Context: an optimization exercise on an open-source flow, tuned for small area. The choices shown serve that exercise and are no tape-out recipe.
At most, simulation tests tie the RTL to the original design; equivalence was not proved.
Some runs may be left out. An edit can pass the tests and still lose a function that they never use.
Function not checked in run 11: the RTL went through the layout flow alone.
Power and IR drop assume default switching activity.

**run.sh**
```bash
#!/bin/bash
# synth_recipe.tcl (not shown) runs the flow's synth.tcl, then flattens the netlist and writes it again
# the make line also repeats each setting of config.mk as NAME=value (left out here)
make -C /OpenROAD-flow-scripts/flow DESIGN_CONFIG=/design/flow/config.mk WORK_HOME=/design/flow/orfs CLKGATE_MAP_FILE= SYNTH_SCRIPT=/design/flow/synth_recipe.tcl finish
```
**config.mk**
```make
export PLATFORM = sky130hd
export DESIGN_NAME = top_module
export DESIGN_NICKNAME = top_module
export VERILOG_FILES = /design/flow/design.v
export SDC_FILE = /design/flow/constraint.sdc
export NUM_CORES = 4
export LEC_CHECK = 0
export CAP_MARGIN = 20
export CORE_MARGIN = 2
export CORE_UTILIZATION = 40
export SLEW_MARGIN = 20
```
**constraint.sdc**
```tcl
create_clock -name core_clock -period 10.0 [get_ports {clk}]
set_input_delay 2.0000 -clock core_clock [delete_from_list [all_inputs] [get_ports {clk}]]
set_output_delay 2.0000 -clock core_clock [all_outputs]
set_load 0.01 [all_outputs]
```
**design.v**
```verilog
`timescale 1ps / 1fs
module top_module(input logic [7:0] pixel_r,pixel_g,pixel_b, input logic clk,reset,data_in_en,output logic signed [12:0] Convo_final,output logic start_add_1);
parameter N=10;
logic [3:0] x, y;           
logic [9:0] a [1:11];       
logic [9:0] b [1:9];        
logic [9:0] s;
logic acc;
assign s = pixel_r + pixel_g + pixel_b;
assign acc = reset && data_in_en;
always_ff @(posedge clk)
begin
if (!reset)
begin
x<=0;
y<=0;
start_add_1<=1'b0;
end
else
begin
start_add_1 <= data_in_en && (y >= 2) && (x != 0) && (x != N-1);
if (data_in_en)
begin
if (x==N-1)
begin
x<=0;
y<= (y==N-1) ? 4'd0 : y+1;
end
else
x<=x+1;
end
end
end
always_ff @(posedge clk)
begin
if (acc)
begin
a[1] <= s;
for (int k=2;k<=11;k++) a[k] <= a[k-1];
if (x != 0)
begin
b[1] <= a[11];
for (int k=2;k<=9;k++) b[k] <= b[k-1];
end
end
end
assign Convo_final = {3'b0,a[1]} + {3'b0,a[10]} + {3'b0,b[1]} + {3'b0,b[9]} - {1'b0,a[11],2'b0};
endmodule
```
run_1/met1.png
Scale bar: 50 um.
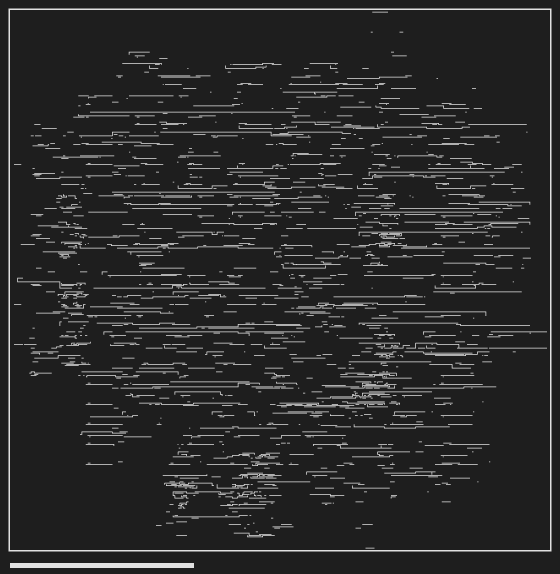
share of all routed wire = 49%
main direction = horizontal
longest straight run = 55.7 um

run_1/density.png
Scale bar: 50 um. The die is cut into 15 by 15 equal tiles; black is low, pale yellow is high, 0 to 100% covered.
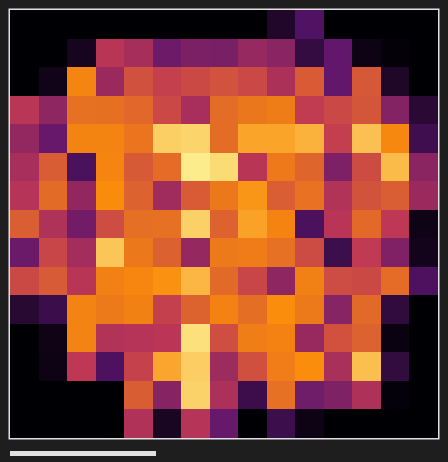
densest ninth of the die = centre
fullest tile = 96%
nearly empty tiles = 17%
mean over tiles = 43%
tiles over 75% full = 10%

run_1/metal_stack.png
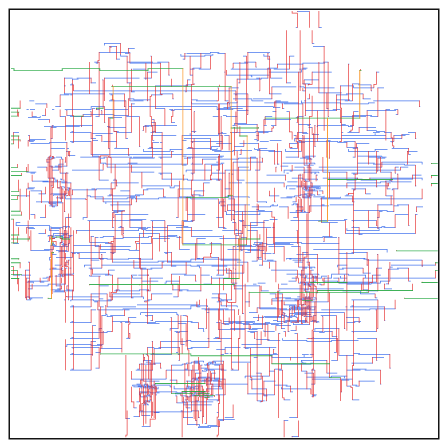
met2 -> red  # wire length 4,900 um
met4 -> orange  # wire length 228 um
met3 -> green  # wire length 608 um
met1 -> blue  # wire length 5,430 um

run_1/final_worst_path.png
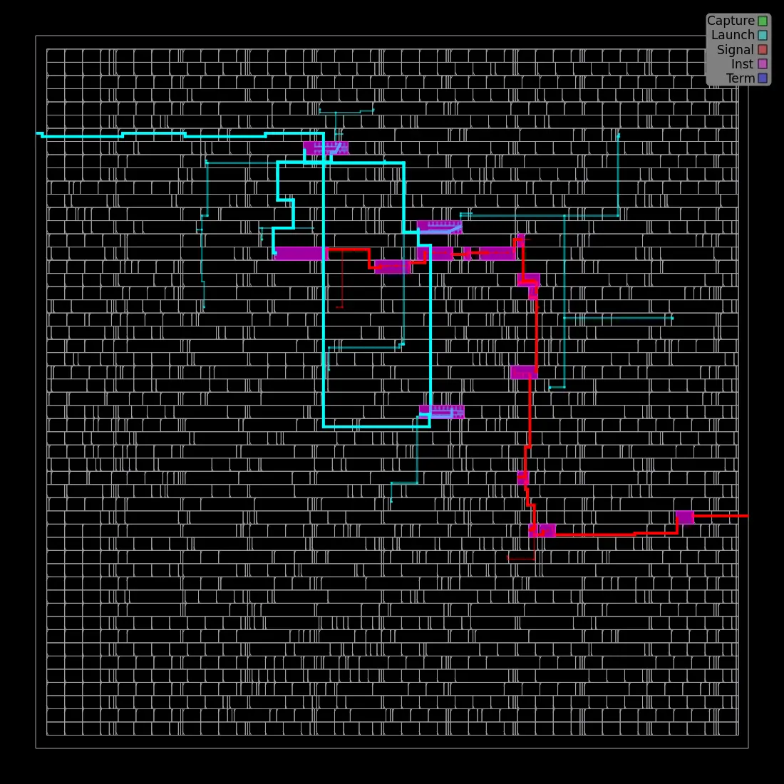
min Tclk post-route: 6.58 ns
Setup TNS Final: 0 ns

[run 1: registers in the layout, indices dropped and copies added, names as in the netlist]
register / flops
a: 110
b: 90
x: 4
y: 4
start_add_1: 1
[run 1: kinds of logic (layout without fill, tap and decap cells)]
logic type / after synthesis / in the layout / synth area share (%)
AND/OR/NAND/NOR: 50 / 50 / 3.15
XOR/XNOR: 19 / 19 / 2.04
multiplexers: 1 / 1 / 0.122
adder cells (fa/ha/maj): 60 / 60 / 12.5
buffers and inverters: 71 / 150 / 3.31
flip-flops: 209 / 209 / 75.7
AO/OA/AOI/OAI: 39 / 39 / 3.20
[run 1: power by group through the flow]
| stage | registers, W | clock network, W | logic [W] |
|---|---|---|---|
| final | 0.00102 | 0.000796 | 0.000540 |
| after global routing | 0.00102 | 0.000859 | 0.000603 |
| after CTS | 0.00102 | 0.000822 | 0.000546 |
| after detailed placement | 0.00104 | 0 | 0.000544 |
| after global placement | 0.00104 | 0 | 0.000534 |
| after floorplan | 0.00103 | 0 | 0.000323 |
[run 1: per-stage QoR]
| stage | hold WS [ns] | power (W) | area [sq um] | util (%) | worst slack (ns) |
|---|---|---|---|---|---|
| finish | 0.409 | 0.00235 | 9650 | 47.8 | 3.42 |
| floorplan | 0.400 | 0.00136 | 8170 | - | 2.99 |
| global route | 0.421 | 0.00248 | 9650 | 47.8 | 3.19 |
| detailed placement | 0.405 | 0.00158 | 8930 | 44.3 | 3.87 |
| CTS | 0.411 | 0.00239 | 9650 | 47.8 | 3.32 |
| global placement | 0.400 | 0.00157 | 8930 | 44.3 | 3.92 |
[run 1: per-layer routing]
layer  GRT usage (%)  vias to the layer above
met1            15.8                     1817
met2            16.0                       91
li1                -                     1733
met3            2.70                       20
met5               0                        -
met4            3.89                        0
[run 1: critical path, delay by kind of cell (launching register included)]
kind	cells	cell delay, ns
buffers and inverters	3	0.68
flip-flops	1	0.43
AO/OA/AOI/OAI	4	0.92
adder cells (fa/ha/maj)	4	1.87
XOR/XNOR	1	0.19
[run 1: layout make-up]
type / instances / area, sq um / area share, %
clock buffers: 24 / 558 / 5.78
flip-flops and latches: 209 / 6190 / 64.1
well taps: 270 / 338 / 3.50
clock inverters: 15 / 160 / 1.66
repair buffers: 42 / 419 / 4.34
multi-input cells: 169 / 1730 / 17.9
inverters: 69 / 262 / 2.71
==> results.yml, run 1 <==
route:
  viasPerCell: 4.59
  drc: 0
  wl_met1_um: 5430
  wl_met2_um: 4900
  vias: 3661
  first_pass_iters: 4
  wl_per_cell_um: 14.0
  ant_nets: 0
  wl_met3_um: 607
setup_path:
  reg2reg_to: "b[2][1]"
  cpMaxStageDelayCell: "clkdlybuf4s50_1"
  slowest_delay_ns: 0.57
  worstSetupPathType: "reg2out"
  cp-startpoint: "a[1][2]"
  crit_required_ns: 8.00
  r2r_cells: 3
  critPathCapture: "Convo_final[10]"
  r2r-start: "x[1]"
  crit_top_cell: "fa_1"
  cp_cell_sequence: "fa_1 -> fa_1 -> inv_1 -> fa_1 -> inv_1 -> ha_1 -> a21oi_1 -> o2111ai_2 -> a31oi_1 -> o21ai_1 -> xor2_1 -> clkdlybuf4s50_1"
  reg2reg_slack_ns: 7.68
  endpoint_kind: "output pin"
  start_kind: "flip-flop"
  cp.arrival_ns: 4.58
power_and_ir_drop:
  peakVddDrop_mv: 0.0999
  p_clk_share_pct: 33.8
  p_sw_w: 0.000607
  pwr-share-seq_pct: 43.3
  powerDensity_nw_per_um2: 244
  intPower_w: 0.00175
  p_comb_share_pct: 22.9
logic_synthesis:
  yosysSeqAreaShare_pct: 75.7
  synth-edff-count: 200
  synth.avg_cell_area_sq_um: 18.2
  yosys-top-cells-count: "200 x edfxtp_1, 69 x inv_1, 36 x fa_1"
  synth.most_common_cell: "edfxtp_1"
  yosys_warnings: 3
  synth_top_cell_area_share_pct: 73.5
  yosysUniqueCellTypes: 35
  ys.flop_type: "edfxtp_1"
  ys_top_cells_by_area: "edfxtp_1 73%, fa_1 8.8%, ha_1 3.7%, inv_1 3.2%, dfxtp_1 2.2%"
  synthesis.area_sq_um: 8170
  synth_cells: 449
  syn_nets: 536
  synth-async-reset-ratio_pct: 0
  synth_area_leader_cell: "edfxtp_1"
  ys_ff_latch: 209
floorplan:
  dieHeight_um: 147
  die_area_sq_um: 21600
  io_pins: 41
  chipWidth_um: 147
  start_util_pct: 40.5
  core_area_sq_um: 20200
  rows: 52
clocking:
  cts_buffer_depth: 3
  cts_buffers: 22
  htreeDepth: 1
  cts_tree: "done"
  cts_root_buffer: "clkbuf_16"
  ctsHoldBuffers: 0
  postCtsSetupBuffers: 0
  cts_repair_resize_count: 0
  insertion_delay_ns: 0.50
  cts_num_sinks: 209
finish:
  layout-drive-gt1-share_pct: 7.20
  final_nets: 600
  final.fill_count: 1699
  final_common_cell: "edfxtp_1"
  antenna_cells: 0
  stdcell_count: 798
timing:
  relSlewSlack_pct: 40.8
  fmax_mhz: 152
  hold_viol_final: 0
  setup_viol_count_final: 0
  fin_worst_skew_ns: 0.0111
  tightest_slew_ns: 0.888
  drv_slew: 0
  finalCritPeriodShare_pct: 65.8
  rsz0062_at_grt: "false"
flow_run:
  maxCapViolCount: 0
outcome:
  outcome: "finished clean"
placed_design:
  dp_cells: 759
  port_buffers: 40
  dp_hpwl_um: 7310
  place_congestion: 0.810
global_routing:
  grt_first_pass_wirelength_um: 18600
  grt_overflow_total: 0
  grt.total_usage_pct: 10.8
  grt_pass1_vias: 3793
  grt_max_degree: 92
min_path:
  hold_class: "reg2reg"
  min_to: "a[4][6]"
  hp-start: "a[3][6]"
run_1/final_placement.png
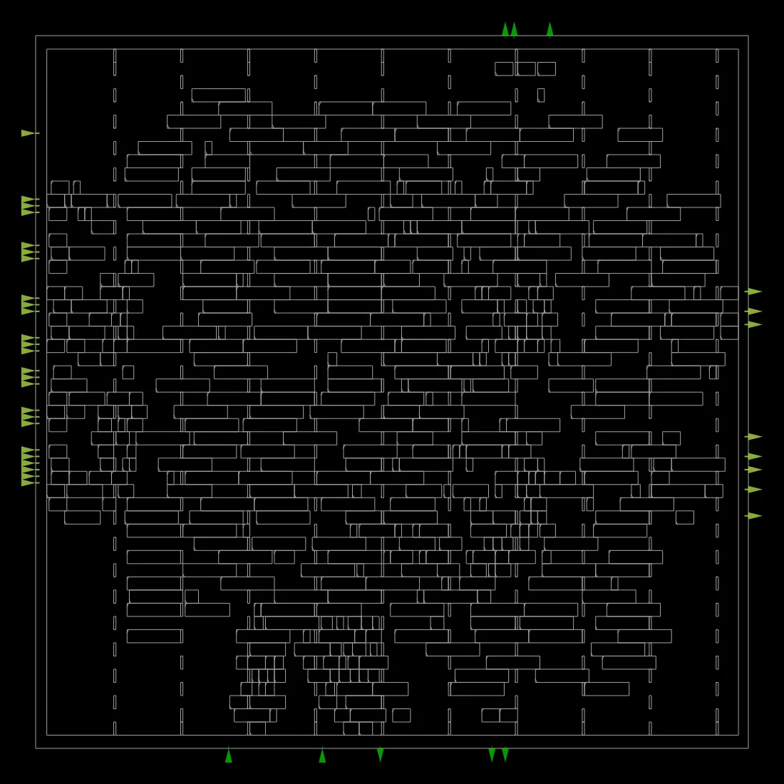

## Run 2: what changed since run 1
--- a/config.mk
+++ b/config.mk
@@ -10,2 +10,5 @@
 export CORE_UTILIZATION = 40
+export CTS_BUF_LIST = sky130_fd_sc_hd__clkbuf_8
+export CTS_CLUSTER_DIAMETER = 60
+export CTS_CLUSTER_SIZE = 18
 export SLEW_MARGIN = 20
run_2/final_placement.png
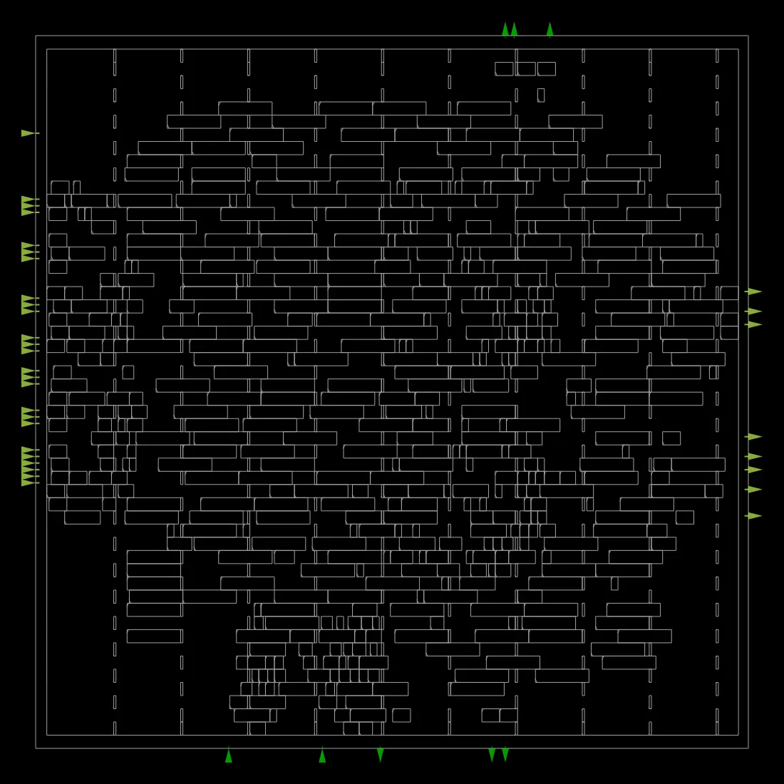
Tap Cells: 270
fin cells: 787

run_2/zoom.png
Window x 61 to 86, y 61 to 86 um. Cells in grey, sequential cells in the stronger grey; small squares are vias.
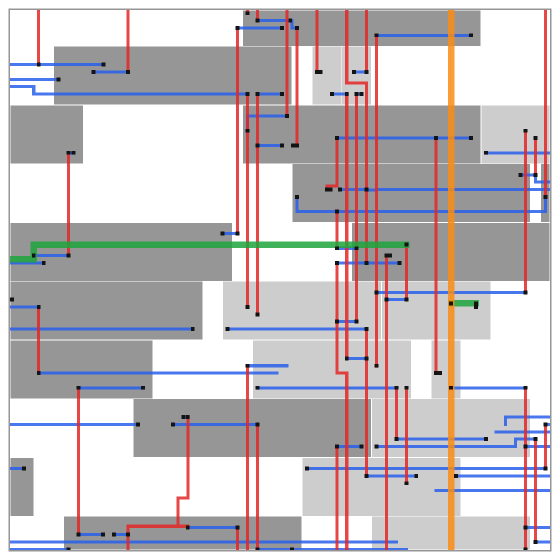
met2 -> red
met1 -> blue
met4 -> orange
met3 -> green
most frequent = edfxtp_1 (10), fa_1 (5), inv_1 (3)
sequential cells in the window = 10
cells with their middle in the window = 19
netlist names of flops here include = `a` (8), `b` (2)

==> run 2 against run 1 <==
Compared with the run above:
- clock skew is 0.0072 ns higher
- maximum frequency is 0.46% lower
- highest routed layer unchanged
- wire length is 1.9% lower
- worst hold slack better by 0.0024 ns
- first-iteration DRC count is 5.0% higher
- critical endpoint is now Convo_final[12]
- largest cell class unchanged
==> results.yml, run 2 <==
logic_synthesis:
  yosys_warnings: 3
  syn_nets: 536
  synth_top_cell_area_share_pct: 73.5
  ys_top_cells_by_area: "edfxtp_1 73%, fa_1 8.8%, ha_1 3.7%, inv_1 3.2%, dfxtp_1 2.2%"
  synth_cells: 449
  synth.avg_cell_area_sq_um: 18.2
  synthesis.area_sq_um: 8170
  yosys-top-cells-count: "200 x edfxtp_1, 69 x inv_1, 36 x fa_1"
  yosysSeqAreaShare_pct: 75.7
  synth-async-reset-ratio_pct: 0
  synth.most_common_cell: "edfxtp_1"
  ys.flop_type: "edfxtp_1"
  synth_area_leader_cell: "edfxtp_1"
  synth-edff-count: 200
  ys_ff_latch: 209
  yosysUniqueCellTypes: 35
clocking:
  cts_buffers: 17
  cts_root_buffer: "clkbuf_8"
  cts_buffer_depth: 3
  ctsHoldBuffers: 0
  cts_tree: "done"
  cts_num_sinks: 209
  postCtsSetupBuffers: 0
  htreeDepth: 1
  insertion_delay_ns: 0.50
  cts_repair_resize_count: 0
timing:
  drv_slew: 0
  post-route-min-period_ns: 6.61
  relSlewSlack_pct: 39.8
  fmax_mhz: 151
  rsz0062_at_grt: "false"
  finalCritPeriodShare_pct: 66.1
  setup_viol_count_final: 0
  fin_worst_skew_ns: 0.0182
  finalSetupTns_ns: 0
  tightest_slew_ns: 0.903
  hold_viol_final: 0
finish:
  largestRegisters: "a: 110 flops, b: 90 flops"
  design_area_sq_um: 9240
  regMostFlops: "a"
  area.growth.synth_to_final_pct: 13.0
  largest_register_ffs: 110
  layout-drive-gt1-share_pct: 5.80
  final_nets: 595
  antenna_cells: 0
  final_cell_mix: "200 x edfxtp_1, 71 x inv_1, 40 x clkdlybuf4s50_1"
  final_common_cell: "edfxtp_1"
outcome:
  outcome: "finished clean"
global_routing:
  grt_first_pass_wirelength_um: 18300
  grt_overflow_total: 0
  grt_pass1_vias: 3727
  grt.total_usage_pct: 10.5
  grt_max_degree: 92
setup_path:
  cp.arrival_ns: 4.61
  crit_required_ns: 8.00
  start_kind: "flip-flop"
  worstSetupPathType: "reg2out"
  critPathMaxFanout: 3
  endpoint_kind: "output pin"
power_and_ir_drop:
  p_sw_w: 0.000562
  p_sw_share_pct: 28.2
  pg_comb_w: 0.000539
  p_clk_share_pct: 22.0
  p_comb_share_pct: 27.0
  maxPowerGroup: "registers"
  intPower_w: 0.00143
  powerSeq_w: 0.00102
  pwr-share-seq_pct: 51.0
  powerClk_w: 0.000440
  powerDensity_nw_per_um2: 216
  peakVddDrop_mv: 0.0769
route:
  ant_nets: 0
  viasPerCell: 4.57
  wl_per_cell_um: 13.9
  first_pass_iters: 4
  drt_iter0_drc: 358
  drc: 0
  vias: 3593
placed_design:
  placed_cell_area_sq_um: 8930
  port_buffers: 40
  place_congestion: 0.810
  dp_hpwl_um: 7310
floorplan:
  dieHeight_um: 147
  chipWidth_um: 147
  rows: 52
  core_area_sq_um: 20200
  io_pins: 41
  start_util_pct: 40.5
  die_area_sq_um: 21600
min_path:
  hold_class: "reg2reg"
flow_run:
  maxCapViolCount: 0
-- run 2: cell count changes in the layout (fill, tap and decap cells not counted), moves of 2 or more --
cell / delta
bufinv_16: -3
clkbuf_1: -2
clkbuf_16: -22
clkbuf_8: +17
clkinv_1: -4
clkinv_2: -3
inv_1: +3
inv_6: +3
-- run 2: stage by stage --
step	worst slack, ns	instances	total power (W)	hold WS (ns)	utilization (%)
final	3.39	787	0.00200	0.412	45.8
after global routing	3.14	787	0.00212	0.431	45.8
after CTS	3.29	787	0.00203	0.420	45.8
after detailed placement	3.87	759	0.00158	0.405	44.3
after global placement	3.92	759	0.00157	0.400	44.3
after floorplan	2.99	449	0.00136	0.400	-
-- run 2: cell families (layout without fill, tap and decap cells) --
family	count (synthesis)	in the layout	synth area share (%)
AOI/OAI and AO/OA	39	39	3.20
xor gates and xnor gates	19	19	2.04
adders and majority gates	60	60	12.5
muxes	1	1	0.122
and+or+nand+nor	50	50	3.15
DFF	209	209	75.7
buffers and inverters	71	139	3.31
-- run 2: per-layer routing --
| metal | vias to the layer above | part of all wire, % | global-route usage [%] |
|---|---|---|---|
| li1 | 1709 | - | - |
| met1 | 1785 | 50 | 15.6 |
| met2 | 78 | 44 | 15.6 |
| met3 | 21 | 4.5 | 2.39 |
| met4 | 0 | 1.9 | 3.17 |
| met5 | - | 0 | 0 |
-- run 2: path summary, 6_finish.rpt --
check             cells after the start  startpoint              end  slack [ns]
setup / recovery                     12     a[1][2]  Convo_final[12]        3.39
hold / removal                        0     a[3][6]          a[4][6]        0.41
setup reg to reg                      3        x[1]          b[8][6]        7.66
hold reg to reg                       0     a[3][6]          a[4][6]        0.41
-- run 2: critical path, cell delays in order (launching register included) --
cell,delay (ns)
edfxtp_1,0.44
fa_1,0.52
fa_1,0.51
inv_1,0.05
fa_1,0.55
inv_1,0.06
ha_1,0.29
a21oi_1,0.24
o2111ai_2,0.19
a31oi_1,0.35
o21bai_1,0.15
xnor2_1,0.19
clkdlybuf4s50_1,0.57
-- run 2: layout make-up --
class                           count  area, sq um
Fill cell                        1726        10900
Clock buffer                       17          234
Multi-Input combinational cell    169         1730
Inverter                           69          262
Tap cell                          270          338
Timing Repair Buffer               42          419
Sequential cell                   209         6190
Clock inverter                     11         72.6
run_2/density.png
Scale bar: 50 um. The die is cut into 15 by 15 equal tiles; black is low, pale yellow is high, 0 to 100% covered.
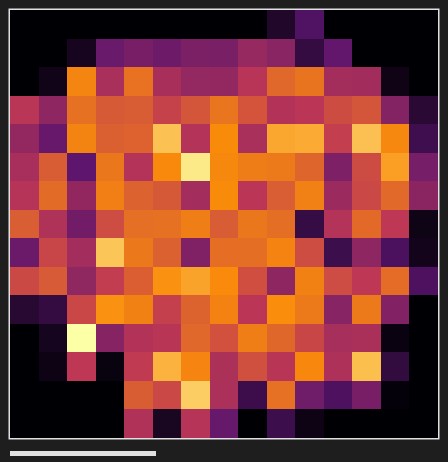

## Run 3: what changed since run 2
--- a/config.mk
+++ b/config.mk
@@ -10,5 +10,5 @@
 export CORE_UTILIZATION = 40
-export CTS_BUF_LIST = sky130_fd_sc_hd__clkbuf_8
-export CTS_CLUSTER_DIAMETER = 60
-export CTS_CLUSTER_SIZE = 18
+export CTS_BUF_LIST = sky130_fd_sc_hd__clkbuf_4
+export CTS_CLUSTER_DIAMETER = 50
+export CTS_CLUSTER_SIZE = 10
 export SLEW_MARGIN = 20
run_3/density.png
Scale bar: 50 um. The die is cut into 15 by 15 equal tiles; black is low, pale yellow is high, 0 to 100% covered.
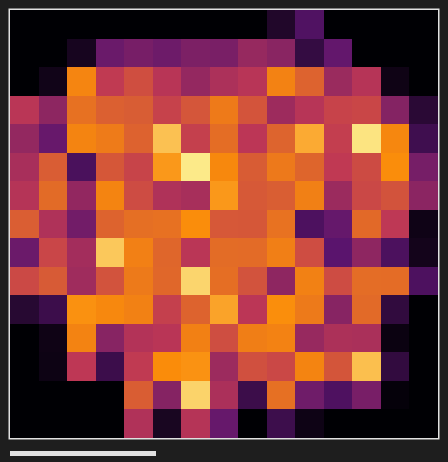
fullest tile = 96%
densest ninth of the die = centre
nearly empty tiles = 18%

run_3/final_worst_path.png
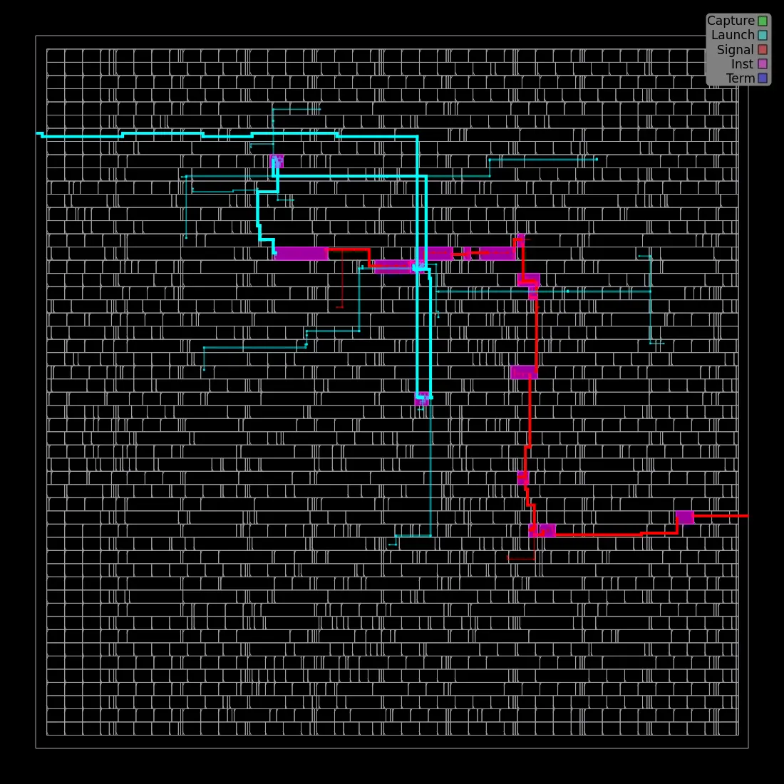
Core Util, Final: 45.8%
fin cells: 799

==> run 3 against run 2 <==
Compared with the run above:
- sequential share of layout area shrank 0.063 points
- maximum frequency decreased by 1.7%
- non-clock buffer count unchanged
- area after synthesis unchanged
- first-iteration DRC count decreased by 5.0%
- critical path depth is the same
- clock-buffer cell count increased by 17
- core utilization is essentially flat
- critical path type unchanged
- highest routed layer unchanged
==> results.yml, run 3 <==
clocking:
  cts_repair_resize_count: 0
  path_clk_slew_ns: 0.10
  ctsHoldBuffers: 0
  cts_buffers: 26
  cts_buffer_depth: 3
  cts_num_sinks: 209
  cts_root_buffer: "clkbuf_4"
  cts_tree: "done"
  postCtsSetupBuffers: 0
  insertion_delay_ns: 0.62
  htreeDepth: 1
route:
  drc: 0
  drt_iter0_drc: 340
  postRouteWirelength_um: 11200
  first_pass_iters: 4
  viasPerCell: 4.61
  wl_per_cell_um: 14.0
  ant_nets: 0
  vias: 3684
logic_synthesis:
  synth-async-reset-ratio_pct: 0
  ys_ff_latch: 209
  synth_cells: 449
  ys.flop_type: "edfxtp_1"
  yosysUniqueCellTypes: 35
  yosysSeqAreaShare_pct: 75.7
  synth_area_leader_cell: "edfxtp_1"
  ys_top_cells_by_area: "edfxtp_1 73%, fa_1 8.8%, ha_1 3.7%, inv_1 3.2%, dfxtp_1 2.2%"
  synth.avg_cell_area_sq_um: 18.2
  yosys-top-cells-count: "200 x edfxtp_1, 69 x inv_1, 36 x fa_1"
  synthesis.area_sq_um: 8170
  synth_top_cell_area_share_pct: 73.5
  syn_nets: 536
  yosys_warnings: 3
  synth-edff-count: 200
  synth.most_common_cell: "edfxtp_1"
global_routing:
  grt_first_pass_wirelength_um: 18600
  grt_most_used_layer: "met2"
  grt_max_degree: 92
  antenna_found_initial: 1
  use_met2_pct: 15.7
  grt_pass1_vias: 3792
  grt_overflow_total: 0
  grt.total_usage_pct: 10.7
  use_met1_pct: 15.7
  globalRouteMet3Util_pct: 2.80
placed_design:
  place_congestion: 0.810
  port_buffers: 40
  dp_hpwl_um: 7310
setup_path:
  slowest_delay_ns: 0.57
  endpoint_kind: "output pin"
  cp.arrival_ns: 4.72
  cp_cell_sequence: "fa_1 -> fa_1 -> inv_1 -> fa_1 -> inv_1 -> ha_1 -> a21oi_1 -> o2111ai_2 -> a31oi_1 -> o21ai_1 -> xor2_1 -> clkdlybuf4s50_1"
  start_kind: "flip-flop"
  reg2reg_slack_ns: 7.64
  crit_top_cell: "fa_1"
  cp_num_buf_inv: 3
  worstSetupPathType: "reg2out"
  crit_required_ns: 8.00
  cpMaxStageDelayCell: "clkdlybuf4s50_1"
  critical-path-top-delay-family: "adder cells"
  critPathMaxFanout: 3
finish:
  final_cell_mix: "200 x edfxtp_1, 68 x inv_1, 40 x clkdlybuf4s50_1"
  area.growth.synth_to_final_pct: 13.2
  final_nets: 604
  largest_register_ffs: 110
  final_common_cell: "edfxtp_1"
  layout-drive-gt1-share_pct: 8.52
  largestRegisters: "a: 110 flops, b: 90 flops"
  regMostFlops: "a"
floorplan:
  start_util_pct: 40.5
  die_area_sq_um: 21600
  chipWidth_um: 147
  core_area_sq_um: 20200
  rows: 52
  dieHeight_um: 147
  io_pins: 41
timing:
  relSlewSlack_pct: 39.3
  setup_viol_count_final: 0
  finalCritPeriodShare_pct: 67.2
  tightest_slew_ns: 0.911
  rsz0062_at_grt: "false"
  hold_viol_final: 0
  fin_worst_skew_ns: 0.0181
  finalSetupTns_ns: 0
  drv_slew: 0
  post-route-min-period_ns: 6.72
  fmax_mhz: 149
outcome:
  outcome: "finished clean"
power_and_ir_drop:
  p_leak_nw: 3.29
  peakVddDrop_mv: 0.0888
  p_total_w: 0.00201
  powerDensity_nw_per_um2: 217
min_path:
  hold_class: "reg2reg"
flow_run:
  maxCapViolCount: 0
==> run 3: cell count changes in the layout (fill, tap and decap cells not counted), moves of 2 or more <==
cell	before	now
clkbuf_4	0	34
clkbuf_8	17	0
inv_1	71	68
inv_6	3	1
==> run 3: layout make-up <==
class / count / area (sq um)
clock buffers: 34 / 255
fillers: 1746 / 10900
flip-flops and latches: 209 / 6190
diodes: 1 / 2.50
inverters: 69 / 262
well taps: 270 / 338
clock inverters: 5 / 57.6
multi-input cells: 169 / 1730
repair buffers: 42 / 419
==> run 3: worst paths after layout <==
path                start               to  depth (start not counted)
setup reg to reg     x[1]          b[3][4]                          3
setup / recovery  a[1][2]  Convo_final[10]                         12
hold / removal    b[3][4]          b[4][4]                          0
hold reg to reg   b[3][4]          b[4][4]                          0
==> run 3: stage by stage <==
step                      cells  util (%)  hold WS (ns)  setup slack (ns)  instance area, sq um
final                       799      45.8         0.412              3.28                  9250
after detailed placement    759      44.3         0.405              3.87                  8930
after floorplan             449         -         0.400              2.99                  8170
after global routing        799      45.8         0.420              3.00                  9250
after CTS                   798      45.8         0.413              3.14                  9240
after global placement      759      44.3         0.400              3.92                  8930
==> run 3: worst reg2reg max path, stage by stage (launching register included) <==
cell     delay (ns)
dfxtp_1        0.45
nor2_1         0.14
a21oi_4        0.52
buf_4          0.78
==> run 3: metal layers <==
metal | part of all wire (%) | wire (um) | vias to the layer above
met5 | 0 | 0 | -
met4 | 1.8 | 201 | 0
met3 | 5.1 | 575 | 17
met2 | 44 | 4960 | 88
met1 | 49 | 5440 | 1836
li1 | - | - | 1743
==> run 3: kinds of logic after synthesis <==
| group | synth area share, % |
|---|---|
| AO/OA/AOI/OAI | 3.20 |
| XOR/XNOR | 2.04 |
| adder cells (fa/ha/maj) | 12.5 |
| buffers and inverters | 3.31 |
| flip-flops | 75.7 |
| multiplexers | 0.122 |
| AND/OR/NAND/NOR | 3.15 |
==> run 3: power by group <==
part	leakage [nW]	switching [W]	total [W]	internal (W)
clock network	0.184	0.000264	0.000449	0.000185
logic	1.19	0.000277	0.000541	0.000264
registers	1.92	0.0000160	0.00102	0.00100
total	3.29	0.000557	0.00201	0.00145
run_3/metal_stack.png
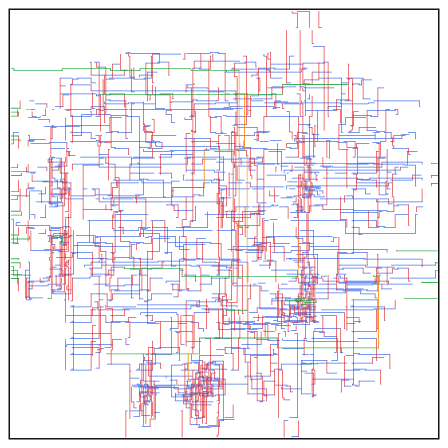

--- run 4 (changed files replaced; the others as in run 3) ---
==> design.v <==
`timescale 1ps / 1fs
module fa(input logic a, b, c, output logic s, co);
assign s = a ^ b ^ c;
assign co = (a & b) | (a & c) | (b & c);
endmodule
module ha(input logic a, b, output logic s, co);
assign s = a ^ b;
assign co = a & b;
endmodule
`timescale 1ps / 1fs
module top_module(input logic [7:0] pixel_r,pixel_g,pixel_b, input logic clk,reset,data_in_en,output logic signed [12:0] Convo_final,output logic start_add_1);
parameter N=10;
logic [3:0] x, y;           
logic [9:0] a1,a2,a3,a4,a5,a6,a7,a8,a9,a10,a11;
logic [9:0] b1,b2,b3,b4,b5,b6,b7,b8,b9;
logic [9:0] s;
always_ff @(posedge clk)
begin
if (!reset)
begin
x<=0;
y<=0;
start_add_1<=1'b0;
end
else
begin
start_add_1 <= data_in_en && (y >= 2) && (x != 0) && (x != N-1);
if (data_in_en)
begin
if (x==N-1)
begin
x<=0;
y<= (y==N-1) ? 4'd0 : y+1;
end
else
x<=x+1;
end
end
end
always_ff @(posedge clk)
begin
if (reset && data_in_en)
begin
{a11,a10,a9,a8,a7,a6,a5,a4,a3,a2,a1} <= {a10,a9,a8,a7,a6,a5,a4,a3,a2,a1,s};
if (x != 0)
{b9,b8,b7,b6,b5,b4,b3,b2,b1} <= {b8,b7,b6,b5,b4,b3,b2,b1,a11};
end
end
logic sa1;
logic sa2;
logic sa3;
logic sa4;
logic sa5;
logic sa6;
logic sa7;
logic sa8;
logic sa9;
logic sa10;
logic sa11;
logic sa12;
logic sa13;
logic sa14;
logic sa15;
logic sa16;
logic sa17;
logic sa18;
logic sa19;
logic sa20;
logic sa21;
logic sa22;
logic sa23;
logic sa24;
logic sa25;
logic sa26;
logic sa27;
logic sa28;
logic sa29;
logic sa30;
logic sa31;
logic sa32;
logic sa33;
logic sa34;
ha u_sa1 (pixel_r[0], pixel_g[0], sa1, sa2);
fa u_sa3 (pixel_r[1], pixel_g[1], pixel_b[1], sa3, sa4);
fa u_sa5 (pixel_r[2], pixel_g[2], pixel_b[2], sa5, sa6);
fa u_sa7 (pixel_r[3], pixel_g[3], pixel_b[3], sa7, sa8);
fa u_sa9 (pixel_r[4], pixel_g[4], pixel_b[4], sa9, sa10);
fa u_sa11 (pixel_r[5], pixel_g[5], pixel_b[5], sa11, sa12);
fa u_sa13 (pixel_r[6], pixel_g[6], pixel_b[6], sa13, sa14);
fa u_sa15 (pixel_r[7], pixel_g[7], pixel_b[7], sa15, sa16);
ha u_sa17 (sa1, pixel_b[0], sa17, sa18);
fa u_sa19 (sa2, sa3, sa18, sa19, sa20);
fa u_sa21 (sa4, sa5, sa20, sa21, sa22);
fa u_sa23 (sa6, sa7, sa22, sa23, sa24);
fa u_sa25 (sa8, sa9, sa24, sa25, sa26);
fa u_sa27 (sa10, sa11, sa26, sa27, sa28);
fa u_sa29 (sa12, sa13, sa28, sa29, sa30);
fa u_sa31 (sa14, sa15, sa30, sa31, sa32);
ha u_sa33 (sa16, sa32, sa33, sa34);
assign s = {sa34, sa33, sa31, sa29, sa27, sa25, sa23, sa21, sa19, sa17};
logic la1;
logic la2;
logic la3;
logic la4;
logic la5;
logic la6;
logic la7;
logic la8;
logic la9;
logic la10;
logic la11;
logic la12;
logic la13;
logic la14;
logic la15;
logic la16;
logic la17;
logic la18;
logic la19;
logic la20;
logic la21;
logic la22;
logic la23;
logic la24;
logic la25;
logic la26;
logic la27;
logic la28;
logic la29;
logic la30;
logic la31;
logic la32;
logic la33;
logic la34;
logic la35;
logic la36;
logic la37;
logic la38;
logic la39;
logic la40;
logic la41;
logic la42;
logic la43;
logic la44;
logic la45;
logic la46;
logic la47;
logic la48;
logic la49;
logic la50;
logic la51;
logic la52;
logic la53;
logic la54;
logic la55;
logic la56;
logic la57;
logic la58;
logic la59;
logic la60;
logic la61;
logic la62;
logic la63;
logic la64;
logic la65;
logic la66;
logic la67;
logic la68;
logic la69;
logic la70;
logic la71;
logic la72;
logic la73;
logic la74;
logic la75;
logic la76;
logic la77;
logic la78;
logic la79;
logic la80;
logic la81;
logic la82;
logic la83;
logic la84;
assign la1 = ~(~a11[0] ^ a1[2]);
assign la2 = ~a11[0] | a1[2];
fa u_la3 (~a11[1], a1[3], a10[3], la3, la4);
fa u_la5 (~a11[2], a1[4], a10[4], la5, la6);
fa u_la7 (~a11[3], a1[5], a10[5], la7, la8);
fa u_la9 (~a11[4], a1[6], a10[6], la9, la10);
fa u_la11 (~a11[5], a1[7], a10[7], la11, la12);
fa u_la13 (~a11[6], a1[8], a10[8], la13, la14);
fa u_la15 (~a11[7], a1[9], a10[9], la15, la16);
ha u_la17 (a1[0], a10[0], la17, la18);
fa u_la19 (a1[1], a10[1], b1[1], la19, la20);
fa u_la21 (la1, a10[2], b1[2], la21, la22);
fa u_la23 (la2, la3, b1[3], la23, la24);
fa u_la25 (la4, la5, b1[4], la25, la26);
fa u_la27 (la6, la7, b1[5], la27, la28);
fa u_la29 (la8, la9, b1[6], la29, la30);
fa u_la31 (la10, la11, b1[7], la31, la32);
fa u_la33 (la12, la13, b1[8], la33, la34);
fa u_la35 (la14, la15, b1[9], la35, la36);
ha u_la37 (la17, b1[0], la37, la38);
fa u_la39 (la18, la19, b9[1], la39, la40);
fa u_la41 (la20, la21, b9[2], la41, la42);
fa u_la43 (la22, la23, b9[3], la43, la44);
fa u_la45 (la24, la25, b9[4], la45, la46);
fa u_la47 (la26, la27, b9[5], la47, la48);
fa u_la49 (la28, la29, b9[6], la49, la50);
fa u_la51 (la30, la31, b9[7], la51, la52);
fa u_la53 (la32, la33, b9[8], la53, la54);
fa u_la55 (la34, la35, b9[9], la55, la56);
fa u_la57 (la36, la16, ~a11[8], la57, la58);
ha u_la59 (la37, b9[0], la59, la60);
fa u_la61 (la38, la39, la60, la61, la62);
fa u_la63 (la40, la41, la62, la63, la64);
fa u_la65 (la42, la43, la64, la65, la66);
fa u_la67 (la44, la45, la66, la67, la68);
fa u_la69 (la46, la47, la68, la69, la70);
fa u_la71 (la48, la49, la70, la71, la72);
fa u_la73 (la50, la51, la72, la73, la74);
fa u_la75 (la52, la53, la74, la75, la76);
fa u_la77 (la54, la55, la76, la77, la78);
fa u_la79 (la56, la57, la78, la79, la80);
fa u_la81 (la58, ~a11[9], la80, la81, la82);
assign la83 = ~la82;
assign Convo_final = {la83, la81, la79, la77, la75, la73, la71, la69, la67, la65, la63, la61, la59};
endmodule
==> config.mk <==
export PLATFORM = sky130hd
export DESIGN_NAME = top_module
export DESIGN_NICKNAME = top_module
export VERILOG_FILES = /design/flow/design.v
export SDC_FILE = /design/flow/constraint.sdc
export NUM_CORES = 4
export LEC_CHECK = 0
export CAP_MARGIN = 20
export CORE_MARGIN = 2
export CORE_UTILIZATION = 40
export CTS_BUF_LIST = sky130_fd_sc_hd__clkbuf_8
export CTS_CLUSTER_DIAMETER = 60
export CTS_CLUSTER_SIZE = 18
export SLEW_MARGIN = 20
export SYNTH_HIERARCHICAL = 1
run_4/metal_stack.png
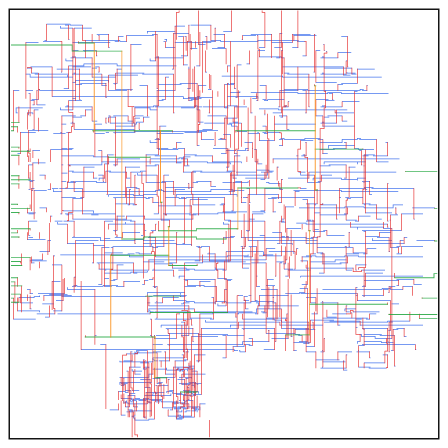
Post-Route WL: 9820 um
Vias: 2,907
Total GRT Usage: 10.0%
WL per Instance: 15.7 um

run_4/final_placement.png
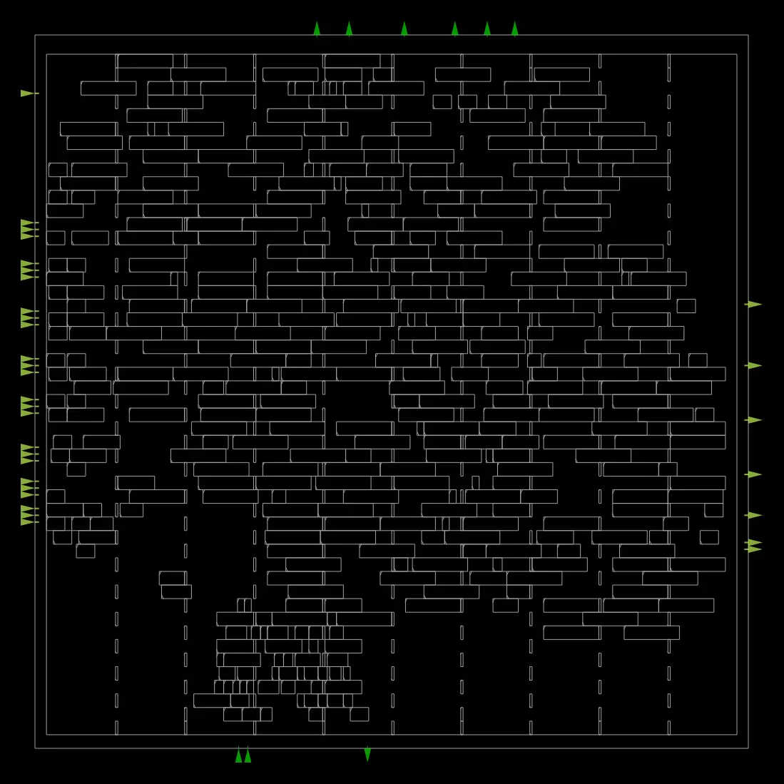
fin cells: 624
filler cell count in the final layout: 1,583
core area: 18,800 sq um
num sequential: 209
Core Util, Final: 45.9%

==> run 4 against run 3 <==
Compared with the run above:
- critical endpoint is now Convo_final[11]
- via count decreased by 21%
- sequential power hardly changed
- worst hold slack better by 0.00075 ns
- largest cell class unchanged
- clock skew rose by 0.0040 ns
- design area shrank 6.8%
- die area shrank 5.9%
- sequential cell count is the same
- global-route usage shrank 0.72 points
- clock power barely moved
==> results.yml, run 4 <==
outcome:
  outcome: "finished clean"
finish:
  final_nets: 466
  final_common_cell: "edfxtp_1"
  final_cell_mix: "200 x edfxtp_1, 51 x fa_1, 40 x clkdlybuf4s50_1"
  area.growth.synth_to_final_pct: 12.2
  layout-drive-gt1-share_pct: 8.46
logic_synthesis:
  synthesis.area_sq_um: 7680
  synth_top_cell_area_share_pct: 78.2
  ys.flop_type: "edfxtp_1"
  synth.most_common_cell: "edfxtp_1"
  synth.avg_cell_area_sq_um: 23.1
  synth-async-reset-ratio_pct: 0
  yosys-top-cells-count: "200 x edfxtp_1, 51 x fa_1, 16 x inv_1"
  synth-edff-count: 200
  yosysUniqueCellTypes: 28
  synth_cells: 333
setup_path:
  cp-startpoint: "a1[1]"
  critPathCapture: "Convo_final[11]"
  cp_num_buf_inv: 1
  cp.arrival_ns: 6.94
  r2r_cells: 4
  slowest_delay_ns: 0.59
  endpoint_kind: "output pin"
  critPathMaxFanout: 2
  critical-path-top-delay-family: "adder cells"
  cp_cell_sequence: "fa_1 -> fa_1 -> fa_1 -> fa_1 -> fa_1 -> fa_1 -> fa_1 -> fa_1 -> fa_1 -> fa_1 -> fa_1 -> fa_1 -> fa_1 -> clkdlybuf4s50_1"
  crit_top_cell: "fa_1"
placed_design:
  place_congestion: 0.725
  dp_hpwl_um: 6140
  dp_cells: 596
  port_buffers: 40
floorplan:
  start_util_pct: 40.9
  io_pins: 41
  chipWidth_um: 143
  dieHeight_um: 143
min_path:
  hold_class: "reg2reg"
  hp-start: "a6[2]"
clocking:
  cts_num_sinks: 209
  cts_root_buffer: "clkbuf_8"
  ctsHoldBuffers: 0
  cts_buffers: 17
  insertion_delay_ns: 0.51
  cts_repair_resize_count: 0
power_and_ir_drop:
  p_leak_nw: 2.81
  peakVddDrop_mv: 0.0695
  p_total_w: 0.00181
  powerDensity_nw_per_um2: 210
flow_run:
  maxCapViolCount: 0
route:
  first_pass_iters: 4
  viasPerCell: 4.66
timing:
  finalSetupTns_ns: 0
  fmax_mhz: 112
  post-route-min-period_ns: 8.94
  hold_viol_final: 0
  fin_hold_ws_ns: 0.413
global_routing:
  grt_overflow_total: 0
  grt_max_degree: 88
[run 4: cell count changes after synthesis, sizes merged, moves of 6 or more]
cell and delta:
inv -53, ha -17, fa +15, buf +12, xnor2 -12, o21ai -8, nand3 -6, nor2 -9
nor2b -7
[run 4: how the worst min path moves through the flow]
stage                     cells past startpoint  slack (ns)     end
after floorplan                               0        0.40  a10[0]
after global placement                        0        0.40   b3[5]
after detailed placement                      0        0.40  a10[4]
after CTS                                     0        0.42   a7[2]
after global routing                          0        0.41   a7[2]
final                                         0        0.41   a7[2]
[run 4: Yosys stat by module, one instance, submodules excluded]
module      times used  flip-flops and latches  cells  cell area (sq um)
ha                   6                       0      1               12.5
fa                  51                       0      1               20.0
top_module           1                     209    276               6590
[run 4: layout make-up]
| cell class | instances | area share (%) |
|---|---|---|
| Inverter | 17 | 0.741 |
| Multi-Input combinational cell | 93 | 15.6 |
| Tap cell | 234 | 3.40 |
| Sequential cell | 209 | 71.8 |
| Clock inverter | 11 | 0.871 |
| Clock buffer | 17 | 2.72 |
| Timing Repair Buffer | 43 | 4.91 |
[run 4: metrics by stage]
| stage | cell area, sq um | util (%) |
|---|---|---|
| after floorplan | 7680 | - |
| after CTS | 8620 | 45.9 |
| after global routing | 8620 | 45.9 |
| after detailed placement | 8310 | 44.3 |
| after global placement | 8310 | 44.3 |
| final | 8620 | 45.9 |
[run 4: logic make-up (layout without fill, tap and decap cells)]
| kind of cell | count (synthesis) | count (layout) | synth area share [%] |
|---|---|---|---|
| flops | 209 | 209 | 80.5 |
| simple gates | 19 | 19 | 1.37 |
| compound gates | 13 | 13 | 1.12 |
| mux | 1 | 1 | 0.147 |
| fa+ha+maj | 58 | 58 | 14.4 |
| buf+inv | 31 | 88 | 2.17 |
| xor+xnor | 2 | 2 | 0.228 |
[run 4: where the power goes]
group	leakage [nW]	switching (W)	internal, W
Combinational	0.722	0.000158	0.000187
Clock	0.161	0.000277	0.000169
Sequential	1.92	0.0000165	0.00100
Total	2.81	0.000451	0.00136
[run 4: routing by layer]
layer | up-vias | GRT usage, % | part of all wire [%]
li1 | 1324 | - | -
met1 | 1502 | 14.9 | 50
met2 | 59 | 14.3 | 43
met3 | 22 | 2.52 | 4.8
met4 | 0 | 3.65 | 2.6
met5 | - | 0 | 0
run_4/zoom.png
Window x 59 to 84, y 59 to 84 um. Cells in grey, sequential cells in the stronger grey; small squares are vias.
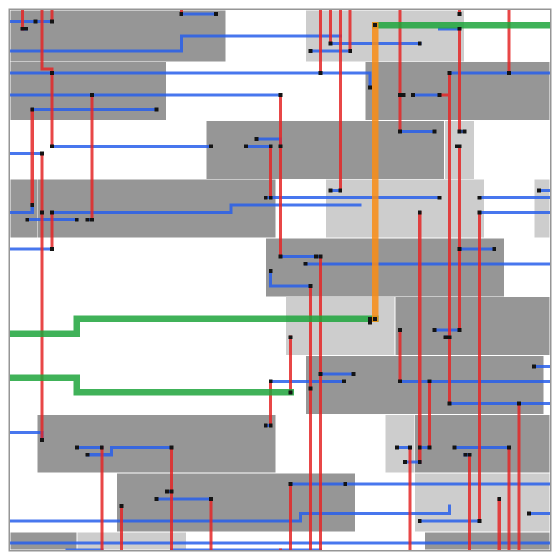

## Run 5: what changed since run 4
==> flow/run.sh (new file) <==
#!/bin/bash
# Layout: the standard flow (standard.sh, unchanged synthesis) with two changes:
#  - ports are buffered with sky130_fd_sc_hd__buf_1 instead of the default port buffer;
#  - clock tree built from clkbuf_8 leaves over larger sink clusters, without dummy loads.
# The make output goes to standard.log in the work folder; ORFS's own per-step logs are
# under orfs/logs/.
set -euo pipefail
CTS="-sink_clustering_enable -repair_clock_nets -sink_clustering_size 10 -sink_clustering_max_diameter 60 -buf_list sky130_fd_sc_hd__clkbuf_4 -dont_use_dummy_load"
bash standard.sh "BUFFER_PORTS_ARGS=-buffer_cell sky130_fd_sc_hd__buf_1" "CTS_ARGS=$CTS" finish > standard.log 2>&1
==> standard.sh (new file) <==
#!/bin/bash
# synth_recipe.tcl (not shown) runs the flow's synth.tcl, then flattens the netlist and writes it again
# the make line also repeats each setting of config.mk as NAME=value (left out here)
make -C /OpenROAD-flow-scripts/flow DESIGN_CONFIG=/design/flow/config.mk WORK_HOME=/design/flow/orfs CLKGATE_MAP_FILE= SYNTH_SCRIPT=/design/flow/synth_recipe.tcl "${@:-finish}"
--- a/config.mk
+++ b/config.mk
@@ -9,6 +9,4 @@
 export CORE_MARGIN = 2
-export CORE_UTILIZATION = 40
-export CTS_BUF_LIST = sky130_fd_sc_hd__clkbuf_8
-export CTS_CLUSTER_DIAMETER = 60
-export CTS_CLUSTER_SIZE = 18
+export CORE_UTILIZATION = 60
+export PLACE_DENSITY = 0.75
 export SLEW_MARGIN = 20
removed: run.sh
run_5/zoom.png
Window x 46 to 71, y 46 to 71 um. Cells in grey, sequential cells in the stronger grey; small squares are vias.
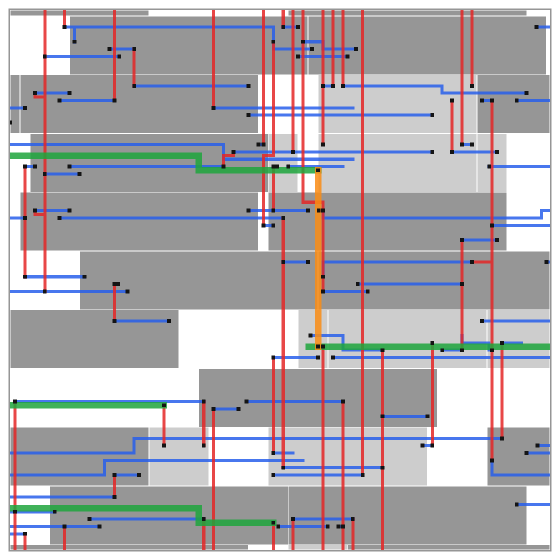

run_5/final_worst_path.png
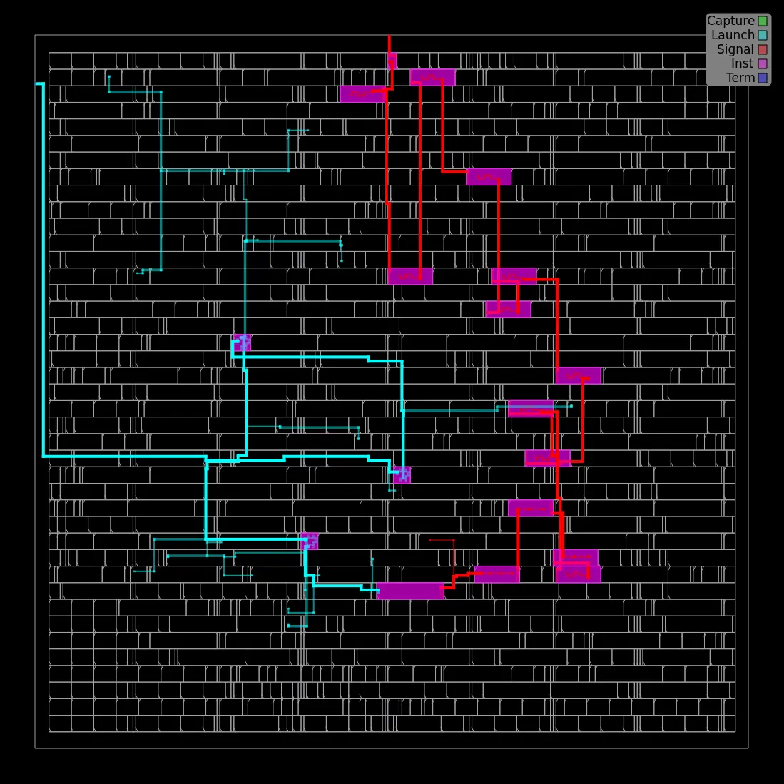
Final WS setup: 1.15 ns
fin cells: 559
min Tclk post-route: 8.85 ns
Core Util, Final: 64.9%

==> run 5 against run 4 <==
Compared with the run above:
- via count decreased by 0.55%
- synthesized cell count unchanged
- sequential share of layout area rose by 4.0 points
- global-route usage up 5.1 points
- largest power group unchanged
==> results.yml, run 5 <==
outcome:
  outcome: "finished clean"
timing:
  tightest_slew_ns: 0.964
  relSlewSlack_pct: 35.8
  finalSetupTns_ns: 0
  rsz0062_at_grt: "false"
  hold_viol_final: 0
logic_synthesis:
  ys_ff_latch: 209
  yosysUniqueCellTypes: 28
  synth-async-reset-ratio_pct: 0
  synth.most_common_cell: "edfxtp_1"
  synth_top_cell_area_share_pct: 78.2
  syn_nets: 418
  synth_cells: 333
  synth.avg_cell_area_sq_um: 23.1
  synth_area_leader_cell: "edfxtp_1"
clocking:
  cts_repair_resize_count: 0
  cts_buffer_depth: 3
  path_clk_slew_ns: 0.12
  insertion_delay_ns: 0.61
setup_path:
  cp.arrival_ns: 6.85
  endpoint_kind: "output pin"
  critPathMaxFanout: 2
route:
  ant_nets: 0
  first_pass_iters: 4
  postRouteWirelength_um: 9740
  drc: 0
global_routing:
  grt_first_pass_wirelength_um: 15100
  grt_pass1_vias: 2944
  use_met2_pct: 21.3
  grt_most_used_layer: "met1"
  grt.total_usage_pct: 15.1
floorplan:
  io_pins: 41
  chipWidth_um: 117
  dieHeight_um: 117
  rows: 41
finish:
  area.growth.synth_to_final_pct: 6.27
  final_nets: 472
  final_common_cell: "edfxtp_1"
  layout-drive-gt1-share_pct: 8.31
placed_design:
  place_congestion: 0.724
  dp_slack_ns: 1.71
power_and_ir_drop:
  peakVddDrop_mv: 0.0861
==> run 5: cell types whose count changed in the layout (fill, tap and decap cells not counted), sizes merged, moves of 3 or more <==
cell | previous run | this run
inv | 21 | 16
clkinv | 4 | 1
clkdlybuf4s50 | 40 | 0
clkbuf | 17 | 24
buf | 3 | 42
clkinvlp | 3 | 0
==> run 5: power breakdown <==
group          switching [W]  total [W]  internal (W)
combinational       0.000159   0.000269      0.000110
clock               0.000245   0.000356      0.000111
sequential         0.0000167    0.00102       0.00100
==> run 5: layout make-up <==
type | count | area share [%]
antenna | 2 | 0.0613
timing repair buffer | 42 | 2.02
sequential | 209 | 75.8
clock buffer | 24 | 2.21
inverter | 17 | 0.782
tap | 172 | 2.64
multi-input combinational | 93 | 16.5
==> run 5: worst paths after layout <==
| path | end | slack [ns] | cells after the start |
|---|---|---|---|
| worst max-delay path | Convo_final[11] | 1.15 | 14 |
| worst min-delay path | b3[2] | 0.42 | 0 |
| worst max register to register | b5[8] | 7.57 | 3 |
| worst min register to register | b3[2] | 0.42 | 0 |
==> run 5: critical path, stage by stage (launching register included) <==
cell      delay (ns)
edfxtp_1        0.44
fa_1            0.59
fa_1            0.45
fa_1            0.42
fa_1            0.42
fa_1            0.41
fa_1            0.41
fa_1            0.41
fa_1            0.40
fa_1            0.41
fa_1            0.41
fa_1            0.42
fa_1            0.42
fa_1            0.49
buf_1           0.15
==> run 5: logic make-up after synthesis <==
kind of cell | synth area share (%)
AOI/OAI and AO/OA | 1.12
xor gates and xnor gates | 0.228
adders and majority gates | 14.4
buffers and inverters | 2.17
DFF | 80.5
muxes | 0.147
and+or+nand+nor | 1.37
==> run 5: metrics by stage <==
stage	instances	power, W	instance area, sq um	hold slack (ns)	utilization (%)
after floorplan	333	0.00128	7680	0.400	-
after global placement	533	0.00130	7970	0.401	63.4
after detailed placement	533	0.00132	7970	0.405	63.4
after CTS	557	0.00168	8150	0.418	64.9
after global routing	559	0.00174	8160	0.426	64.9
final	559	0.00164	8160	0.416	64.9
==> run 5: Yosys stat by module, one instance, submodules excluded <==
module      cell area, sq um  flip-flops and latches
top_module              6590                     209
fa                      20.0                       0
ha                      12.5                       0
run_5/metal_stack.png
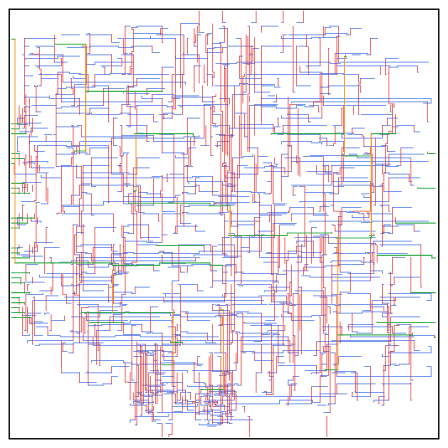

## Run 6: what changed since run 5
--- a/config.mk
+++ b/config.mk
@@ -9,4 +9,3 @@
 export CORE_MARGIN = 2
-export CORE_UTILIZATION = 60
-export PLACE_DENSITY = 0.75
+export CORE_UTILIZATION = 40
 export SLEW_MARGIN = 20
run_6/metal_stack.png
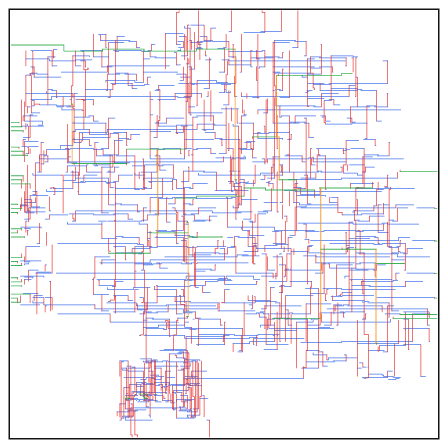
met4 -> orange  # wire length 233 um
met3 -> green  # wire length 434 um
met1 -> blue  # wire length 4,920 um
met2 -> red  # wire length 3,900 um

==> run 6 against run 5 <==
Compared with the run above:
- critical endpoint unchanged
- clock-buffer cell count did not move
- critical path type unchanged
- sequential power barely moved
- worst setup slack improved by 0.21 ns
- still clean on timing, DRC and antenna
- combinational power fell by 1%
==> results.yml, run 6 <==
clocking:
  insertion_delay_ns: 0.61
  cts_tree: "done"
  cts_num_sinks: 209
  path_clk_slew_ns: 0.10
  cts_repair_resize_count: 0
  ctsHoldBuffers: 0
  cts_buffers: 24
  cts_root_buffer: "clkbuf_4"
  cts_buffer_depth: 3
  htreeDepth: 1
  postCtsSetupBuffers: 0
logic_synthesis:
  synth_area_leader_cell: "edfxtp_1"
  yosysSeqAreaShare_pct: 80.5
  synth-edff-count: 200
  muxShareOfSynthArea_pct: 0.147
  synth-simple-area-share_pct: 1.37
  yosys-top-cells-count: "200 x edfxtp_1, 51 x fa_1, 16 x inv_1"
  synth.avg_cell_area_sq_um: 23.1
  synth.most_common_cell: "edfxtp_1"
  yosysUniqueCellTypes: 28
  synth-async-reset-ratio_pct: 0
  synth_top_family_by_area: "adder cells"
  synth-xor-area-share_pct: 0.228
  synthAdderAreaFrac_pct: 14.4
  synth_cells: 333
  ys.flop_type: "edfxtp_1"
  syn_nets: 418
  ys_top_cells_by_area: "edfxtp_1 78%, fa_1 13%, dfxtp_1 2.3%, buf_4 1.3%, ha_1 1.1%"
  ys_ff_latch: 209
  synthesis.area_sq_um: 7680
  synth_top_cell_area_share_pct: 78.2
  synth_compound_area_share_pct: 1.12
  yosys_warnings: 7
finish:
  layout-drive-gt1-share_pct: 8.31
  antenna_cells: 0
  final_common_cell: "edfxtp_1"
  area.growth.synth_to_final_pct: 7.18
  design_area_sq_um: 8230
  final_nets: 472
  final_cell_mix: "200 x edfxtp_1, 51 x fa_1, 40 x buf_1"
floorplan:
  dieHeight_um: 143
  rows: 50
  io_pins: 41
  die_area_sq_um: 20300
  start_util_pct: 40.9
  core_area_sq_um: 18800
  chipWidth_um: 143
power_and_ir_drop:
  p_leak_nw: 2.64
  powerDensity_nw_per_um2: 199
  peakVddDrop_mv: 0.0850
timing:
  rsz0062_at_grt: "false"
  hold_viol_final: 0
  drv_slew: 0
  finalSetupTns_ns: 0
  setup_viol_count_final: 0
  relSlewSlack_pct: 29.9
  finalCritPeriodShare_pct: 86.4
  tightest_slew_ns: 1.05
  fin_worst_skew_ns: 0.0397
  fmax_mhz: 116
  post-route-min-period_ns: 8.64
placed_design:
  place_congestion: 0.718
  dp_hpwl_um: 5830
  port_buffers: 40
  placed_cell_area_sq_um: 8050
setup_path:
  cp.arrival_ns: 6.64
  start_kind: "flip-flop"
  cp_cell_sequence: "fa_1 -> fa_1 -> fa_1 -> fa_1 -> fa_1 -> fa_1 -> fa_1 -> fa_1 -> fa_1 -> fa_1 -> fa_1 -> fa_1 -> fa_1 -> buf_1"
  crit_top_cell: "fa_1"
  cp_num_cells: 14
  reg2reg_slack_ns: 8.22
  cpMaxStageDelayCell: "fa_1"
  critPathMaxFanout: 2
  r2r_cells: 3
  critPathCapture: "Convo_final[11]"
  worstSetupPathType: "reg2out"
  critical-path-top-delay-family: "adder cells"
  cp_num_buf_inv: 1
  endpoint_kind: "output pin"
  r2r-start: "x[1]"
  crit_required_ns: 8.00
  reg2reg_to: "b9[7]"
  cp-startpoint: "a1[1]"
  slowest_delay_ns: 0.58
flow_run:
  maxCapViolCount: 0
route:
  vias: 2880
  postRouteWirelength_um: 9490
  drc: 0
  viasPerCell: 4.65
  ant_nets: 0
  wl_per_cell_um: 15.3
  drt_iter0_drc: 176
  first_pass_iters: 4
global_routing:
  grt.total_usage_pct: 9.65
  grt_pass1_vias: 2990
  grt_max_degree: 92
  grt_first_pass_wirelength_um: 15100
  grt_overflow_total: 0
  antenna_found_initial: 0
min_path:
  hp-start: "a4[0]"
  hold_class: "reg2reg"
outcome:
  outcome: "finished clean"
run_6/density.png
Scale bar: 50 um. The die is cut into 14 by 14 equal tiles; black is low, pale yellow is high, 0 to 100% covered.
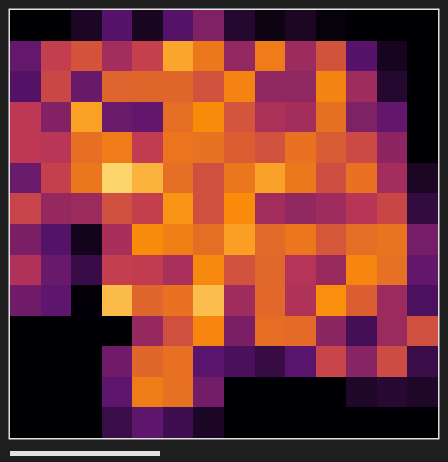
emptiest ninth of the die = south-west
mean over tiles = 39%
densest ninth of the die = centre
tiles over 75% full = 5.1%
nearly empty tiles = 18%
fullest tile = 91%

==> run 6: cell count changes in the layout (fill, tap and decap cells not counted) <==
| cell | change |
|---|---|
| diode_2 | -2 |
| buf_4 | -1 |
| buf_6 | +1 |
| nor3_2 | +1 |
| nor3_4 | -1 |
==> run 6: cell type report <==
cell class	count	area, sq um
inverters	17	63.8
flip-flops and latches	209	6190
repair buffers	42	169
clock buffers	24	180
fillers	1620	10500
well taps	234	293
multi-input cells	93	1340
==> run 6: metrics by stage <==
stage	std cells	setup WS, ns	hold WS, ns	util (%)	total power (W)
finish	619	1.36	0.415	43.9	0.00164
global route	619	1.09	0.422	43.9	0.00174
CTS	619	1.22	0.422	43.8	0.00167
detailed placement	595	1.86	0.405	42.9	0.00132
global placement	595	1.95	0.400	42.9	0.00131
floorplan	333	0.604	0.400	-	0.00128
==> run 6: cell families after synthesis <==
family | after synthesis
AO/OA/AOI/OAI | 13
XOR/XNOR | 2
adder cells (fa/ha/maj) | 58
buffers and inverters | 31
flip-flops | 209
multiplexers | 1
AND/OR/NAND/NOR | 19
==> run 6: per-module statistics from Yosys, one instance, submodules excluded <==
module	flops+latches	cell area [sq um]	cells
ha	0	12.5	1
top_module	209	6590	276
fa	0	20.0	1
==> run 6: worst min path at each step <==
stage / slack [ns] / depth (start not counted) / endpoint
after floorplan: 0.40 / 0 / a10[0]
after global placement: 0.40 / 0 / b3[5]
after detailed placement: 0.40 / 0 / a6[1]
after CTS: 0.42 / 0 / a9[1]
after global routing: 0.42 / 0 / a4[4]
final: 0.42 / 0 / a5[0]
==> run 6: report_power, final <==
group          leakage, nW  total, W  switching [W]  internal, W
Clock                0.110  0.000353       0.000242     0.000111
Sequential            1.92   0.00102      0.0000163      0.00100
Combinational        0.609  0.000265       0.000157     0.000108
==> run 6: metal layers <==
layer | routed length (um) | global-route usage [%]
met2 | 3900 | 13.1
met5 | 0 | 0
met4 | 232 | 3.02
met1 | 4920 | 15.0
met3 | 433 | 2.83
run_6/final_placement.png
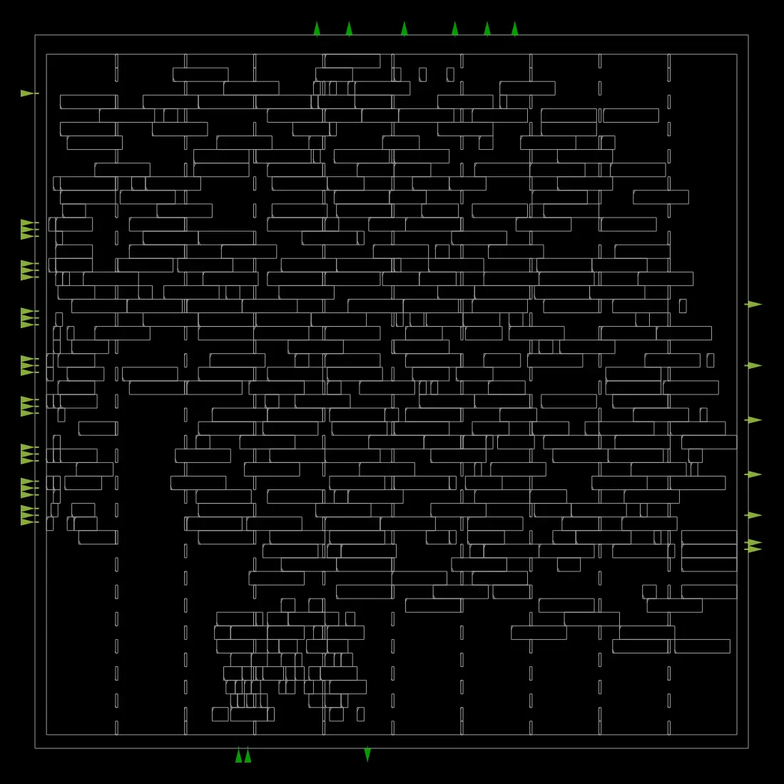

## Run 7: what changed since run 6
--- a/flow/run.sh
+++ b/flow/run.sh
@@ -7,3 +7,3 @@
 set -euo pipefail
-CTS="-sink_clustering_enable -repair_clock_nets -sink_clustering_size 10 -sink_clustering_max_diameter 60 -buf_list sky130_fd_sc_hd__clkbuf_4 -dont_use_dummy_load"
+CTS="-sink_clustering_enable -repair_clock_nets -sink_clustering_size 18 -sink_clustering_max_diameter 60 -buf_list sky130_fd_sc_hd__clkbuf_8 -dont_use_dummy_load"
 bash standard.sh "BUFFER_PORTS_ARGS=-buffer_cell sky130_fd_sc_hd__buf_1" "CTS_ARGS=$CTS" finish > standard.log 2>&1
--- a/config.mk
+++ b/config.mk
@@ -10,2 +10,5 @@
 export CORE_UTILIZATION = 40
+export CTS_BUF_LIST = sky130_fd_sc_hd__clkbuf_8
+export CTS_CLUSTER_DIAMETER = 60
+export CTS_CLUSTER_SIZE = 18
 export SLEW_MARGIN = 20
run_7/final_placement.png
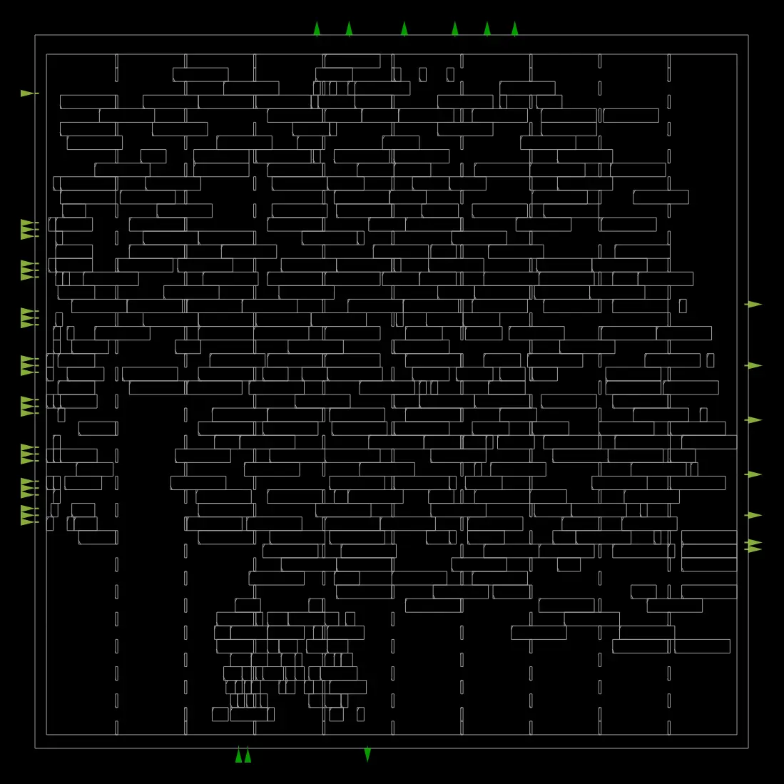
fin cells: 612
Seq/total area: 74.6%
FP Rows: 50

==> run 7 against run 6 <==
Compared with the run above:
- clock-buffer cell count decreased by 7
- synthesized cell count did not move
- global-route usage is 0.10 points lower
- area after synthesis stayed put
- clock power grew 11%
- clock skew up 0.0091 ns
- maximum frequency increased by 1.0%
- sequential power is essentially flat
- die area unchanged
- combinational power about the same
- final cell count down 1.1%
- worst hold slack worse by 0.023 ns
- critical endpoint unchanged
- largest cell class unchanged
- largest power group unchanged
==> results.yml, run 7 <==
outcome:
  outcome: "finished clean"
setup_path:
  cp.arrival_ns: 6.55
  endpoint_kind: "output pin"
  start_kind: "flip-flop"
  crit_required_ns: 8.00
route:
  wl_per_cell_um: 15.3
  viasPerCell: 4.66
  wl_met1_um: 4910
  vias: 2852
  ant_nets: 0
  wl_met3_um: 388
  wl_met2_um: 3810
  top_layer: "met4"
finish:
  area.growth.synth_to_final_pct: 7.88
  final_nets: 465
  final_common_cell: "edfxtp_1"
  layout-drive-gt1-share_pct: 6.61
  antenna_cells: 0
clocking:
  cts_tree: "done"
  cts_buffer_depth: 3
  htreeDepth: 1
timing:
  setup_viol_count_final: 0
  hold_viol_final: 0
  tightest_slew_ns: 1.05
  fin_worst_skew_ns: 0.0487
  relSlewSlack_pct: 29.7
global_routing:
  grt_pass1_vias: 2908
  grt_max_degree: 92
  antenna_found_initial: 0
floorplan:
  start_util_pct: 40.9
power_and_ir_drop:
  p_leak_nw: 2.66
  peakVddDrop_mv: 0.0846
  p_total_w: 0.00167
logic_synthesis:
  ys_ff_latch: 209
  synth_area_leader_cell: "edfxtp_1"
  yosys_warnings: 7
  synth.avg_cell_area_sq_um: 23.1
  synth_cells: 333
  yosysSeqAreaShare_pct: 80.5
placed_design:
  dp_hpwl_um: 5830
  place_congestion: 0.718
  dp_cells: 595
flow_run:
  maxCapViolCount: 0
min_path:
  hold_class: "reg2reg"
run_7/final_worst_path.png
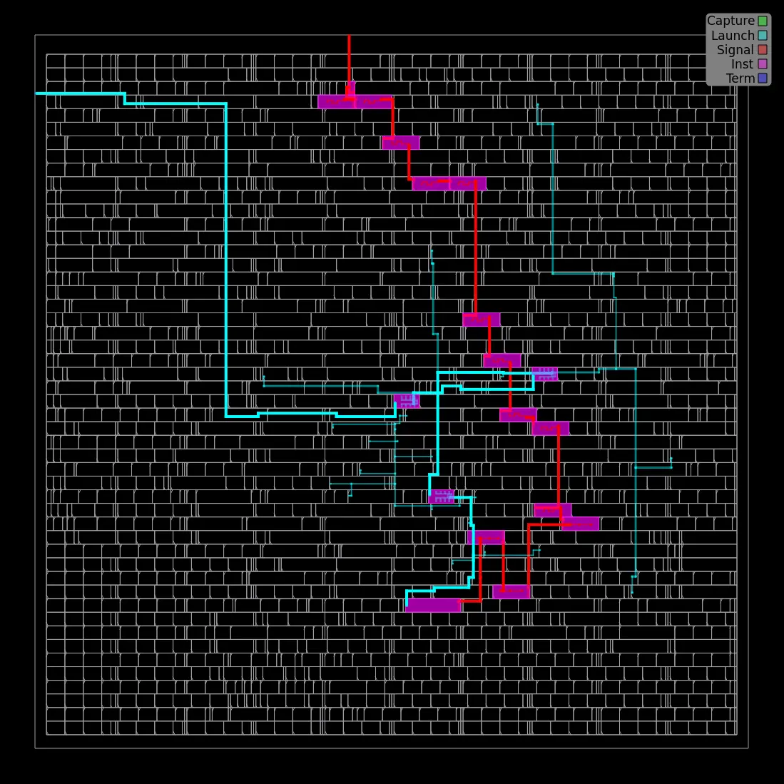
Final WS setup: 1.45 ns
Core Util, Final: 44.2%
min Tclk post-route: 8.55 ns

[run 7: cell counts after synthesis]
No cell type changed its count.
[run 7: critical path: stages (launching register included)]
cell      delay [ns]
edfxtp_1        0.44
fa_1            0.58
fa_1            0.46
fa_1            0.42
fa_1            0.40
fa_1            0.39
fa_1            0.39
fa_1            0.39
fa_1            0.41
fa_1            0.39
fa_1            0.39
fa_1            0.39
fa_1            0.38
fa_1            0.49
buf_1           0.15
[run 7: final timing paths]
check                            from         endpoint  cells past startpoint
worst max-delay path            a1[1]  Convo_final[11]                     14
worst min-delay path            b4[3]            b5[3]                      0
worst max register to register   x[1]            b4[6]                      3
worst min register to register  b4[3]            b5[3]                      0
[run 7: stage by stage]
step	cell area (sq um)	setup slack (ns)	hold WS [ns]
CTS	8280	1.32	0.393
global route	8290	1.19	0.406
floorplan	7680	0.604	0.400
global placement	8050	1.95	0.400
detailed placement	8050	1.86	0.405
finish	8290	1.45	0.392
[run 7: logic make-up (layout without fill, tap and decap cells)]
logic type | Yosys count | in the layout | synth area share [%]
flip-flops | 209 | 209 | 80.5
adder cells (fa/ha/maj) | 58 | 58 | 14.4
buffers and inverters | 31 | 76 | 2.17
AND/OR/NAND/NOR | 19 | 19 | 1.37
AO/OA/AOI/OAI | 13 | 13 | 1.12
XOR/XNOR | 2 | 2 | 0.228
multiplexers | 1 | 1 | 0.147
[run 7: layout make-up]
cell class / instances / area [sq um]
Clock buffer: 17 / 234
Fill cell: 1610 / 10500
Inverter: 17 / 63.8
Multi-Input combinational cell: 93 / 1340
Sequential cell: 209 / 6190
Tap cell: 234 / 293
Timing Repair Buffer: 42 / 169
[run 7: routing by layer]
layer | global-route usage, % | up-vias
li1 | - | 1304
met5 | 0 | -
met3 | 2.56 | 16
met4 | 3.34 | 0
met2 | 13.0 | 53
met1 | 14.8 | 1479
[run 7: where the power goes]
group | switching, W | internal, W | total [W]
clock network | 0.000240 | 0.000153 | 0.000393
registers | 0.0000162 | 0.00100 | 0.00102
logic | 0.000157 | 0.000107 | 0.000264
[run 7: Yosys stat by module (local to each module, per instance)]
module / cells / area, sq um
ha: 1 / 12.5
fa: 1 / 20.0
top_module: 276 / 6590
run_7/metal_stack.png
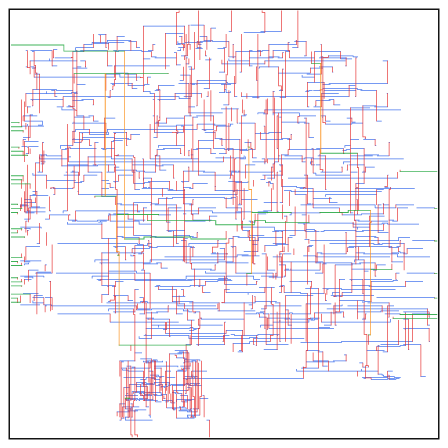

--- run 8 (changed files replaced; the others as in run 7) ---
==> design.v <==
`timescale 1ps / 1fs
module fa(input logic a, b, c, output logic s, co);
assign s = a ^ b ^ c;
assign co = (a & b) | (a & c) | (b & c);
endmodule
module ha(input logic a, b, output logic s, co);
assign s = a ^ b;
assign co = a & b;
endmodule
`timescale 1ps / 1fs
module top_module(input logic [7:0] pixel_r,pixel_g,pixel_b, input logic clk,reset,data_in_en,output logic signed [12:0] Convo_final,output logic start_add_1);
parameter N=10;
logic [3:0] x, y;           
logic [9:0] a1,a2,a3,a4,a5,a6,a7,a8,a9,a10,a11;
logic [9:0] b1,b2,b3,b4,b5,b6,b7,b8,b9;
logic [9:0] s;
always_ff @(posedge clk)
begin
if (!reset)
begin
x<=0;
y<=0;
start_add_1<=1'b0;
end
else
begin
start_add_1 <= data_in_en && (y >= 2) && (x != 0) && (x != N-1);
if (data_in_en)
begin
if (x==N-1)
begin
x<=0;
y<= (y==N-1) ? 4'd0 : y+1;
end
else
x<=x+1;
end
end
end
always_ff @(posedge clk)
begin
if (reset && data_in_en)
begin
{a11,a10,a9,a8,a7,a6,a5,a4,a3,a2,a1} <= {a10,a9,a8,a7,a6,a5,a4,a3,a2,a1,s};
if (x != 0)
{b9,b8,b7,b6,b5,b4,b3,b2,b1} <= {b8,b7,b6,b5,b4,b3,b2,b1,a11};
end
end
logic sa1;
logic sa2;
logic sa3;
logic sa4;
logic sa5;
logic sa6;
logic sa7;
logic sa8;
logic sa9;
logic sa10;
logic sa11;
logic sa12;
logic sa13;
logic sa14;
logic sa15;
logic sa16;
logic sa17;
logic sa18;
logic sa19;
logic sa20;
logic sa21;
logic sa22;
logic sa23;
logic sa24;
logic sa25;
logic sa26;
logic sa27;
logic sa28;
logic sa29;
logic sa30;
logic sa31;
logic sa32;
fa u_sa1 (pixel_r[0], pixel_g[0], pixel_b[0], sa1, sa2);
fa u_sa3 (pixel_r[1], pixel_g[1], pixel_b[1], sa3, sa4);
fa u_sa5 (pixel_r[2], pixel_g[2], pixel_b[2], sa5, sa6);
fa u_sa7 (pixel_r[3], pixel_g[3], pixel_b[3], sa7, sa8);
fa u_sa9 (pixel_r[4], pixel_g[4], pixel_b[4], sa9, sa10);
fa u_sa11 (pixel_r[5], pixel_g[5], pixel_b[5], sa11, sa12);
fa u_sa13 (pixel_r[6], pixel_g[6], pixel_b[6], sa13, sa14);
fa u_sa15 (pixel_r[7], pixel_g[7], pixel_b[7], sa15, sa16);
ha u_sa17 (sa2, sa3, sa17, sa18);
fa u_sa19 (sa4, sa5, sa18, sa19, sa20);
fa u_sa21 (sa6, sa7, sa20, sa21, sa22);
fa u_sa23 (sa8, sa9, sa22, sa23, sa24);
fa u_sa25 (sa10, sa11, sa24, sa25, sa26);
fa u_sa27 (sa12, sa13, sa26, sa27, sa28);
fa u_sa29 (sa14, sa15, sa28, sa29, sa30);
ha u_sa31 (sa16, sa30, sa31, sa32);
assign s = {sa32, sa31, sa29, sa27, sa25, sa23, sa21, sa19, sa17, sa1};
logic la1;
logic la2;
logic la3;
logic la4;
logic la5;
logic la6;
logic la7;
logic la8;
logic la9;
logic la10;
logic la11;
logic la12;
logic la13;
logic la14;
logic la15;
logic la16;
logic la17;
logic la18;
logic la19;
logic la20;
logic la21;
logic la22;
logic la23;
logic la24;
logic la25;
logic la26;
logic la27;
logic la28;
logic la29;
logic la30;
logic la31;
logic la32;
logic la33;
logic la34;
logic la35;
logic la36;
logic la37;
logic la38;
logic la39;
logic la40;
logic la41;
logic la42;
logic la43;
logic la44;
logic la45;
logic la46;
logic la47;
logic la48;
logic la49;
logic la50;
logic la51;
logic la52;
logic la53;
logic la54;
logic la55;
logic la56;
logic la57;
logic la58;
logic la59;
logic la60;
logic la61;
logic la62;
logic la63;
logic la64;
logic la65;
logic la66;
logic la67;
logic la68;
logic la69;
logic la70;
logic la71;
logic la72;
logic la73;
logic la74;
logic la75;
logic la76;
logic la77;
logic la78;
logic la79;
logic la80;
logic la81;
fa u_la1 (a1[0], a10[0], b1[0], la1, la2);
fa u_la3 (a1[1], a10[1], b1[1], la3, la4);
assign la5 = ~(~a11[0] ^ a1[2]);
assign la6 = ~a11[0] | a1[2];
fa u_la7 (a10[2], b1[2], b9[2], la7, la8);
fa u_la9 (~a11[1], a1[3], a10[3], la9, la10);
fa u_la11 (~a11[2], a1[4], a10[4], la11, la12);
fa u_la13 (~a11[3], a1[5], a10[5], la13, la14);
fa u_la15 (~a11[4], a1[6], a10[6], la15, la16);
fa u_la17 (~a11[5], a1[7], a10[7], la17, la18);
fa u_la19 (~a11[6], a1[8], a10[8], la19, la20);
fa u_la21 (~a11[7], a1[9], a10[9], la21, la22);
fa u_la23 (la2, la3, b9[1], la23, la24);
fa u_la25 (la4, la5, la7, la25, la26);
fa u_la27 (la6, la8, la9, la27, la28);
fa u_la29 (la10, la11, b1[4], la29, la30);
fa u_la31 (la12, la13, b1[5], la31, la32);
fa u_la33 (la14, la15, b1[6], la33, la34);
fa u_la35 (la16, la17, b1[7], la35, la36);
fa u_la37 (la18, la19, b1[8], la37, la38);
fa u_la39 (la20, la21, b1[9], la39, la40);
fa u_la41 (la26, la27, b1[3], la41, la42);
fa u_la43 (la28, la29, b9[4], la43, la44);
fa u_la45 (la30, la31, b9[5], la45, la46);
fa u_la47 (la32, la33, b9[6], la47, la48);
fa u_la49 (la34, la35, b9[7], la49, la50);
fa u_la51 (la36, la37, b9[8], la51, la52);
fa u_la53 (la38, la39, b9[9], la53, la54);
fa u_la55 (la40, la22, ~a11[8], la55, la56);
ha u_la57 (la1, b9[0], la57, la58);
ha u_la59 (la23, la58, la59, la60);
fa u_la61 (la24, la25, la60, la61, la62);
fa u_la63 (la41, b9[3], la62, la63, la64);
fa u_la65 (la42, la43, la64, la65, la66);
fa u_la67 (la44, la45, la66, la67, la68);
fa u_la69 (la46, la47, la68, la69, la70);
fa u_la71 (la48, la49, la70, la71, la72);
fa u_la73 (la50, la51, la72, la73, la74);
fa u_la75 (la52, la53, la74, la75, la76);
fa u_la77 (la54, la55, la76, la77, la78);
fa u_la79 (la56, ~a11[9], la78, la79, la80);
assign la81 = ~la80;
assign Convo_final = {la81, la79, la77, la75, la73, la71, la69, la67, la65, la63, la61, la59, la57};
endmodule
==> flow/run.sh <==
#!/bin/bash
# Layout: the standard flow (standard.sh, unchanged synthesis) with two changes:
#  - ports are buffered with sky130_fd_sc_hd__buf_1 instead of the default port buffer;
#  - clock tree built from clkbuf_8 leaves over larger sink clusters, without dummy loads.
# The make output goes to standard.log in the work folder; ORFS's own per-step logs are
# under orfs/logs/.
set -euo pipefail
CTS="-sink_clustering_enable -repair_clock_nets -sink_clustering_size 10 -sink_clustering_max_diameter 60 -buf_list sky130_fd_sc_hd__clkbuf_4 -dont_use_dummy_load"
bash standard.sh "BUFFER_PORTS_ARGS=-buffer_cell sky130_fd_sc_hd__buf_1" "CTS_ARGS=$CTS" finish > standard.log 2>&1
==> config.mk <==
export PLATFORM = sky130hd
export DESIGN_NAME = top_module
export DESIGN_NICKNAME = top_module
export VERILOG_FILES = /design/flow/design.v
export SDC_FILE = /design/flow/constraint.sdc
export NUM_CORES = 4
export LEC_CHECK = 0
export CAP_MARGIN = 20
export CORE_MARGIN = 2
export CORE_UTILIZATION = 40
export SLEW_MARGIN = 20
export SYNTH_HIERARCHICAL = 1
run_8/metal_stack.png
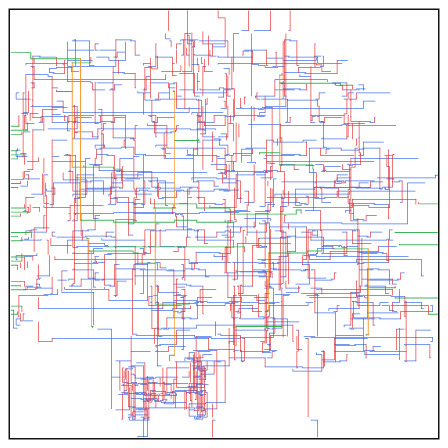
met4 -> orange  # wire length 284 um
met1 -> blue  # wire length 4,930 um
met3 -> green  # wire length 520 um
met2 -> red  # wire length 4,140 um

==> run 8 against run 7 <==
Compared with the run above:
- still clean on timing, DRC and antenna
- clock-buffer cell count up 8
- global-route usage up 0.65 points
- sequential share of layout area is 0.34 points higher
- final cell count grew 1.5%
- synthesized cell count down 0.60%
- sequential cell count unchanged
- core utilization down 0.20 points
- power shrank 1.7%
- critical path type unchanged
- largest power group unchanged
- highest routed layer unchanged
==> results.yml, run 8 <==
clocking:
  cts_root_buffer: "clkbuf_4"
  insertion_delay_ns: 0.61
  cts_repair_resize_count: 0
  cts_buffers: 25
  postCtsSetupBuffers: 0
  cts_tree: "done"
  ctsHoldBuffers: 0
  cts_num_sinks: 209
  cts_buffer_depth: 3
  htreeDepth: 1
  path_clk_slew_ns: 0.10
power_and_ir_drop:
  p_leak_nw: 2.65
  peakVddDrop_mv: 0.0772
  powerDensity_nw_per_um2: 200
setup_path:
  cp.arrival_ns: 6.42
  critPathMaxFanout: 2
  slowest_delay_ns: 0.58
  cp_num_buf_inv: 1
  critical-path-top-delay-family: "adder cells"
  cpMaxStageDelayCell: "fa_1"
  cp_num_cells: 14
  endpoint_kind: "output pin"
  r2r_cells: 4
  start_kind: "flip-flop"
  worstSetupPathType: "reg2out"
  crit_top_cell: "fa_1"
global_routing:
  grt_pass1_vias: 3127
  antenna_found_initial: 1
  grt_overflow_total: 0
  grt_max_degree: 89
  globalRouteMet3Util_pct: 2.76
  use_met1_pct: 15.4
  grt_first_pass_wirelength_um: 15900
  use_met2_pct: 14.3
  grt_most_used_layer: "met1"
  grt.total_usage_pct: 10.2
logic_synthesis:
  synth_area_leader_cell: "edfxtp_1"
  yosys-top-cells-count: "200 x edfxtp_1, 51 x fa_1, 16 x inv_1"
  synth.avg_cell_area_sq_um: 23.1
  muxShareOfSynthArea_pct: 0.147
  ys_ff_latch: 209
  yosysUniqueCellTypes: 28
  synth.most_common_cell: "edfxtp_1"
  ys.flop_type: "edfxtp_1"
  synth-simple-area-share_pct: 1.37
  synth_top_family_by_area: "adder cells"
  synthAdderAreaFrac_pct: 14.2
  synth-xor-area-share_pct: 0.229
  synth_compound_area_share_pct: 1.13
  synth_top_cell_area_share_pct: 78.4
  yosys_warnings: 7
  syn_nets: 414
  synth_cells: 331
  ys_top_cells_by_area: "edfxtp_1 78%, fa_1 13%, dfxtp_1 2.4%, buf_4 1.3%, ha_1 0.82%"
  synthesis.area_sq_um: 7660
  synth-async-reset-ratio_pct: 0
timing:
  fin_worst_skew_ns: 0.0352
  finalCritPeriodShare_pct: 84.2
  hold_viol_final: 0
  rsz0062_at_grt: "false"
  fin_hold_ws_ns: 0.396
  fmax_mhz: 119
  post-route-min-period_ns: 8.42
  tightest_slew_ns: 0.867
  relSlewSlack_pct: 42.2
route:
  postRouteWirelength_um: 9870
  first_pass_iters: 4
  vias: 2932
  ant_nets: 0
  drc: 0
  drt_iter0_drc: 282
  viasPerCell: 4.72
  wl_per_cell_um: 15.9
finish:
  multi_input_area_sq_um: 1320
  final_cell_mix: "200 x edfxtp_1, 51 x fa_1, 40 x buf_1"
  final_nets: 471
  seq_area_sq_um: 6190
  layout-drive-gt1-share_pct: 9.07
  area.growth.synth_to_final_pct: 7.75
  final_common_cell: "edfxtp_1"
placed_design:
  dp_hpwl_um: 6050
  place_congestion: 0.719
  port_buffers: 40
floorplan:
  rows: 50
  chipWidth_um: 142
  core_area_sq_um: 18800
  start_util_pct: 40.8
  dieHeight_um: 142
flow_run:
  maxCapViolCount: 0
min_path:
  hold_class: "reg2reg"
  holdPathStages: 0
outcome:
  outcome: "finished clean"
run_8/final_worst_path.png
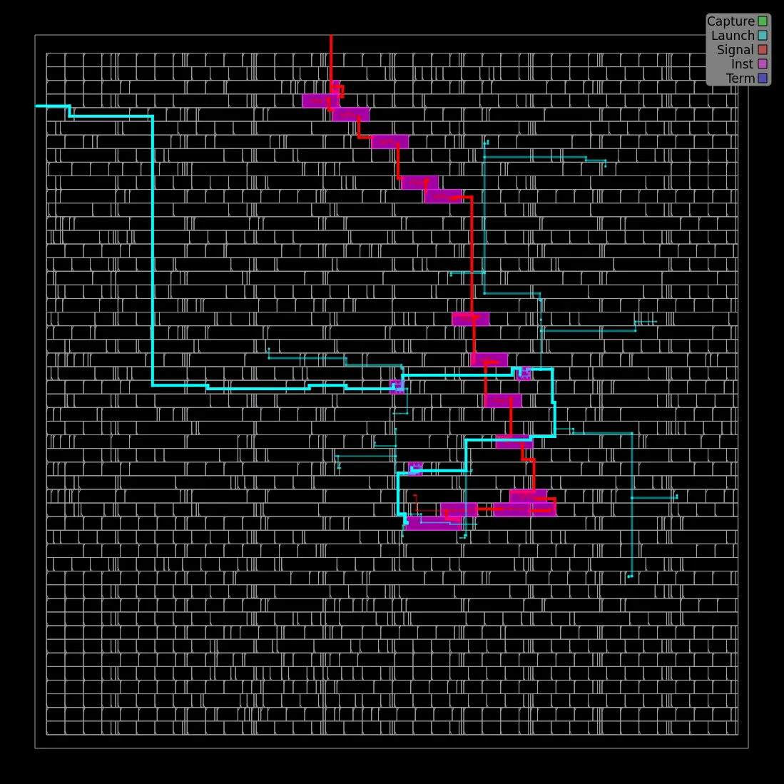
fin cells: 621
Core Util, Final: 44.0%

==> run 8: cell types whose count changed after synthesis <==
cell and delta:
ha_1 -2
==> run 8: area by class of cell <==
type,instances,area share [%]
flip-flops and latches,209,75.0
diodes,1,0.0303
well taps,234,3.55
clock buffers,25,2.28
multi-input cells,91,16.0
inverters,17,0.774
repair buffers,44,2.43
==> run 8: path summary, 6_finish.rpt <==
| kind | startpoint | slack (ns) | endpoint |
|---|---|---|---|
| max | a1[1] | 1.58 | Convo_final[11] |
| min | a7[3] | 0.40 | a8[3] |
| max reg2reg | x[3] | 7.84 | b6[9] |
| min reg2reg | a7[3] | 0.40 | a8[3] |
==> run 8: cells by family (layout without fill, tap and decap cells) <==
family          Yosys count  after routing
compound gates           13             13
xor+xnor                  2              2
fa+ha+maj                56             56
buf+inv                  31             86
flops                   209            209
mux                       1              1
other cells               0              1
simple gates             19             19
==> run 8: power by group <==
| part | leakage, nW | internal, W | switching, W |
|---|---|---|---|
| clock | 0.115 | 0.000115 | 0.000248 |
| sequential | 1.92 | 0.00100 | 0.0000163 |
| combinational | 0.607 | 0.000108 | 0.000158 |
==> run 8: worst reg2reg max path: cells and delay by family, from the launching register on <==
kind / cells / cell delay [ns]
buffers and inverters: 2 / 1.05
DFF: 1 / 0.44
and+or+nand+nor: 2 / 0.21
==> run 8: routing by layer <==
layer  vias up  routed length (um)
met3        26                 520
met5         -                   0
met2        66                4140
met1      1511                4930
met4         0                 283
li1       1329                   -
==> run 8: metrics by stage <==
| step | setup WS (ns) | cell area [sq um] | utilization, % | instances | total power [W] |
|---|---|---|---|---|---|
| after floorplan | 0.604 | 7660 | - | 331 | 0.00128 |
| after global placement | 2.19 | 8030 | 42.8 | 594 | 0.00131 |
| after detailed placement | 2.19 | 8030 | 42.8 | 594 | 0.00131 |
| after CTS | 1.49 | 8220 | 43.8 | 619 | 0.00168 |
| after global routing | 1.33 | 8250 | 44.0 | 621 | 0.00174 |
| final | 1.58 | 8250 | 44.0 | 621 | 0.00165 |
==> run 8: per-module statistics from Yosys (local to each module, per instance) <==
module	flip-flops and latches	copies in the design
top_module	209	1
fa	0	51
ha	0	4
run_8/met1.png
Scale bar: 50 um.
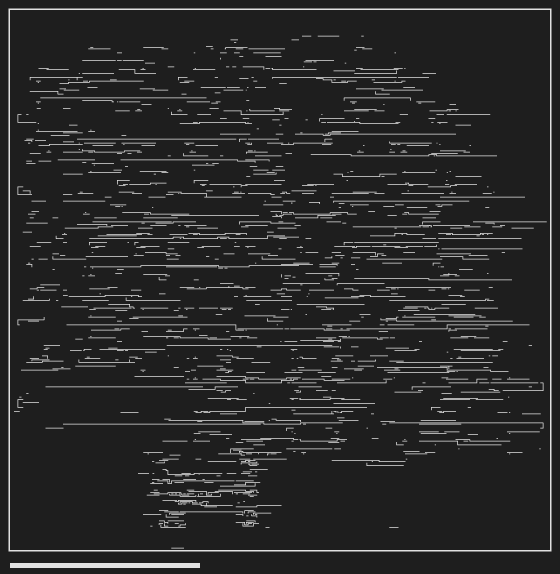

## Run 9: what changed since run 8
--- a/config.mk
+++ b/config.mk
@@ -7,6 +7,6 @@
 export LEC_CHECK = 0
-export CAP_MARGIN = 20
+export CAP_MARGIN = 0
 export CORE_MARGIN = 2
 export CORE_UTILIZATION = 40
-export SLEW_MARGIN = 20
+export SLEW_MARGIN = 0
 export SYNTH_HIERARCHICAL = 1
run_9/met1.png
Scale bar: 50 um.
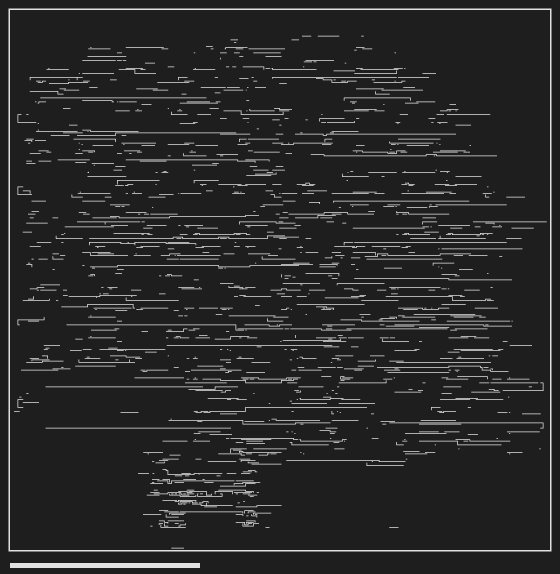
main direction = horizontal
nets with wire on the layer = 418
longest straight run = 48.8 um

==> run 9 against run 8 <==
Compared with the run above:
- power down 0.15%
- critical path depth unchanged
- design area shrank 0.33%
- worst hold slack better by 0.0011 ns
- critical path type unchanged
==> results.yml, run 9 <==
clocking:
  cts_num_sinks: 209
  ctsHoldBuffers: 0
  cts_root_buffer: "clkbuf_4"
  postCtsSetupBuffers: 0
  htreeDepth: 1
  insertion_delay_ns: 0.61
  path_clk_slew_ns: 0.10
  cts_tree: "done"
  cts_repair_resize_count: 0
timing:
  finalSetupTns_ns: 0
  drv_slew: 0
  post-route-min-period_ns: 8.41
  finalCritPeriodShare_pct: 84.1
  setup_viol_count_final: 0
  rsz0062_at_grt: "false"
global_routing:
  grt.total_usage_pct: 10.2
  antenna_found_initial: 1
  grt_pass1_vias: 3127
  grt_first_pass_wirelength_um: 15900
  grt_overflow_total: 0
  grt_max_degree: 89
setup_path:
  crit_top_cell: "fa_1"
  critPathMaxFanout: 2
  slowest_delay_ns: 0.58
  crit_required_ns: 8.00
  endpoint_kind: "output pin"
  worstSetupPathType: "reg2out"
logic_synthesis:
  synth.avg_cell_area_sq_um: 23.1
  synth-edff-count: 200
  ys.flop_type: "edfxtp_1"
  yosysUniqueCellTypes: 28
  synth_area_leader_cell: "edfxtp_1"
  yosysSeqAreaShare_pct: 80.8
  synthesis.area_sq_um: 7660
placed_design:
  place_congestion: 0.719
  port_buffers: 40
finish:
  final_cell_mix: "200 x edfxtp_1, 51 x fa_1, 40 x buf_1"
  final_nets: 470
floorplan:
  start_util_pct: 40.8
  die_area_sq_um: 20300
  core_area_sq_um: 18800
  chipWidth_um: 142
route:
  viasPerCell: 4.72
  wl_per_cell_um: 15.8
  drt_iter0_drc: 262
min_path:
  hold_class: "reg2reg"
outcome:
  outcome: "finished clean"
flow_run:
  maxCapViolCount: 0
power_and_ir_drop:
  p_leak_nw: 2.63
run_9/density.png
Scale bar: 50 um. The die is cut into 14 by 14 equal tiles; black is low, pale yellow is high, 0 to 100% covered.
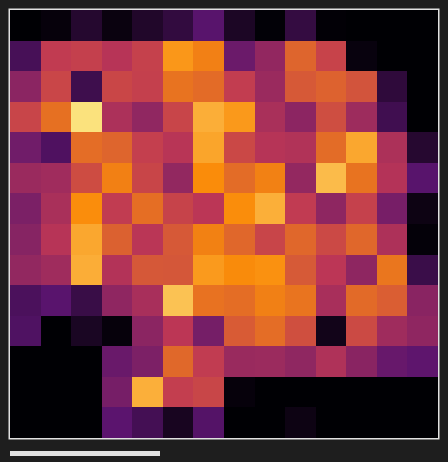
mean over tiles = 39%
tiles over 75% full = 8.2%
fullest tile = 94%
densest ninth of the die = centre
emptiest ninth of the die = south-west
nearly empty tiles = 18%

## run 9: modules after synthesis, one instance, submodules excluded
module | cells | cell area (sq um) | times used | flops+latches
top_module | 276 | 6590 | 1 | 209
ha | 1 | 12.5 | 4 | 0
fa | 1 | 20.0 | 51 | 0
## run 9: path summary, 6_finish.rpt
check	startpoint	to	slack [ns]	cells after the start
max	a1[1]	Convo_final[11]	1.59	14
min	a7[3]	a8[3]	0.40	0
min reg2reg	a7[3]	a8[3]	0.40	0
max reg2reg	x[3]	b8[8]	7.85	4
## run 9: stage by stage
step / total power, W / hold WS, ns / setup slack (ns) / area, sq um / cells
4_1_cts: 0.00168 / 0.400 / 1.49 / 8220 / 619
2_1_floorplan: 0.00128 / 0.400 / 0.604 / 7660 / 331
6_report: 0.00164 / 0.398 / 1.59 / 8220 / 620
3_5_place_dp: 0.00131 / 0.405 / 2.19 / 8030 / 594
5_1_grt: 0.00174 / 0.416 / 1.33 / 8220 / 620
3_3_place_gp: 0.00131 / 0.400 / 2.19 / 8030 / 594
## run 9: cells by family after synthesis
| logic type | count (synthesis) | share of synthesized area, % |
|---|---|---|
| compound gates | 13 | 1.13 |
| xor+xnor | 2 | 0.229 |
| fa+ha+maj | 56 | 14.2 |
| buf+inv | 31 | 2.17 |
| flops | 209 | 80.8 |
| mux | 1 | 0.147 |
| simple gates | 19 | 1.37 |
## run 9: per-layer routing
| metal | global-route usage, % | wire length, um |
|---|---|---|
| met1 | 15.4 | 4850 |
| met4 | 3.70 | 286 |
| met5 | 0 | 0 |
| met3 | 2.76 | 525 |
| met2 | 14.3 | 4140 |
## run 9: area by class of cell
cell class              count  area [sq um]
clock buffers              25           188
multi-input cells          91          1320
repair buffers             43           173
fillers                  1607         10500
flip-flops and latches    209          6190
well taps                 234           293
diodes                      1          2.50
inverters                  17          63.8
## run 9: report_power, final
group	switching, W	total [W]	internal [W]
Clock	0.000248	0.000363	0.000115
Sequential	0.0000162	0.00102	0.00100
Combinational	0.000157	0.000264	0.000106
Total	0.000421	0.00164	0.00122
## Run 10: what changed since run 9
--- a/config.mk
+++ b/config.mk
@@ -7,6 +7,6 @@
 export LEC_CHECK = 0
-export CAP_MARGIN = 0
+export CAP_MARGIN = 5
 export CORE_MARGIN = 2
 export CORE_UTILIZATION = 40
-export SLEW_MARGIN = 0
+export SLEW_MARGIN = 5
 export SYNTH_HIERARCHICAL = 1
run_10/zoom.png
Window x 59 to 84, y 59 to 84 um. Cells in grey, sequential cells in the stronger grey; small squares are vias.
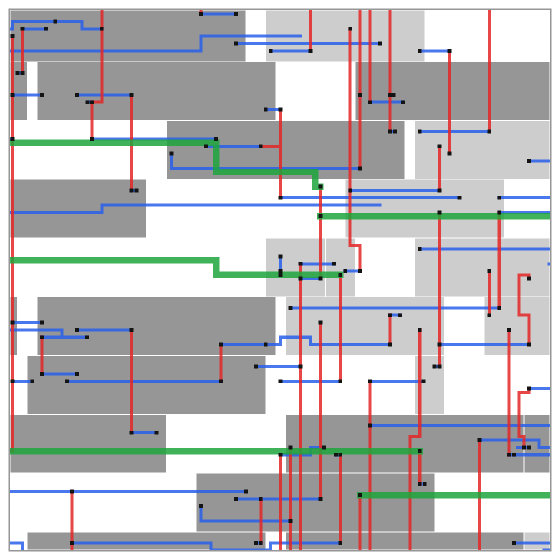

==> run 10 against run 9 <==
Compared with the run above:
- clock power about the same
- die area unchanged
- first-iteration DRC count unchanged
- sequential cell count unchanged
- combinational power about the same
- wire length unchanged
- power unchanged
- area after synthesis unchanged
- register-to-register slack about the same
- synthesized cell count unchanged
- critical path type unchanged
- critical endpoint unchanged
==> results.yml, run 10 <==
setup_path:
  worstSetupPathType: "reg2out"
  critPathMaxFanout: 2
  reg2reg_slack_ns: 7.85
route:
  ant_nets: 0
  drt_iter0_drc: 262
  viasPerCell: 4.72
  first_pass_iters: 4
clocking:
  ctsHoldBuffers: 0
  htreeDepth: 1
  cts_buffers: 25
  cts_tree: "done"
  path_clk_slew_ns: 0.10
power_and_ir_drop:
  peakVddDrop_mv: 0.0771
  intPower_w: 0.00122
  p_sw_w: 0.000421
floorplan:
  chipWidth_um: 142
  start_util_pct: 40.8
logic_synthesis:
  synth_top_cell_area_share_pct: 78.4
  synth.most_common_cell: "edfxtp_1"
  synth_cells: 331
  ys_top_cells_by_area: "edfxtp_1 78%, fa_1 13%, dfxtp_1 2.4%, buf_4 1.3%, ha_1 0.82%"
  synth-edff-count: 200
  yosysSeqAreaShare_pct: 80.8
  ys_ff_latch: 209
global_routing:
  grt_most_used_layer: "met1"
  antenna_found_initial: 1
  grt_overflow_total: 0
  use_met2_pct: 14.3
  grt_pass1_vias: 3127
finish:
  final_core_util_pct: 43.8
  stdcell_count: 620
  area.growth.synth_to_final_pct: 7.39
  final_common_cell: "edfxtp_1"
placed_design:
  dp_cells: 594
  port_buffers: 40
timing:
  tightest_slew_ns: 1.05
  fmax_mhz: 119
  finalCritPeriodShare_pct: 84.1
  rsz0062_at_grt: "false"
  hold_viol_final: 0
  finalSetupTns_ns: 0
outcome:
  outcome: "finished clean"
run_10/metal_stack.png
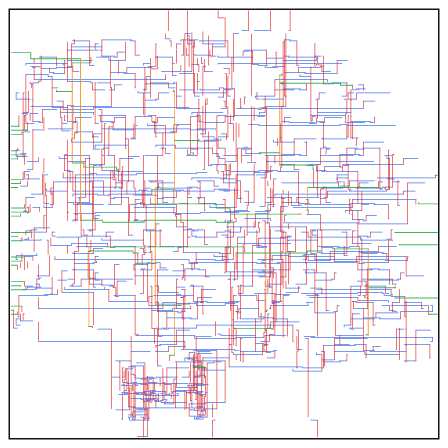
Vias: 2,924
WL per Instance: 15.8 um
Post-Route WL: 9800 um
Total GRT Usage: 10.2%

run 10: cell counts after synthesis:
No cell type changed its count.
run 10: per-module statistics from Yosys, one instance, submodules excluded:
module / cell area (sq um) / copies in the design / flip-flops and latches
ha: 12.5 / 4 / 0
top_module: 6590 / 1 / 209
fa: 20.0 / 51 / 0
run 10: kinds of logic (layout without fill, tap and decap cells):
group | Yosys count | after routing | synth area share [%]
AOI/OAI and AO/OA | 13 | 13 | 1.13
muxes | 1 | 1 | 0.147
xor gates and xnor gates | 2 | 2 | 0.229
other | 0 | 1 | 0
DFF | 209 | 209 | 80.8
adders and majority gates | 56 | 56 | 14.2
and+or+nand+nor | 19 | 19 | 1.37
buffers and inverters | 31 | 85 | 2.17
run 10: area by class of cell:
class                   count  area, sq um  share of cell area, %
clock buffers              25          188                   2.28
flip-flops and latches    209         6190                   75.2
multi-input cells          91         1320                   16.0
repair buffers             43          173                   2.10
well taps                 234          293                   3.56
inverters                  17         63.8                  0.776
diodes                      1         2.50                 0.0304
run 10: per-stage QoR:
step / hold slack, ns / power [W]
floorplan: 0.400 / 0.00128
global placement: 0.400 / 0.00131
detailed placement: 0.405 / 0.00131
CTS: 0.400 / 0.00168
global route: 0.416 / 0.00174
finish: 0.398 / 0.00164
run 10: metal layers:
| layer | routed length [um] | vias to the layer above | share of wire [%] |
|---|---|---|---|
| met5 | 0 | - | 0 |
| met4 | 286 | 0 | 2.9 |
| met3 | 525 | 27 | 5.4 |
| met2 | 4140 | 70 | 42 |
| met1 | 4850 | 1500 | 49 |
| li1 | - | 1327 | - |
run 10: worst paths after layout:
check        startpoint         endpoint  depth (start not counted)
max reg2reg        x[3]            b8[8]                          4
max               a1[1]  Convo_final[11]                         14
min               a7[3]            a8[3]                          0
min reg2reg       a7[3]            a8[3]                          0
run 10: power groups by stage:
stage                     logic (W)  registers (W)  clock network (W)
final                      0.000264        0.00102           0.000363
after global routing       0.000304        0.00102           0.000417
after CTS                  0.000276        0.00102           0.000386
after detailed placement   0.000276        0.00104                  0
after global placement     0.000271        0.00104                  0
after floorplan            0.000243        0.00104                  0
run_10/final_placement.png
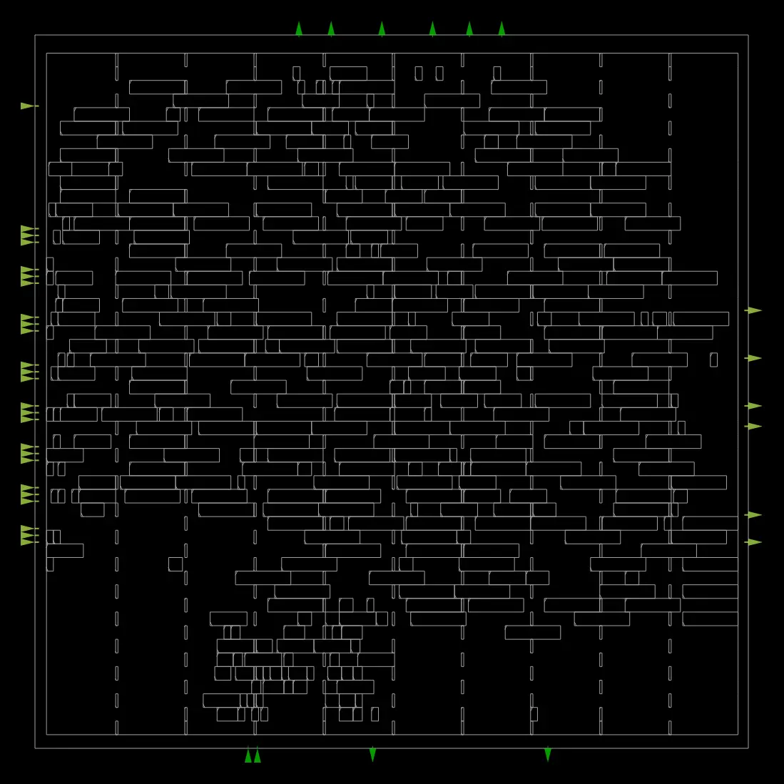

## Run 11: what changed since run 10
--- a/design.v
+++ b/design.v
@@ -16,24 +16,13 @@
 logic [9:0] s;
+logic x9, y9;
+logic [3:0] tx, ty;
+assign x9 = x[3] && x[0];
+assign y9 = y[3] && y[0];
+assign tx = {x9 || (x[2] && x[1] && x[0]), x[1] && x[0], x[0] && !x[3], 1'b1};
+assign ty = {y9 || (y[2] && y[1] && y[0]), y[1] && y[0], y[0] && !y[3], 1'b1};
 always_ff @(posedge clk)
 begin
-if (!reset)
-begin
-x<=0;
-y<=0;
-start_add_1<=1'b0;
-end
-else
-begin
-start_add_1 <= data_in_en && (y >= 2) && (x != 0) && (x != N-1);
-if (data_in_en)
-begin
-if (x==N-1)
-begin
-x<=0;
-y<= (y==N-1) ? 4'd0 : y+1;
-end
-else
-x<=x+1;
-end
-end
+x <= reset ? x ^ (tx & {4{data_in_en}}) : 4'd0;
+y <= reset ? y ^ (ty & {4{data_in_en && x9}}) : 4'd0;
+start_add_1 <= reset && data_in_en && (y >= 2) && (x != 0) && !x9;
 end
run_11/final_placement.png
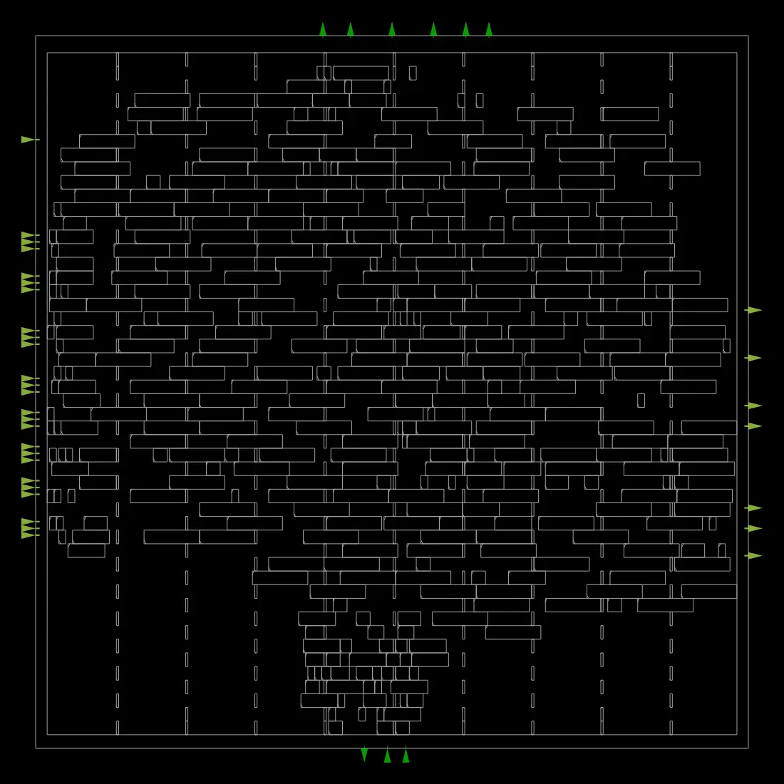
fin cells: 610
Seq/total area: 75.6%
Tap Cells: 234

==> run 11 against run 10 <==
Compared with the run above:
- critical path depth unchanged
- sequential share of layout area up 0.40 points
- register-to-register slack better by 0.13 ns
- area after synthesis down 0.33%
- clock power about the same
- critical path type unchanged
- critical endpoint unchanged
==> results.yml, run 11 <==
timing:
  post-route-min-period_ns: 8.39
  setup_viol_count_final: 0
  fin_worst_skew_ns: 0.105
  fin_hold_ws_ns: 0.363
  relSlewSlack_pct: 22.7
  hold_viol_final: 0
  tightest_slew_ns: 1.16
  finalSetupTns_ns: 0
  drv_slew: 0
  fmax_mhz: 119
  rsz0062_at_grt: "false"
  finalCritPeriodShare_pct: 83.9
global_routing:
  grt_overflow_total: 0
  grt_max_degree: 91
  grt.total_usage_pct: 10.0
  grt_first_pass_wirelength_um: 15500
  grt_pass1_vias: 2925
  antenna_found_initial: 1
route:
  ant_nets: 0
  first_pass_iters: 4
  wl_met1_um: 5040
  wl_met2_um: 3860
  wl_met3_um: 429
  wl_per_cell_um: 15.7
  viasPerCell: 4.65
  drc: 0
  top_layer: "met4"
logic_synthesis:
  yosys-top-cells-count: "200 x edfxtp_1, 51 x fa_1, 14 x inv_1"
  synth.avg_cell_area_sq_um: 23.7
  synthesis.area_sq_um: 7630
  synth_cells: 322
  syn_nets: 405
  synth-edff-count: 200
  synth_top_cell_area_share_pct: 78.7
  yosys_warnings: 7
  ys_ff_latch: 209
  ys.flop_type: "edfxtp_1"
  synth_area_leader_cell: "edfxtp_1"
  ys_top_cells_by_area: "edfxtp_1 79%, fa_1 13%, dfxtp_1 2.4%, buf_4 1.3%, ha_1 0.82%"
  yosysUniqueCellTypes: 28
  synth.most_common_cell: "edfxtp_1"
  synth-async-reset-ratio_pct: 0
setup_path:
  critPathMaxFanout: 2
  endpoint_kind: "output pin"
  worstSetupPathType: "reg2out"
  crit_top_cell: "fa_1"
  start_kind: "flip-flop"
  cpMaxStageDelayCell: "fa_1"
  crit_required_ns: 8.00
  slowest_delay_ns: 0.58
  cp_cell_sequence: "fa_1 -> fa_1 -> ha_1 -> fa_1 -> fa_1 -> fa_1 -> fa_1 -> fa_1 -> fa_1 -> fa_1 -> fa_1 -> fa_1 -> fa_1 -> buf_1"
  r2r_cells: 2
clocking:
  cts_repair_resize_count: 0
  cts_buffer_depth: 3
  htreeDepth: 1
  path_clk_slew_ns: 0.10
  cts_root_buffer: "clkbuf_4"
  cts_buffers: 25
  cts_tree: "done"
  postCtsSetupBuffers: 0
  insertion_delay_ns: 0.63
  ctsHoldBuffers: 0
finish:
  layout-drive-gt1-share_pct: 8.29
  final_cell_mix: "200 x edfxtp_1, 51 x fa_1, 40 x buf_1"
  final_common_cell: "edfxtp_1"
  area.growth.synth_to_final_pct: 7.17
  final_nets: 459
outcome:
  outcome: "finished clean"
placed_design:
  port_buffers: 40
  place_congestion: 0.724
  dp_hpwl_um: 5820
floorplan:
  rows: 50
  dieHeight_um: 142
  io_pins: 41
  die_area_sq_um: 20200
power_and_ir_drop:
  peakVddDrop_mv: 0.0887
  p_leak_nw: 2.68
  powerDensity_nw_per_um2: 200
flow_run:
  maxCapViolCount: 0
min_path:
  hold_class: "reg2reg"
run_11/density.png
Scale bar: 50 um. The die is cut into 14 by 14 equal tiles; black is low, pale yellow is high, 0 to 100% covered.
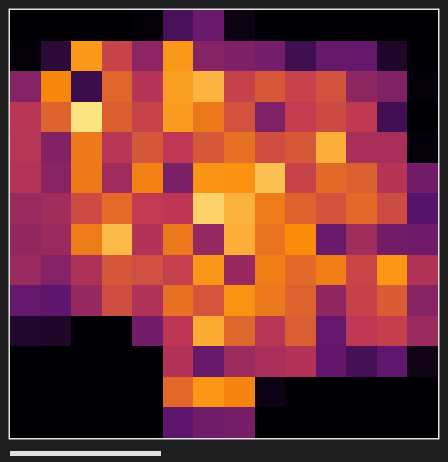
Core Util, Final: 43.7%
core area: 18,700 sq um
Initial Util: 40.8%

[run 11: worst max-delay path, delay by kind of cell (launching register included)]
kind                     cells  cell delay [ns]
flip-flops                   1             0.44
adder cells (fa/ha/maj)     13             5.24
buffers and inverters        1             0.15
[run 11: Yosys stat by module, one instance, submodules excluded]
module	flip-flops and latches	area (sq um)	cells	times used
fa	0	20.0	1	51
ha	0	12.5	1	4
top_module	209	6560	267	1
[run 11: final timing paths]
path | slack (ns) | start | endpoint
max | 1.61 | a1[1] | Convo_final[11]
min | 0.36 | a4[4] | a5[4]
max reg2reg | 7.98 | x[0] | b6[0]
min reg2reg | 0.36 | a4[4] | a5[4]
[run 11: layout make-up]
type	instances	area, sq um
diodes	2	5.00
well taps	234	293
inverters	14	52.6
clock buffers	25	188
fillers	1612	10500
repair buffers	42	165
flip-flops and latches	209	6190
multi-input cells	84	1290
[run 11: logic make-up (layout without fill, tap and decap cells)]
kind of cell | after synthesis | in the layout | share of synthesized area (%)
multiplexers | 1 | 1 | 0.131
AO/OA/AOI/OAI | 7 | 7 | 0.771
flip-flops | 209 | 209 | 81.1
AND/OR/NAND/NOR | 16 | 16 | 1.30
other | 0 | 2 | 0
buffers and inverters | 29 | 81 | 2.08
adder cells (fa/ha/maj) | 56 | 56 | 14.2
XOR/XNOR | 4 | 4 | 0.459
[run 11: where the power goes]
part	switching (W)	internal, W
Combinational	0.000155	0.000105
Clock	0.000246	0.000115
Sequential	0.0000167	0.00100
Total	0.000418	0.00122
[run 11: metal layers]
metal,vias up,track usage (%)
met4,0,4.21
met5,-,0
met1,1465,15.7
met2,63,13.4
li1,1285,-
met3,23,2.42
[run 11: through the flow]
step	total power [W]	instances	util [%]	cell area, sq um	setup slack, ns
after CTS	0.00168	608	43.7	8170	1.48
after global placement	0.00131	583	42.7	7990	2.19
after floorplan	0.00128	322	-	7630	2.42
after detailed placement	0.00131	583	42.7	7990	2.14
after global routing	0.00175	610	43.7	8180	1.30
final	0.00164	610	43.7	8180	1.61
run_11/met1.png
Scale bar: 50 um.
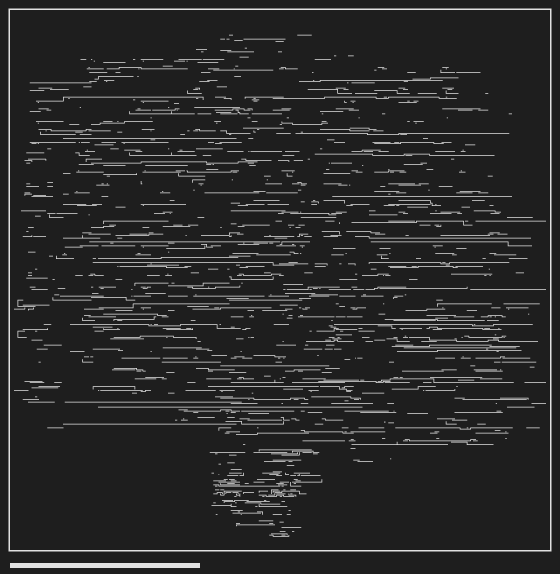

## Run 12: what changed since run 11
--- a/design.v
+++ b/design.v
@@ -18,3 +18,3 @@
 logic [3:0] tx, ty;
-assign x9 = x[3] && x[0];
+assign x9 = x[3] && x[0];            
 assign y9 = y[3] && y[0];
--- a/config.mk
+++ b/config.mk
@@ -10,2 +10,3 @@
 export CORE_UTILIZATION = 40
+export PLACE_DENSITY = 0.9
 export SLEW_MARGIN = 5
run_12/met1.png
Scale bar: 50 um.
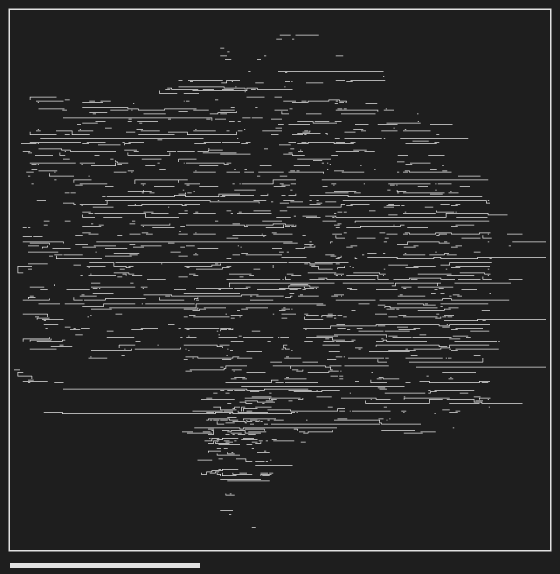
met1 capacity usage during global routing: 14.3%
Post-Route WL: 9890 um
Vias: 2,835

run_12/metal_stack.png
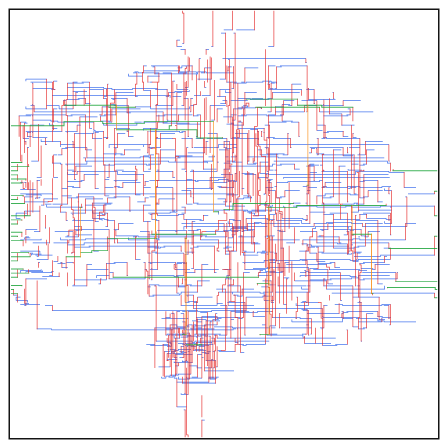
met3 -> green  # wire length 530 um
met2 -> red  # wire length 4,410 um
met1 -> blue  # wire length 4,730 um
met4 -> orange  # wire length 220 um

==> run 12 against run 11 <==
Compared with the run above:
- global-route usage about the same
- critical path depth did not move
- final cell count shrank 0.33%
- combinational power is 4% higher
- sequential cell count stayed put
==> results.yml, run 12 <==
min_path:
  hold_class: "reg2reg"
  holdPathStages: 0
  hp-start: "a2[2]"
timing:
  fin_worst_skew_ns: 0.0494
  rsz0062_at_grt: "false"
  relSlewSlack_pct: 26.0
  finalSetupTns_ns: 0
placed_design:
  placed_cell_area_sq_um: 7990
  place_congestion: 0.806
floorplan:
  rows: 50
  dieHeight_um: 142
  start_util_pct: 40.8
logic_synthesis:
  yosysUniqueCellTypes: 28
  ys_top_cells_by_area: "edfxtp_1 79%, fa_1 13%, dfxtp_1 2.4%, buf_4 1.3%, ha_1 0.82%"
  synthesis.area_sq_um: 7630
  synth.most_common_cell: "edfxtp_1"
  synth_area_leader_cell: "edfxtp_1"
  synth.avg_cell_area_sq_um: 23.7
  ys.flop_type: "edfxtp_1"
  synth-async-reset-ratio_pct: 0
clocking:
  cts_root_buffer: "clkbuf_4"
  cts_buffers: 25
  cts_tree: "done"
setup_path:
  cp_num_cells: 14
  endpoint_kind: "output pin"
  critical-path-top-delay-family: "adder cells"
  r2r_cells: 2
  crit_top_cell: "fa_1"
  worstSetupPathType: "reg2out"
route:
  first_pass_iters: 4
  drc: 0
  ant_nets: 0
power_and_ir_drop:
  p_total_w: 0.00165
  p_leak_nw: 2.68
  powerDensity_nw_per_um2: 201
outcome:
  outcome: "finished clean"
finish:
  layout-drive-gt1-share_pct: 8.29
  design_area_sq_um: 8170
  final_nets: 459
  final_cell_mix: "200 x edfxtp_1, 51 x fa_1, 40 x buf_1"
global_routing:
  grt.total_usage_pct: 10.1
  grt_overflow_total: 0
  grt_pass1_vias: 2975
flow_run:
  maxCapViolCount: 0
## run 12: cell counts after synthesis
Identical to the previous run, type by type.
## run 12: layout make-up
| cell class | count | area (sq um) |
|---|---|---|
| timing repair buffer | 42 | 165 |
| fill | 1528 | 10500 |
| multi-input combinational | 84 | 1290 |
| inverter | 14 | 52.6 |
| tap | 234 | 293 |
| clock buffer | 25 | 188 |
| sequential | 209 | 6190 |
## run 12: logic make-up after synthesis
logic type / after synthesis / synth area share (%)
compound gates: 7 / 0.771
xor+xnor: 4 / 0.459
fa+ha+maj: 56 / 14.2
buf+inv: 29 / 2.08
flops: 209 / 81.1
mux: 1 / 0.131
simple gates: 16 / 1.30
## run 12: metrics by stage
stage | hold WS, ns | setup slack, ns
2_1_floorplan | 0.400 | 2.42
3_3_place_gp | 0.400 | 2.21
3_5_place_dp | 0.405 | 2.14
4_1_cts | 0.357 | 1.47
5_1_grt | 0.353 | 1.28
6_report | 0.357 | 1.56
## run 12: final timing paths
check	endpoint	slack, ns
worst min register to register	a3[2]	0.36
worst min-delay path	a3[2]	0.36
worst max register to register	b4[9]	8.03
worst max-delay path	Convo_final[11]	1.56
## run 12: worst register-to-register path, cell delays in order, from the launching register on
cell and delay (ns):
dfxtp_1 0.52, o41a_2 0.20, buf_4 0.82
## run 12: routing by layer
metal	vias up	share of wire, %	wire length [um]	track usage [%]
met1	1466	48	4730	14.3
met5	-	0	0	0
met3	20	5.3	529	3.03
met2	69	45	4410	15.3
li1	1280	-	-	-
met4	0	2.2	220	3.00
## run 12: where the power goes
part	internal [W]	switching, W
Clock	0.000115	0.000239
Combinational	0.000107	0.000164
Sequential	0.00100	0.0000178
Total	0.00122	0.000421
## run 12: Yosys stat by module, one instance, submodules excluded
module	cell area, sq um	cells	copies in the design	flip-flops and latches
fa	20.0	1	51	0
ha	12.5	1	4	0
top_module	6560	267	1	209

==> notes/layouts.md <==
Pictures saved along the way, in no particular order.

Cell density map.
(a)
Scale bar: 50 um. The die is cut into 14 by 14 equal tiles; black is low, pale yellow is high, 0 to 100% covered.
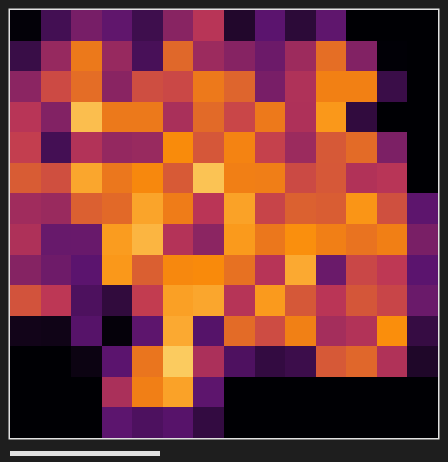
(b)
Scale bar: 20 um. The die is cut into 12 by 12 equal tiles; black is low, pale yellow is high, 0 to 100% covered.
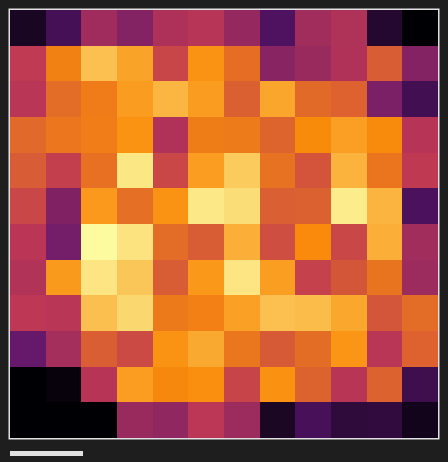
(c)
Scale bar: 50 um. The die is cut into 14 by 14 equal tiles; black is low, pale yellow is high, 0 to 100% covered.
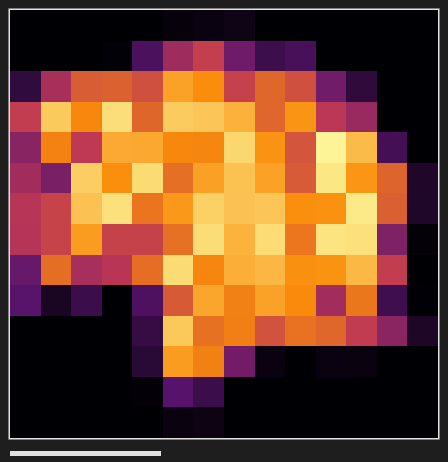
The one with the smallest die is (b).
The one with the highest utilization is (b).
| from | picture |
|---|---|
| run 12 | (c) |
| run 5 | (b) |
| run 4 | (a) |

-- port drivers added, routing unchanged --
The flow's constraints put no driver on any port. The routed layouts listed below were extracted and timed again, unchanged, in two steps.
Step 1: set_driving_cell puts a clkbuf_16 on clk and a buf_2 on each other input, an assumption about the parent block.
Step 2 also shifts input and output timing later by t, the mid clock arrival at the registers, as if the neighbouring blocks saw the same clock.
a / b / c = ideal / step 1 / step 2; a / b = the first two.
run | t, ns | setup WS [ns] | worst hold slack (ns) | clock arrival spread, ns | worst slew at a driven data input, ns
run 1 | 0.538 | 3.422 / 3.376 / 3.914 | 0.409 / 0.409 / 0.409 | 0.012 / 0.012 | 0.03
run 2 | 0.530 | 3.392 / 3.355 / 3.884 | 0.412 / 0.412 / 0.412 | 0.020 / 0.021 | 0.03
run 3 | 0.654 | 3.281 / 3.242 / 3.896 | 0.412 / 0.412 / 0.412 | 0.020 / 0.020 | 0.03
run 4 | 0.534 | 1.059 / 1.019 / 1.553 | 0.413 / 0.413 / 0.413 | 0.024 / 0.024 | 0.03
run 5 | 0.633 | 1.147 / 1.109 / 1.741 | 0.416 / 0.416 / 0.416 | 0.037 / 0.037 | 0.03
run 6 | 0.623 | 1.360 / 1.325 / 1.948 | 0.415 / 0.415 / 0.415 | 0.039 / 0.040 | 0.03
run 7 | 0.509 | 1.446 / 1.408 / 1.917 | 0.392 / 0.392 / 0.392 | 0.049 / 0.048 | 0.03
run 8 | 0.633 | 1.581 / 1.543 / 2.177 | 0.396 / 0.396 / 0.396 | 0.035 / 0.035 | 0.03
run 9 | 0.632 | 1.589 / 1.551 / 2.183 | 0.398 / 0.398 / 0.398 | 0.038 / 0.038 | 0.03
run 10 | 0.632 | 1.589 / 1.551 / 2.183 | 0.398 / 0.398 / 0.398 | 0.038 / 0.038 | 0.03
run 11 | 0.617 | 1.608 / 1.568 / 2.185 | 0.363 / 0.363 / 0.363 | 0.105 / 0.106 | 0.03
run 12 | 0.603 | 1.559 / 1.528 / 2.131 | 0.357 / 0.357 / 0.357 | 0.059 / 0.059 | 0.04
After both steps every run listed still meets setup and hold.
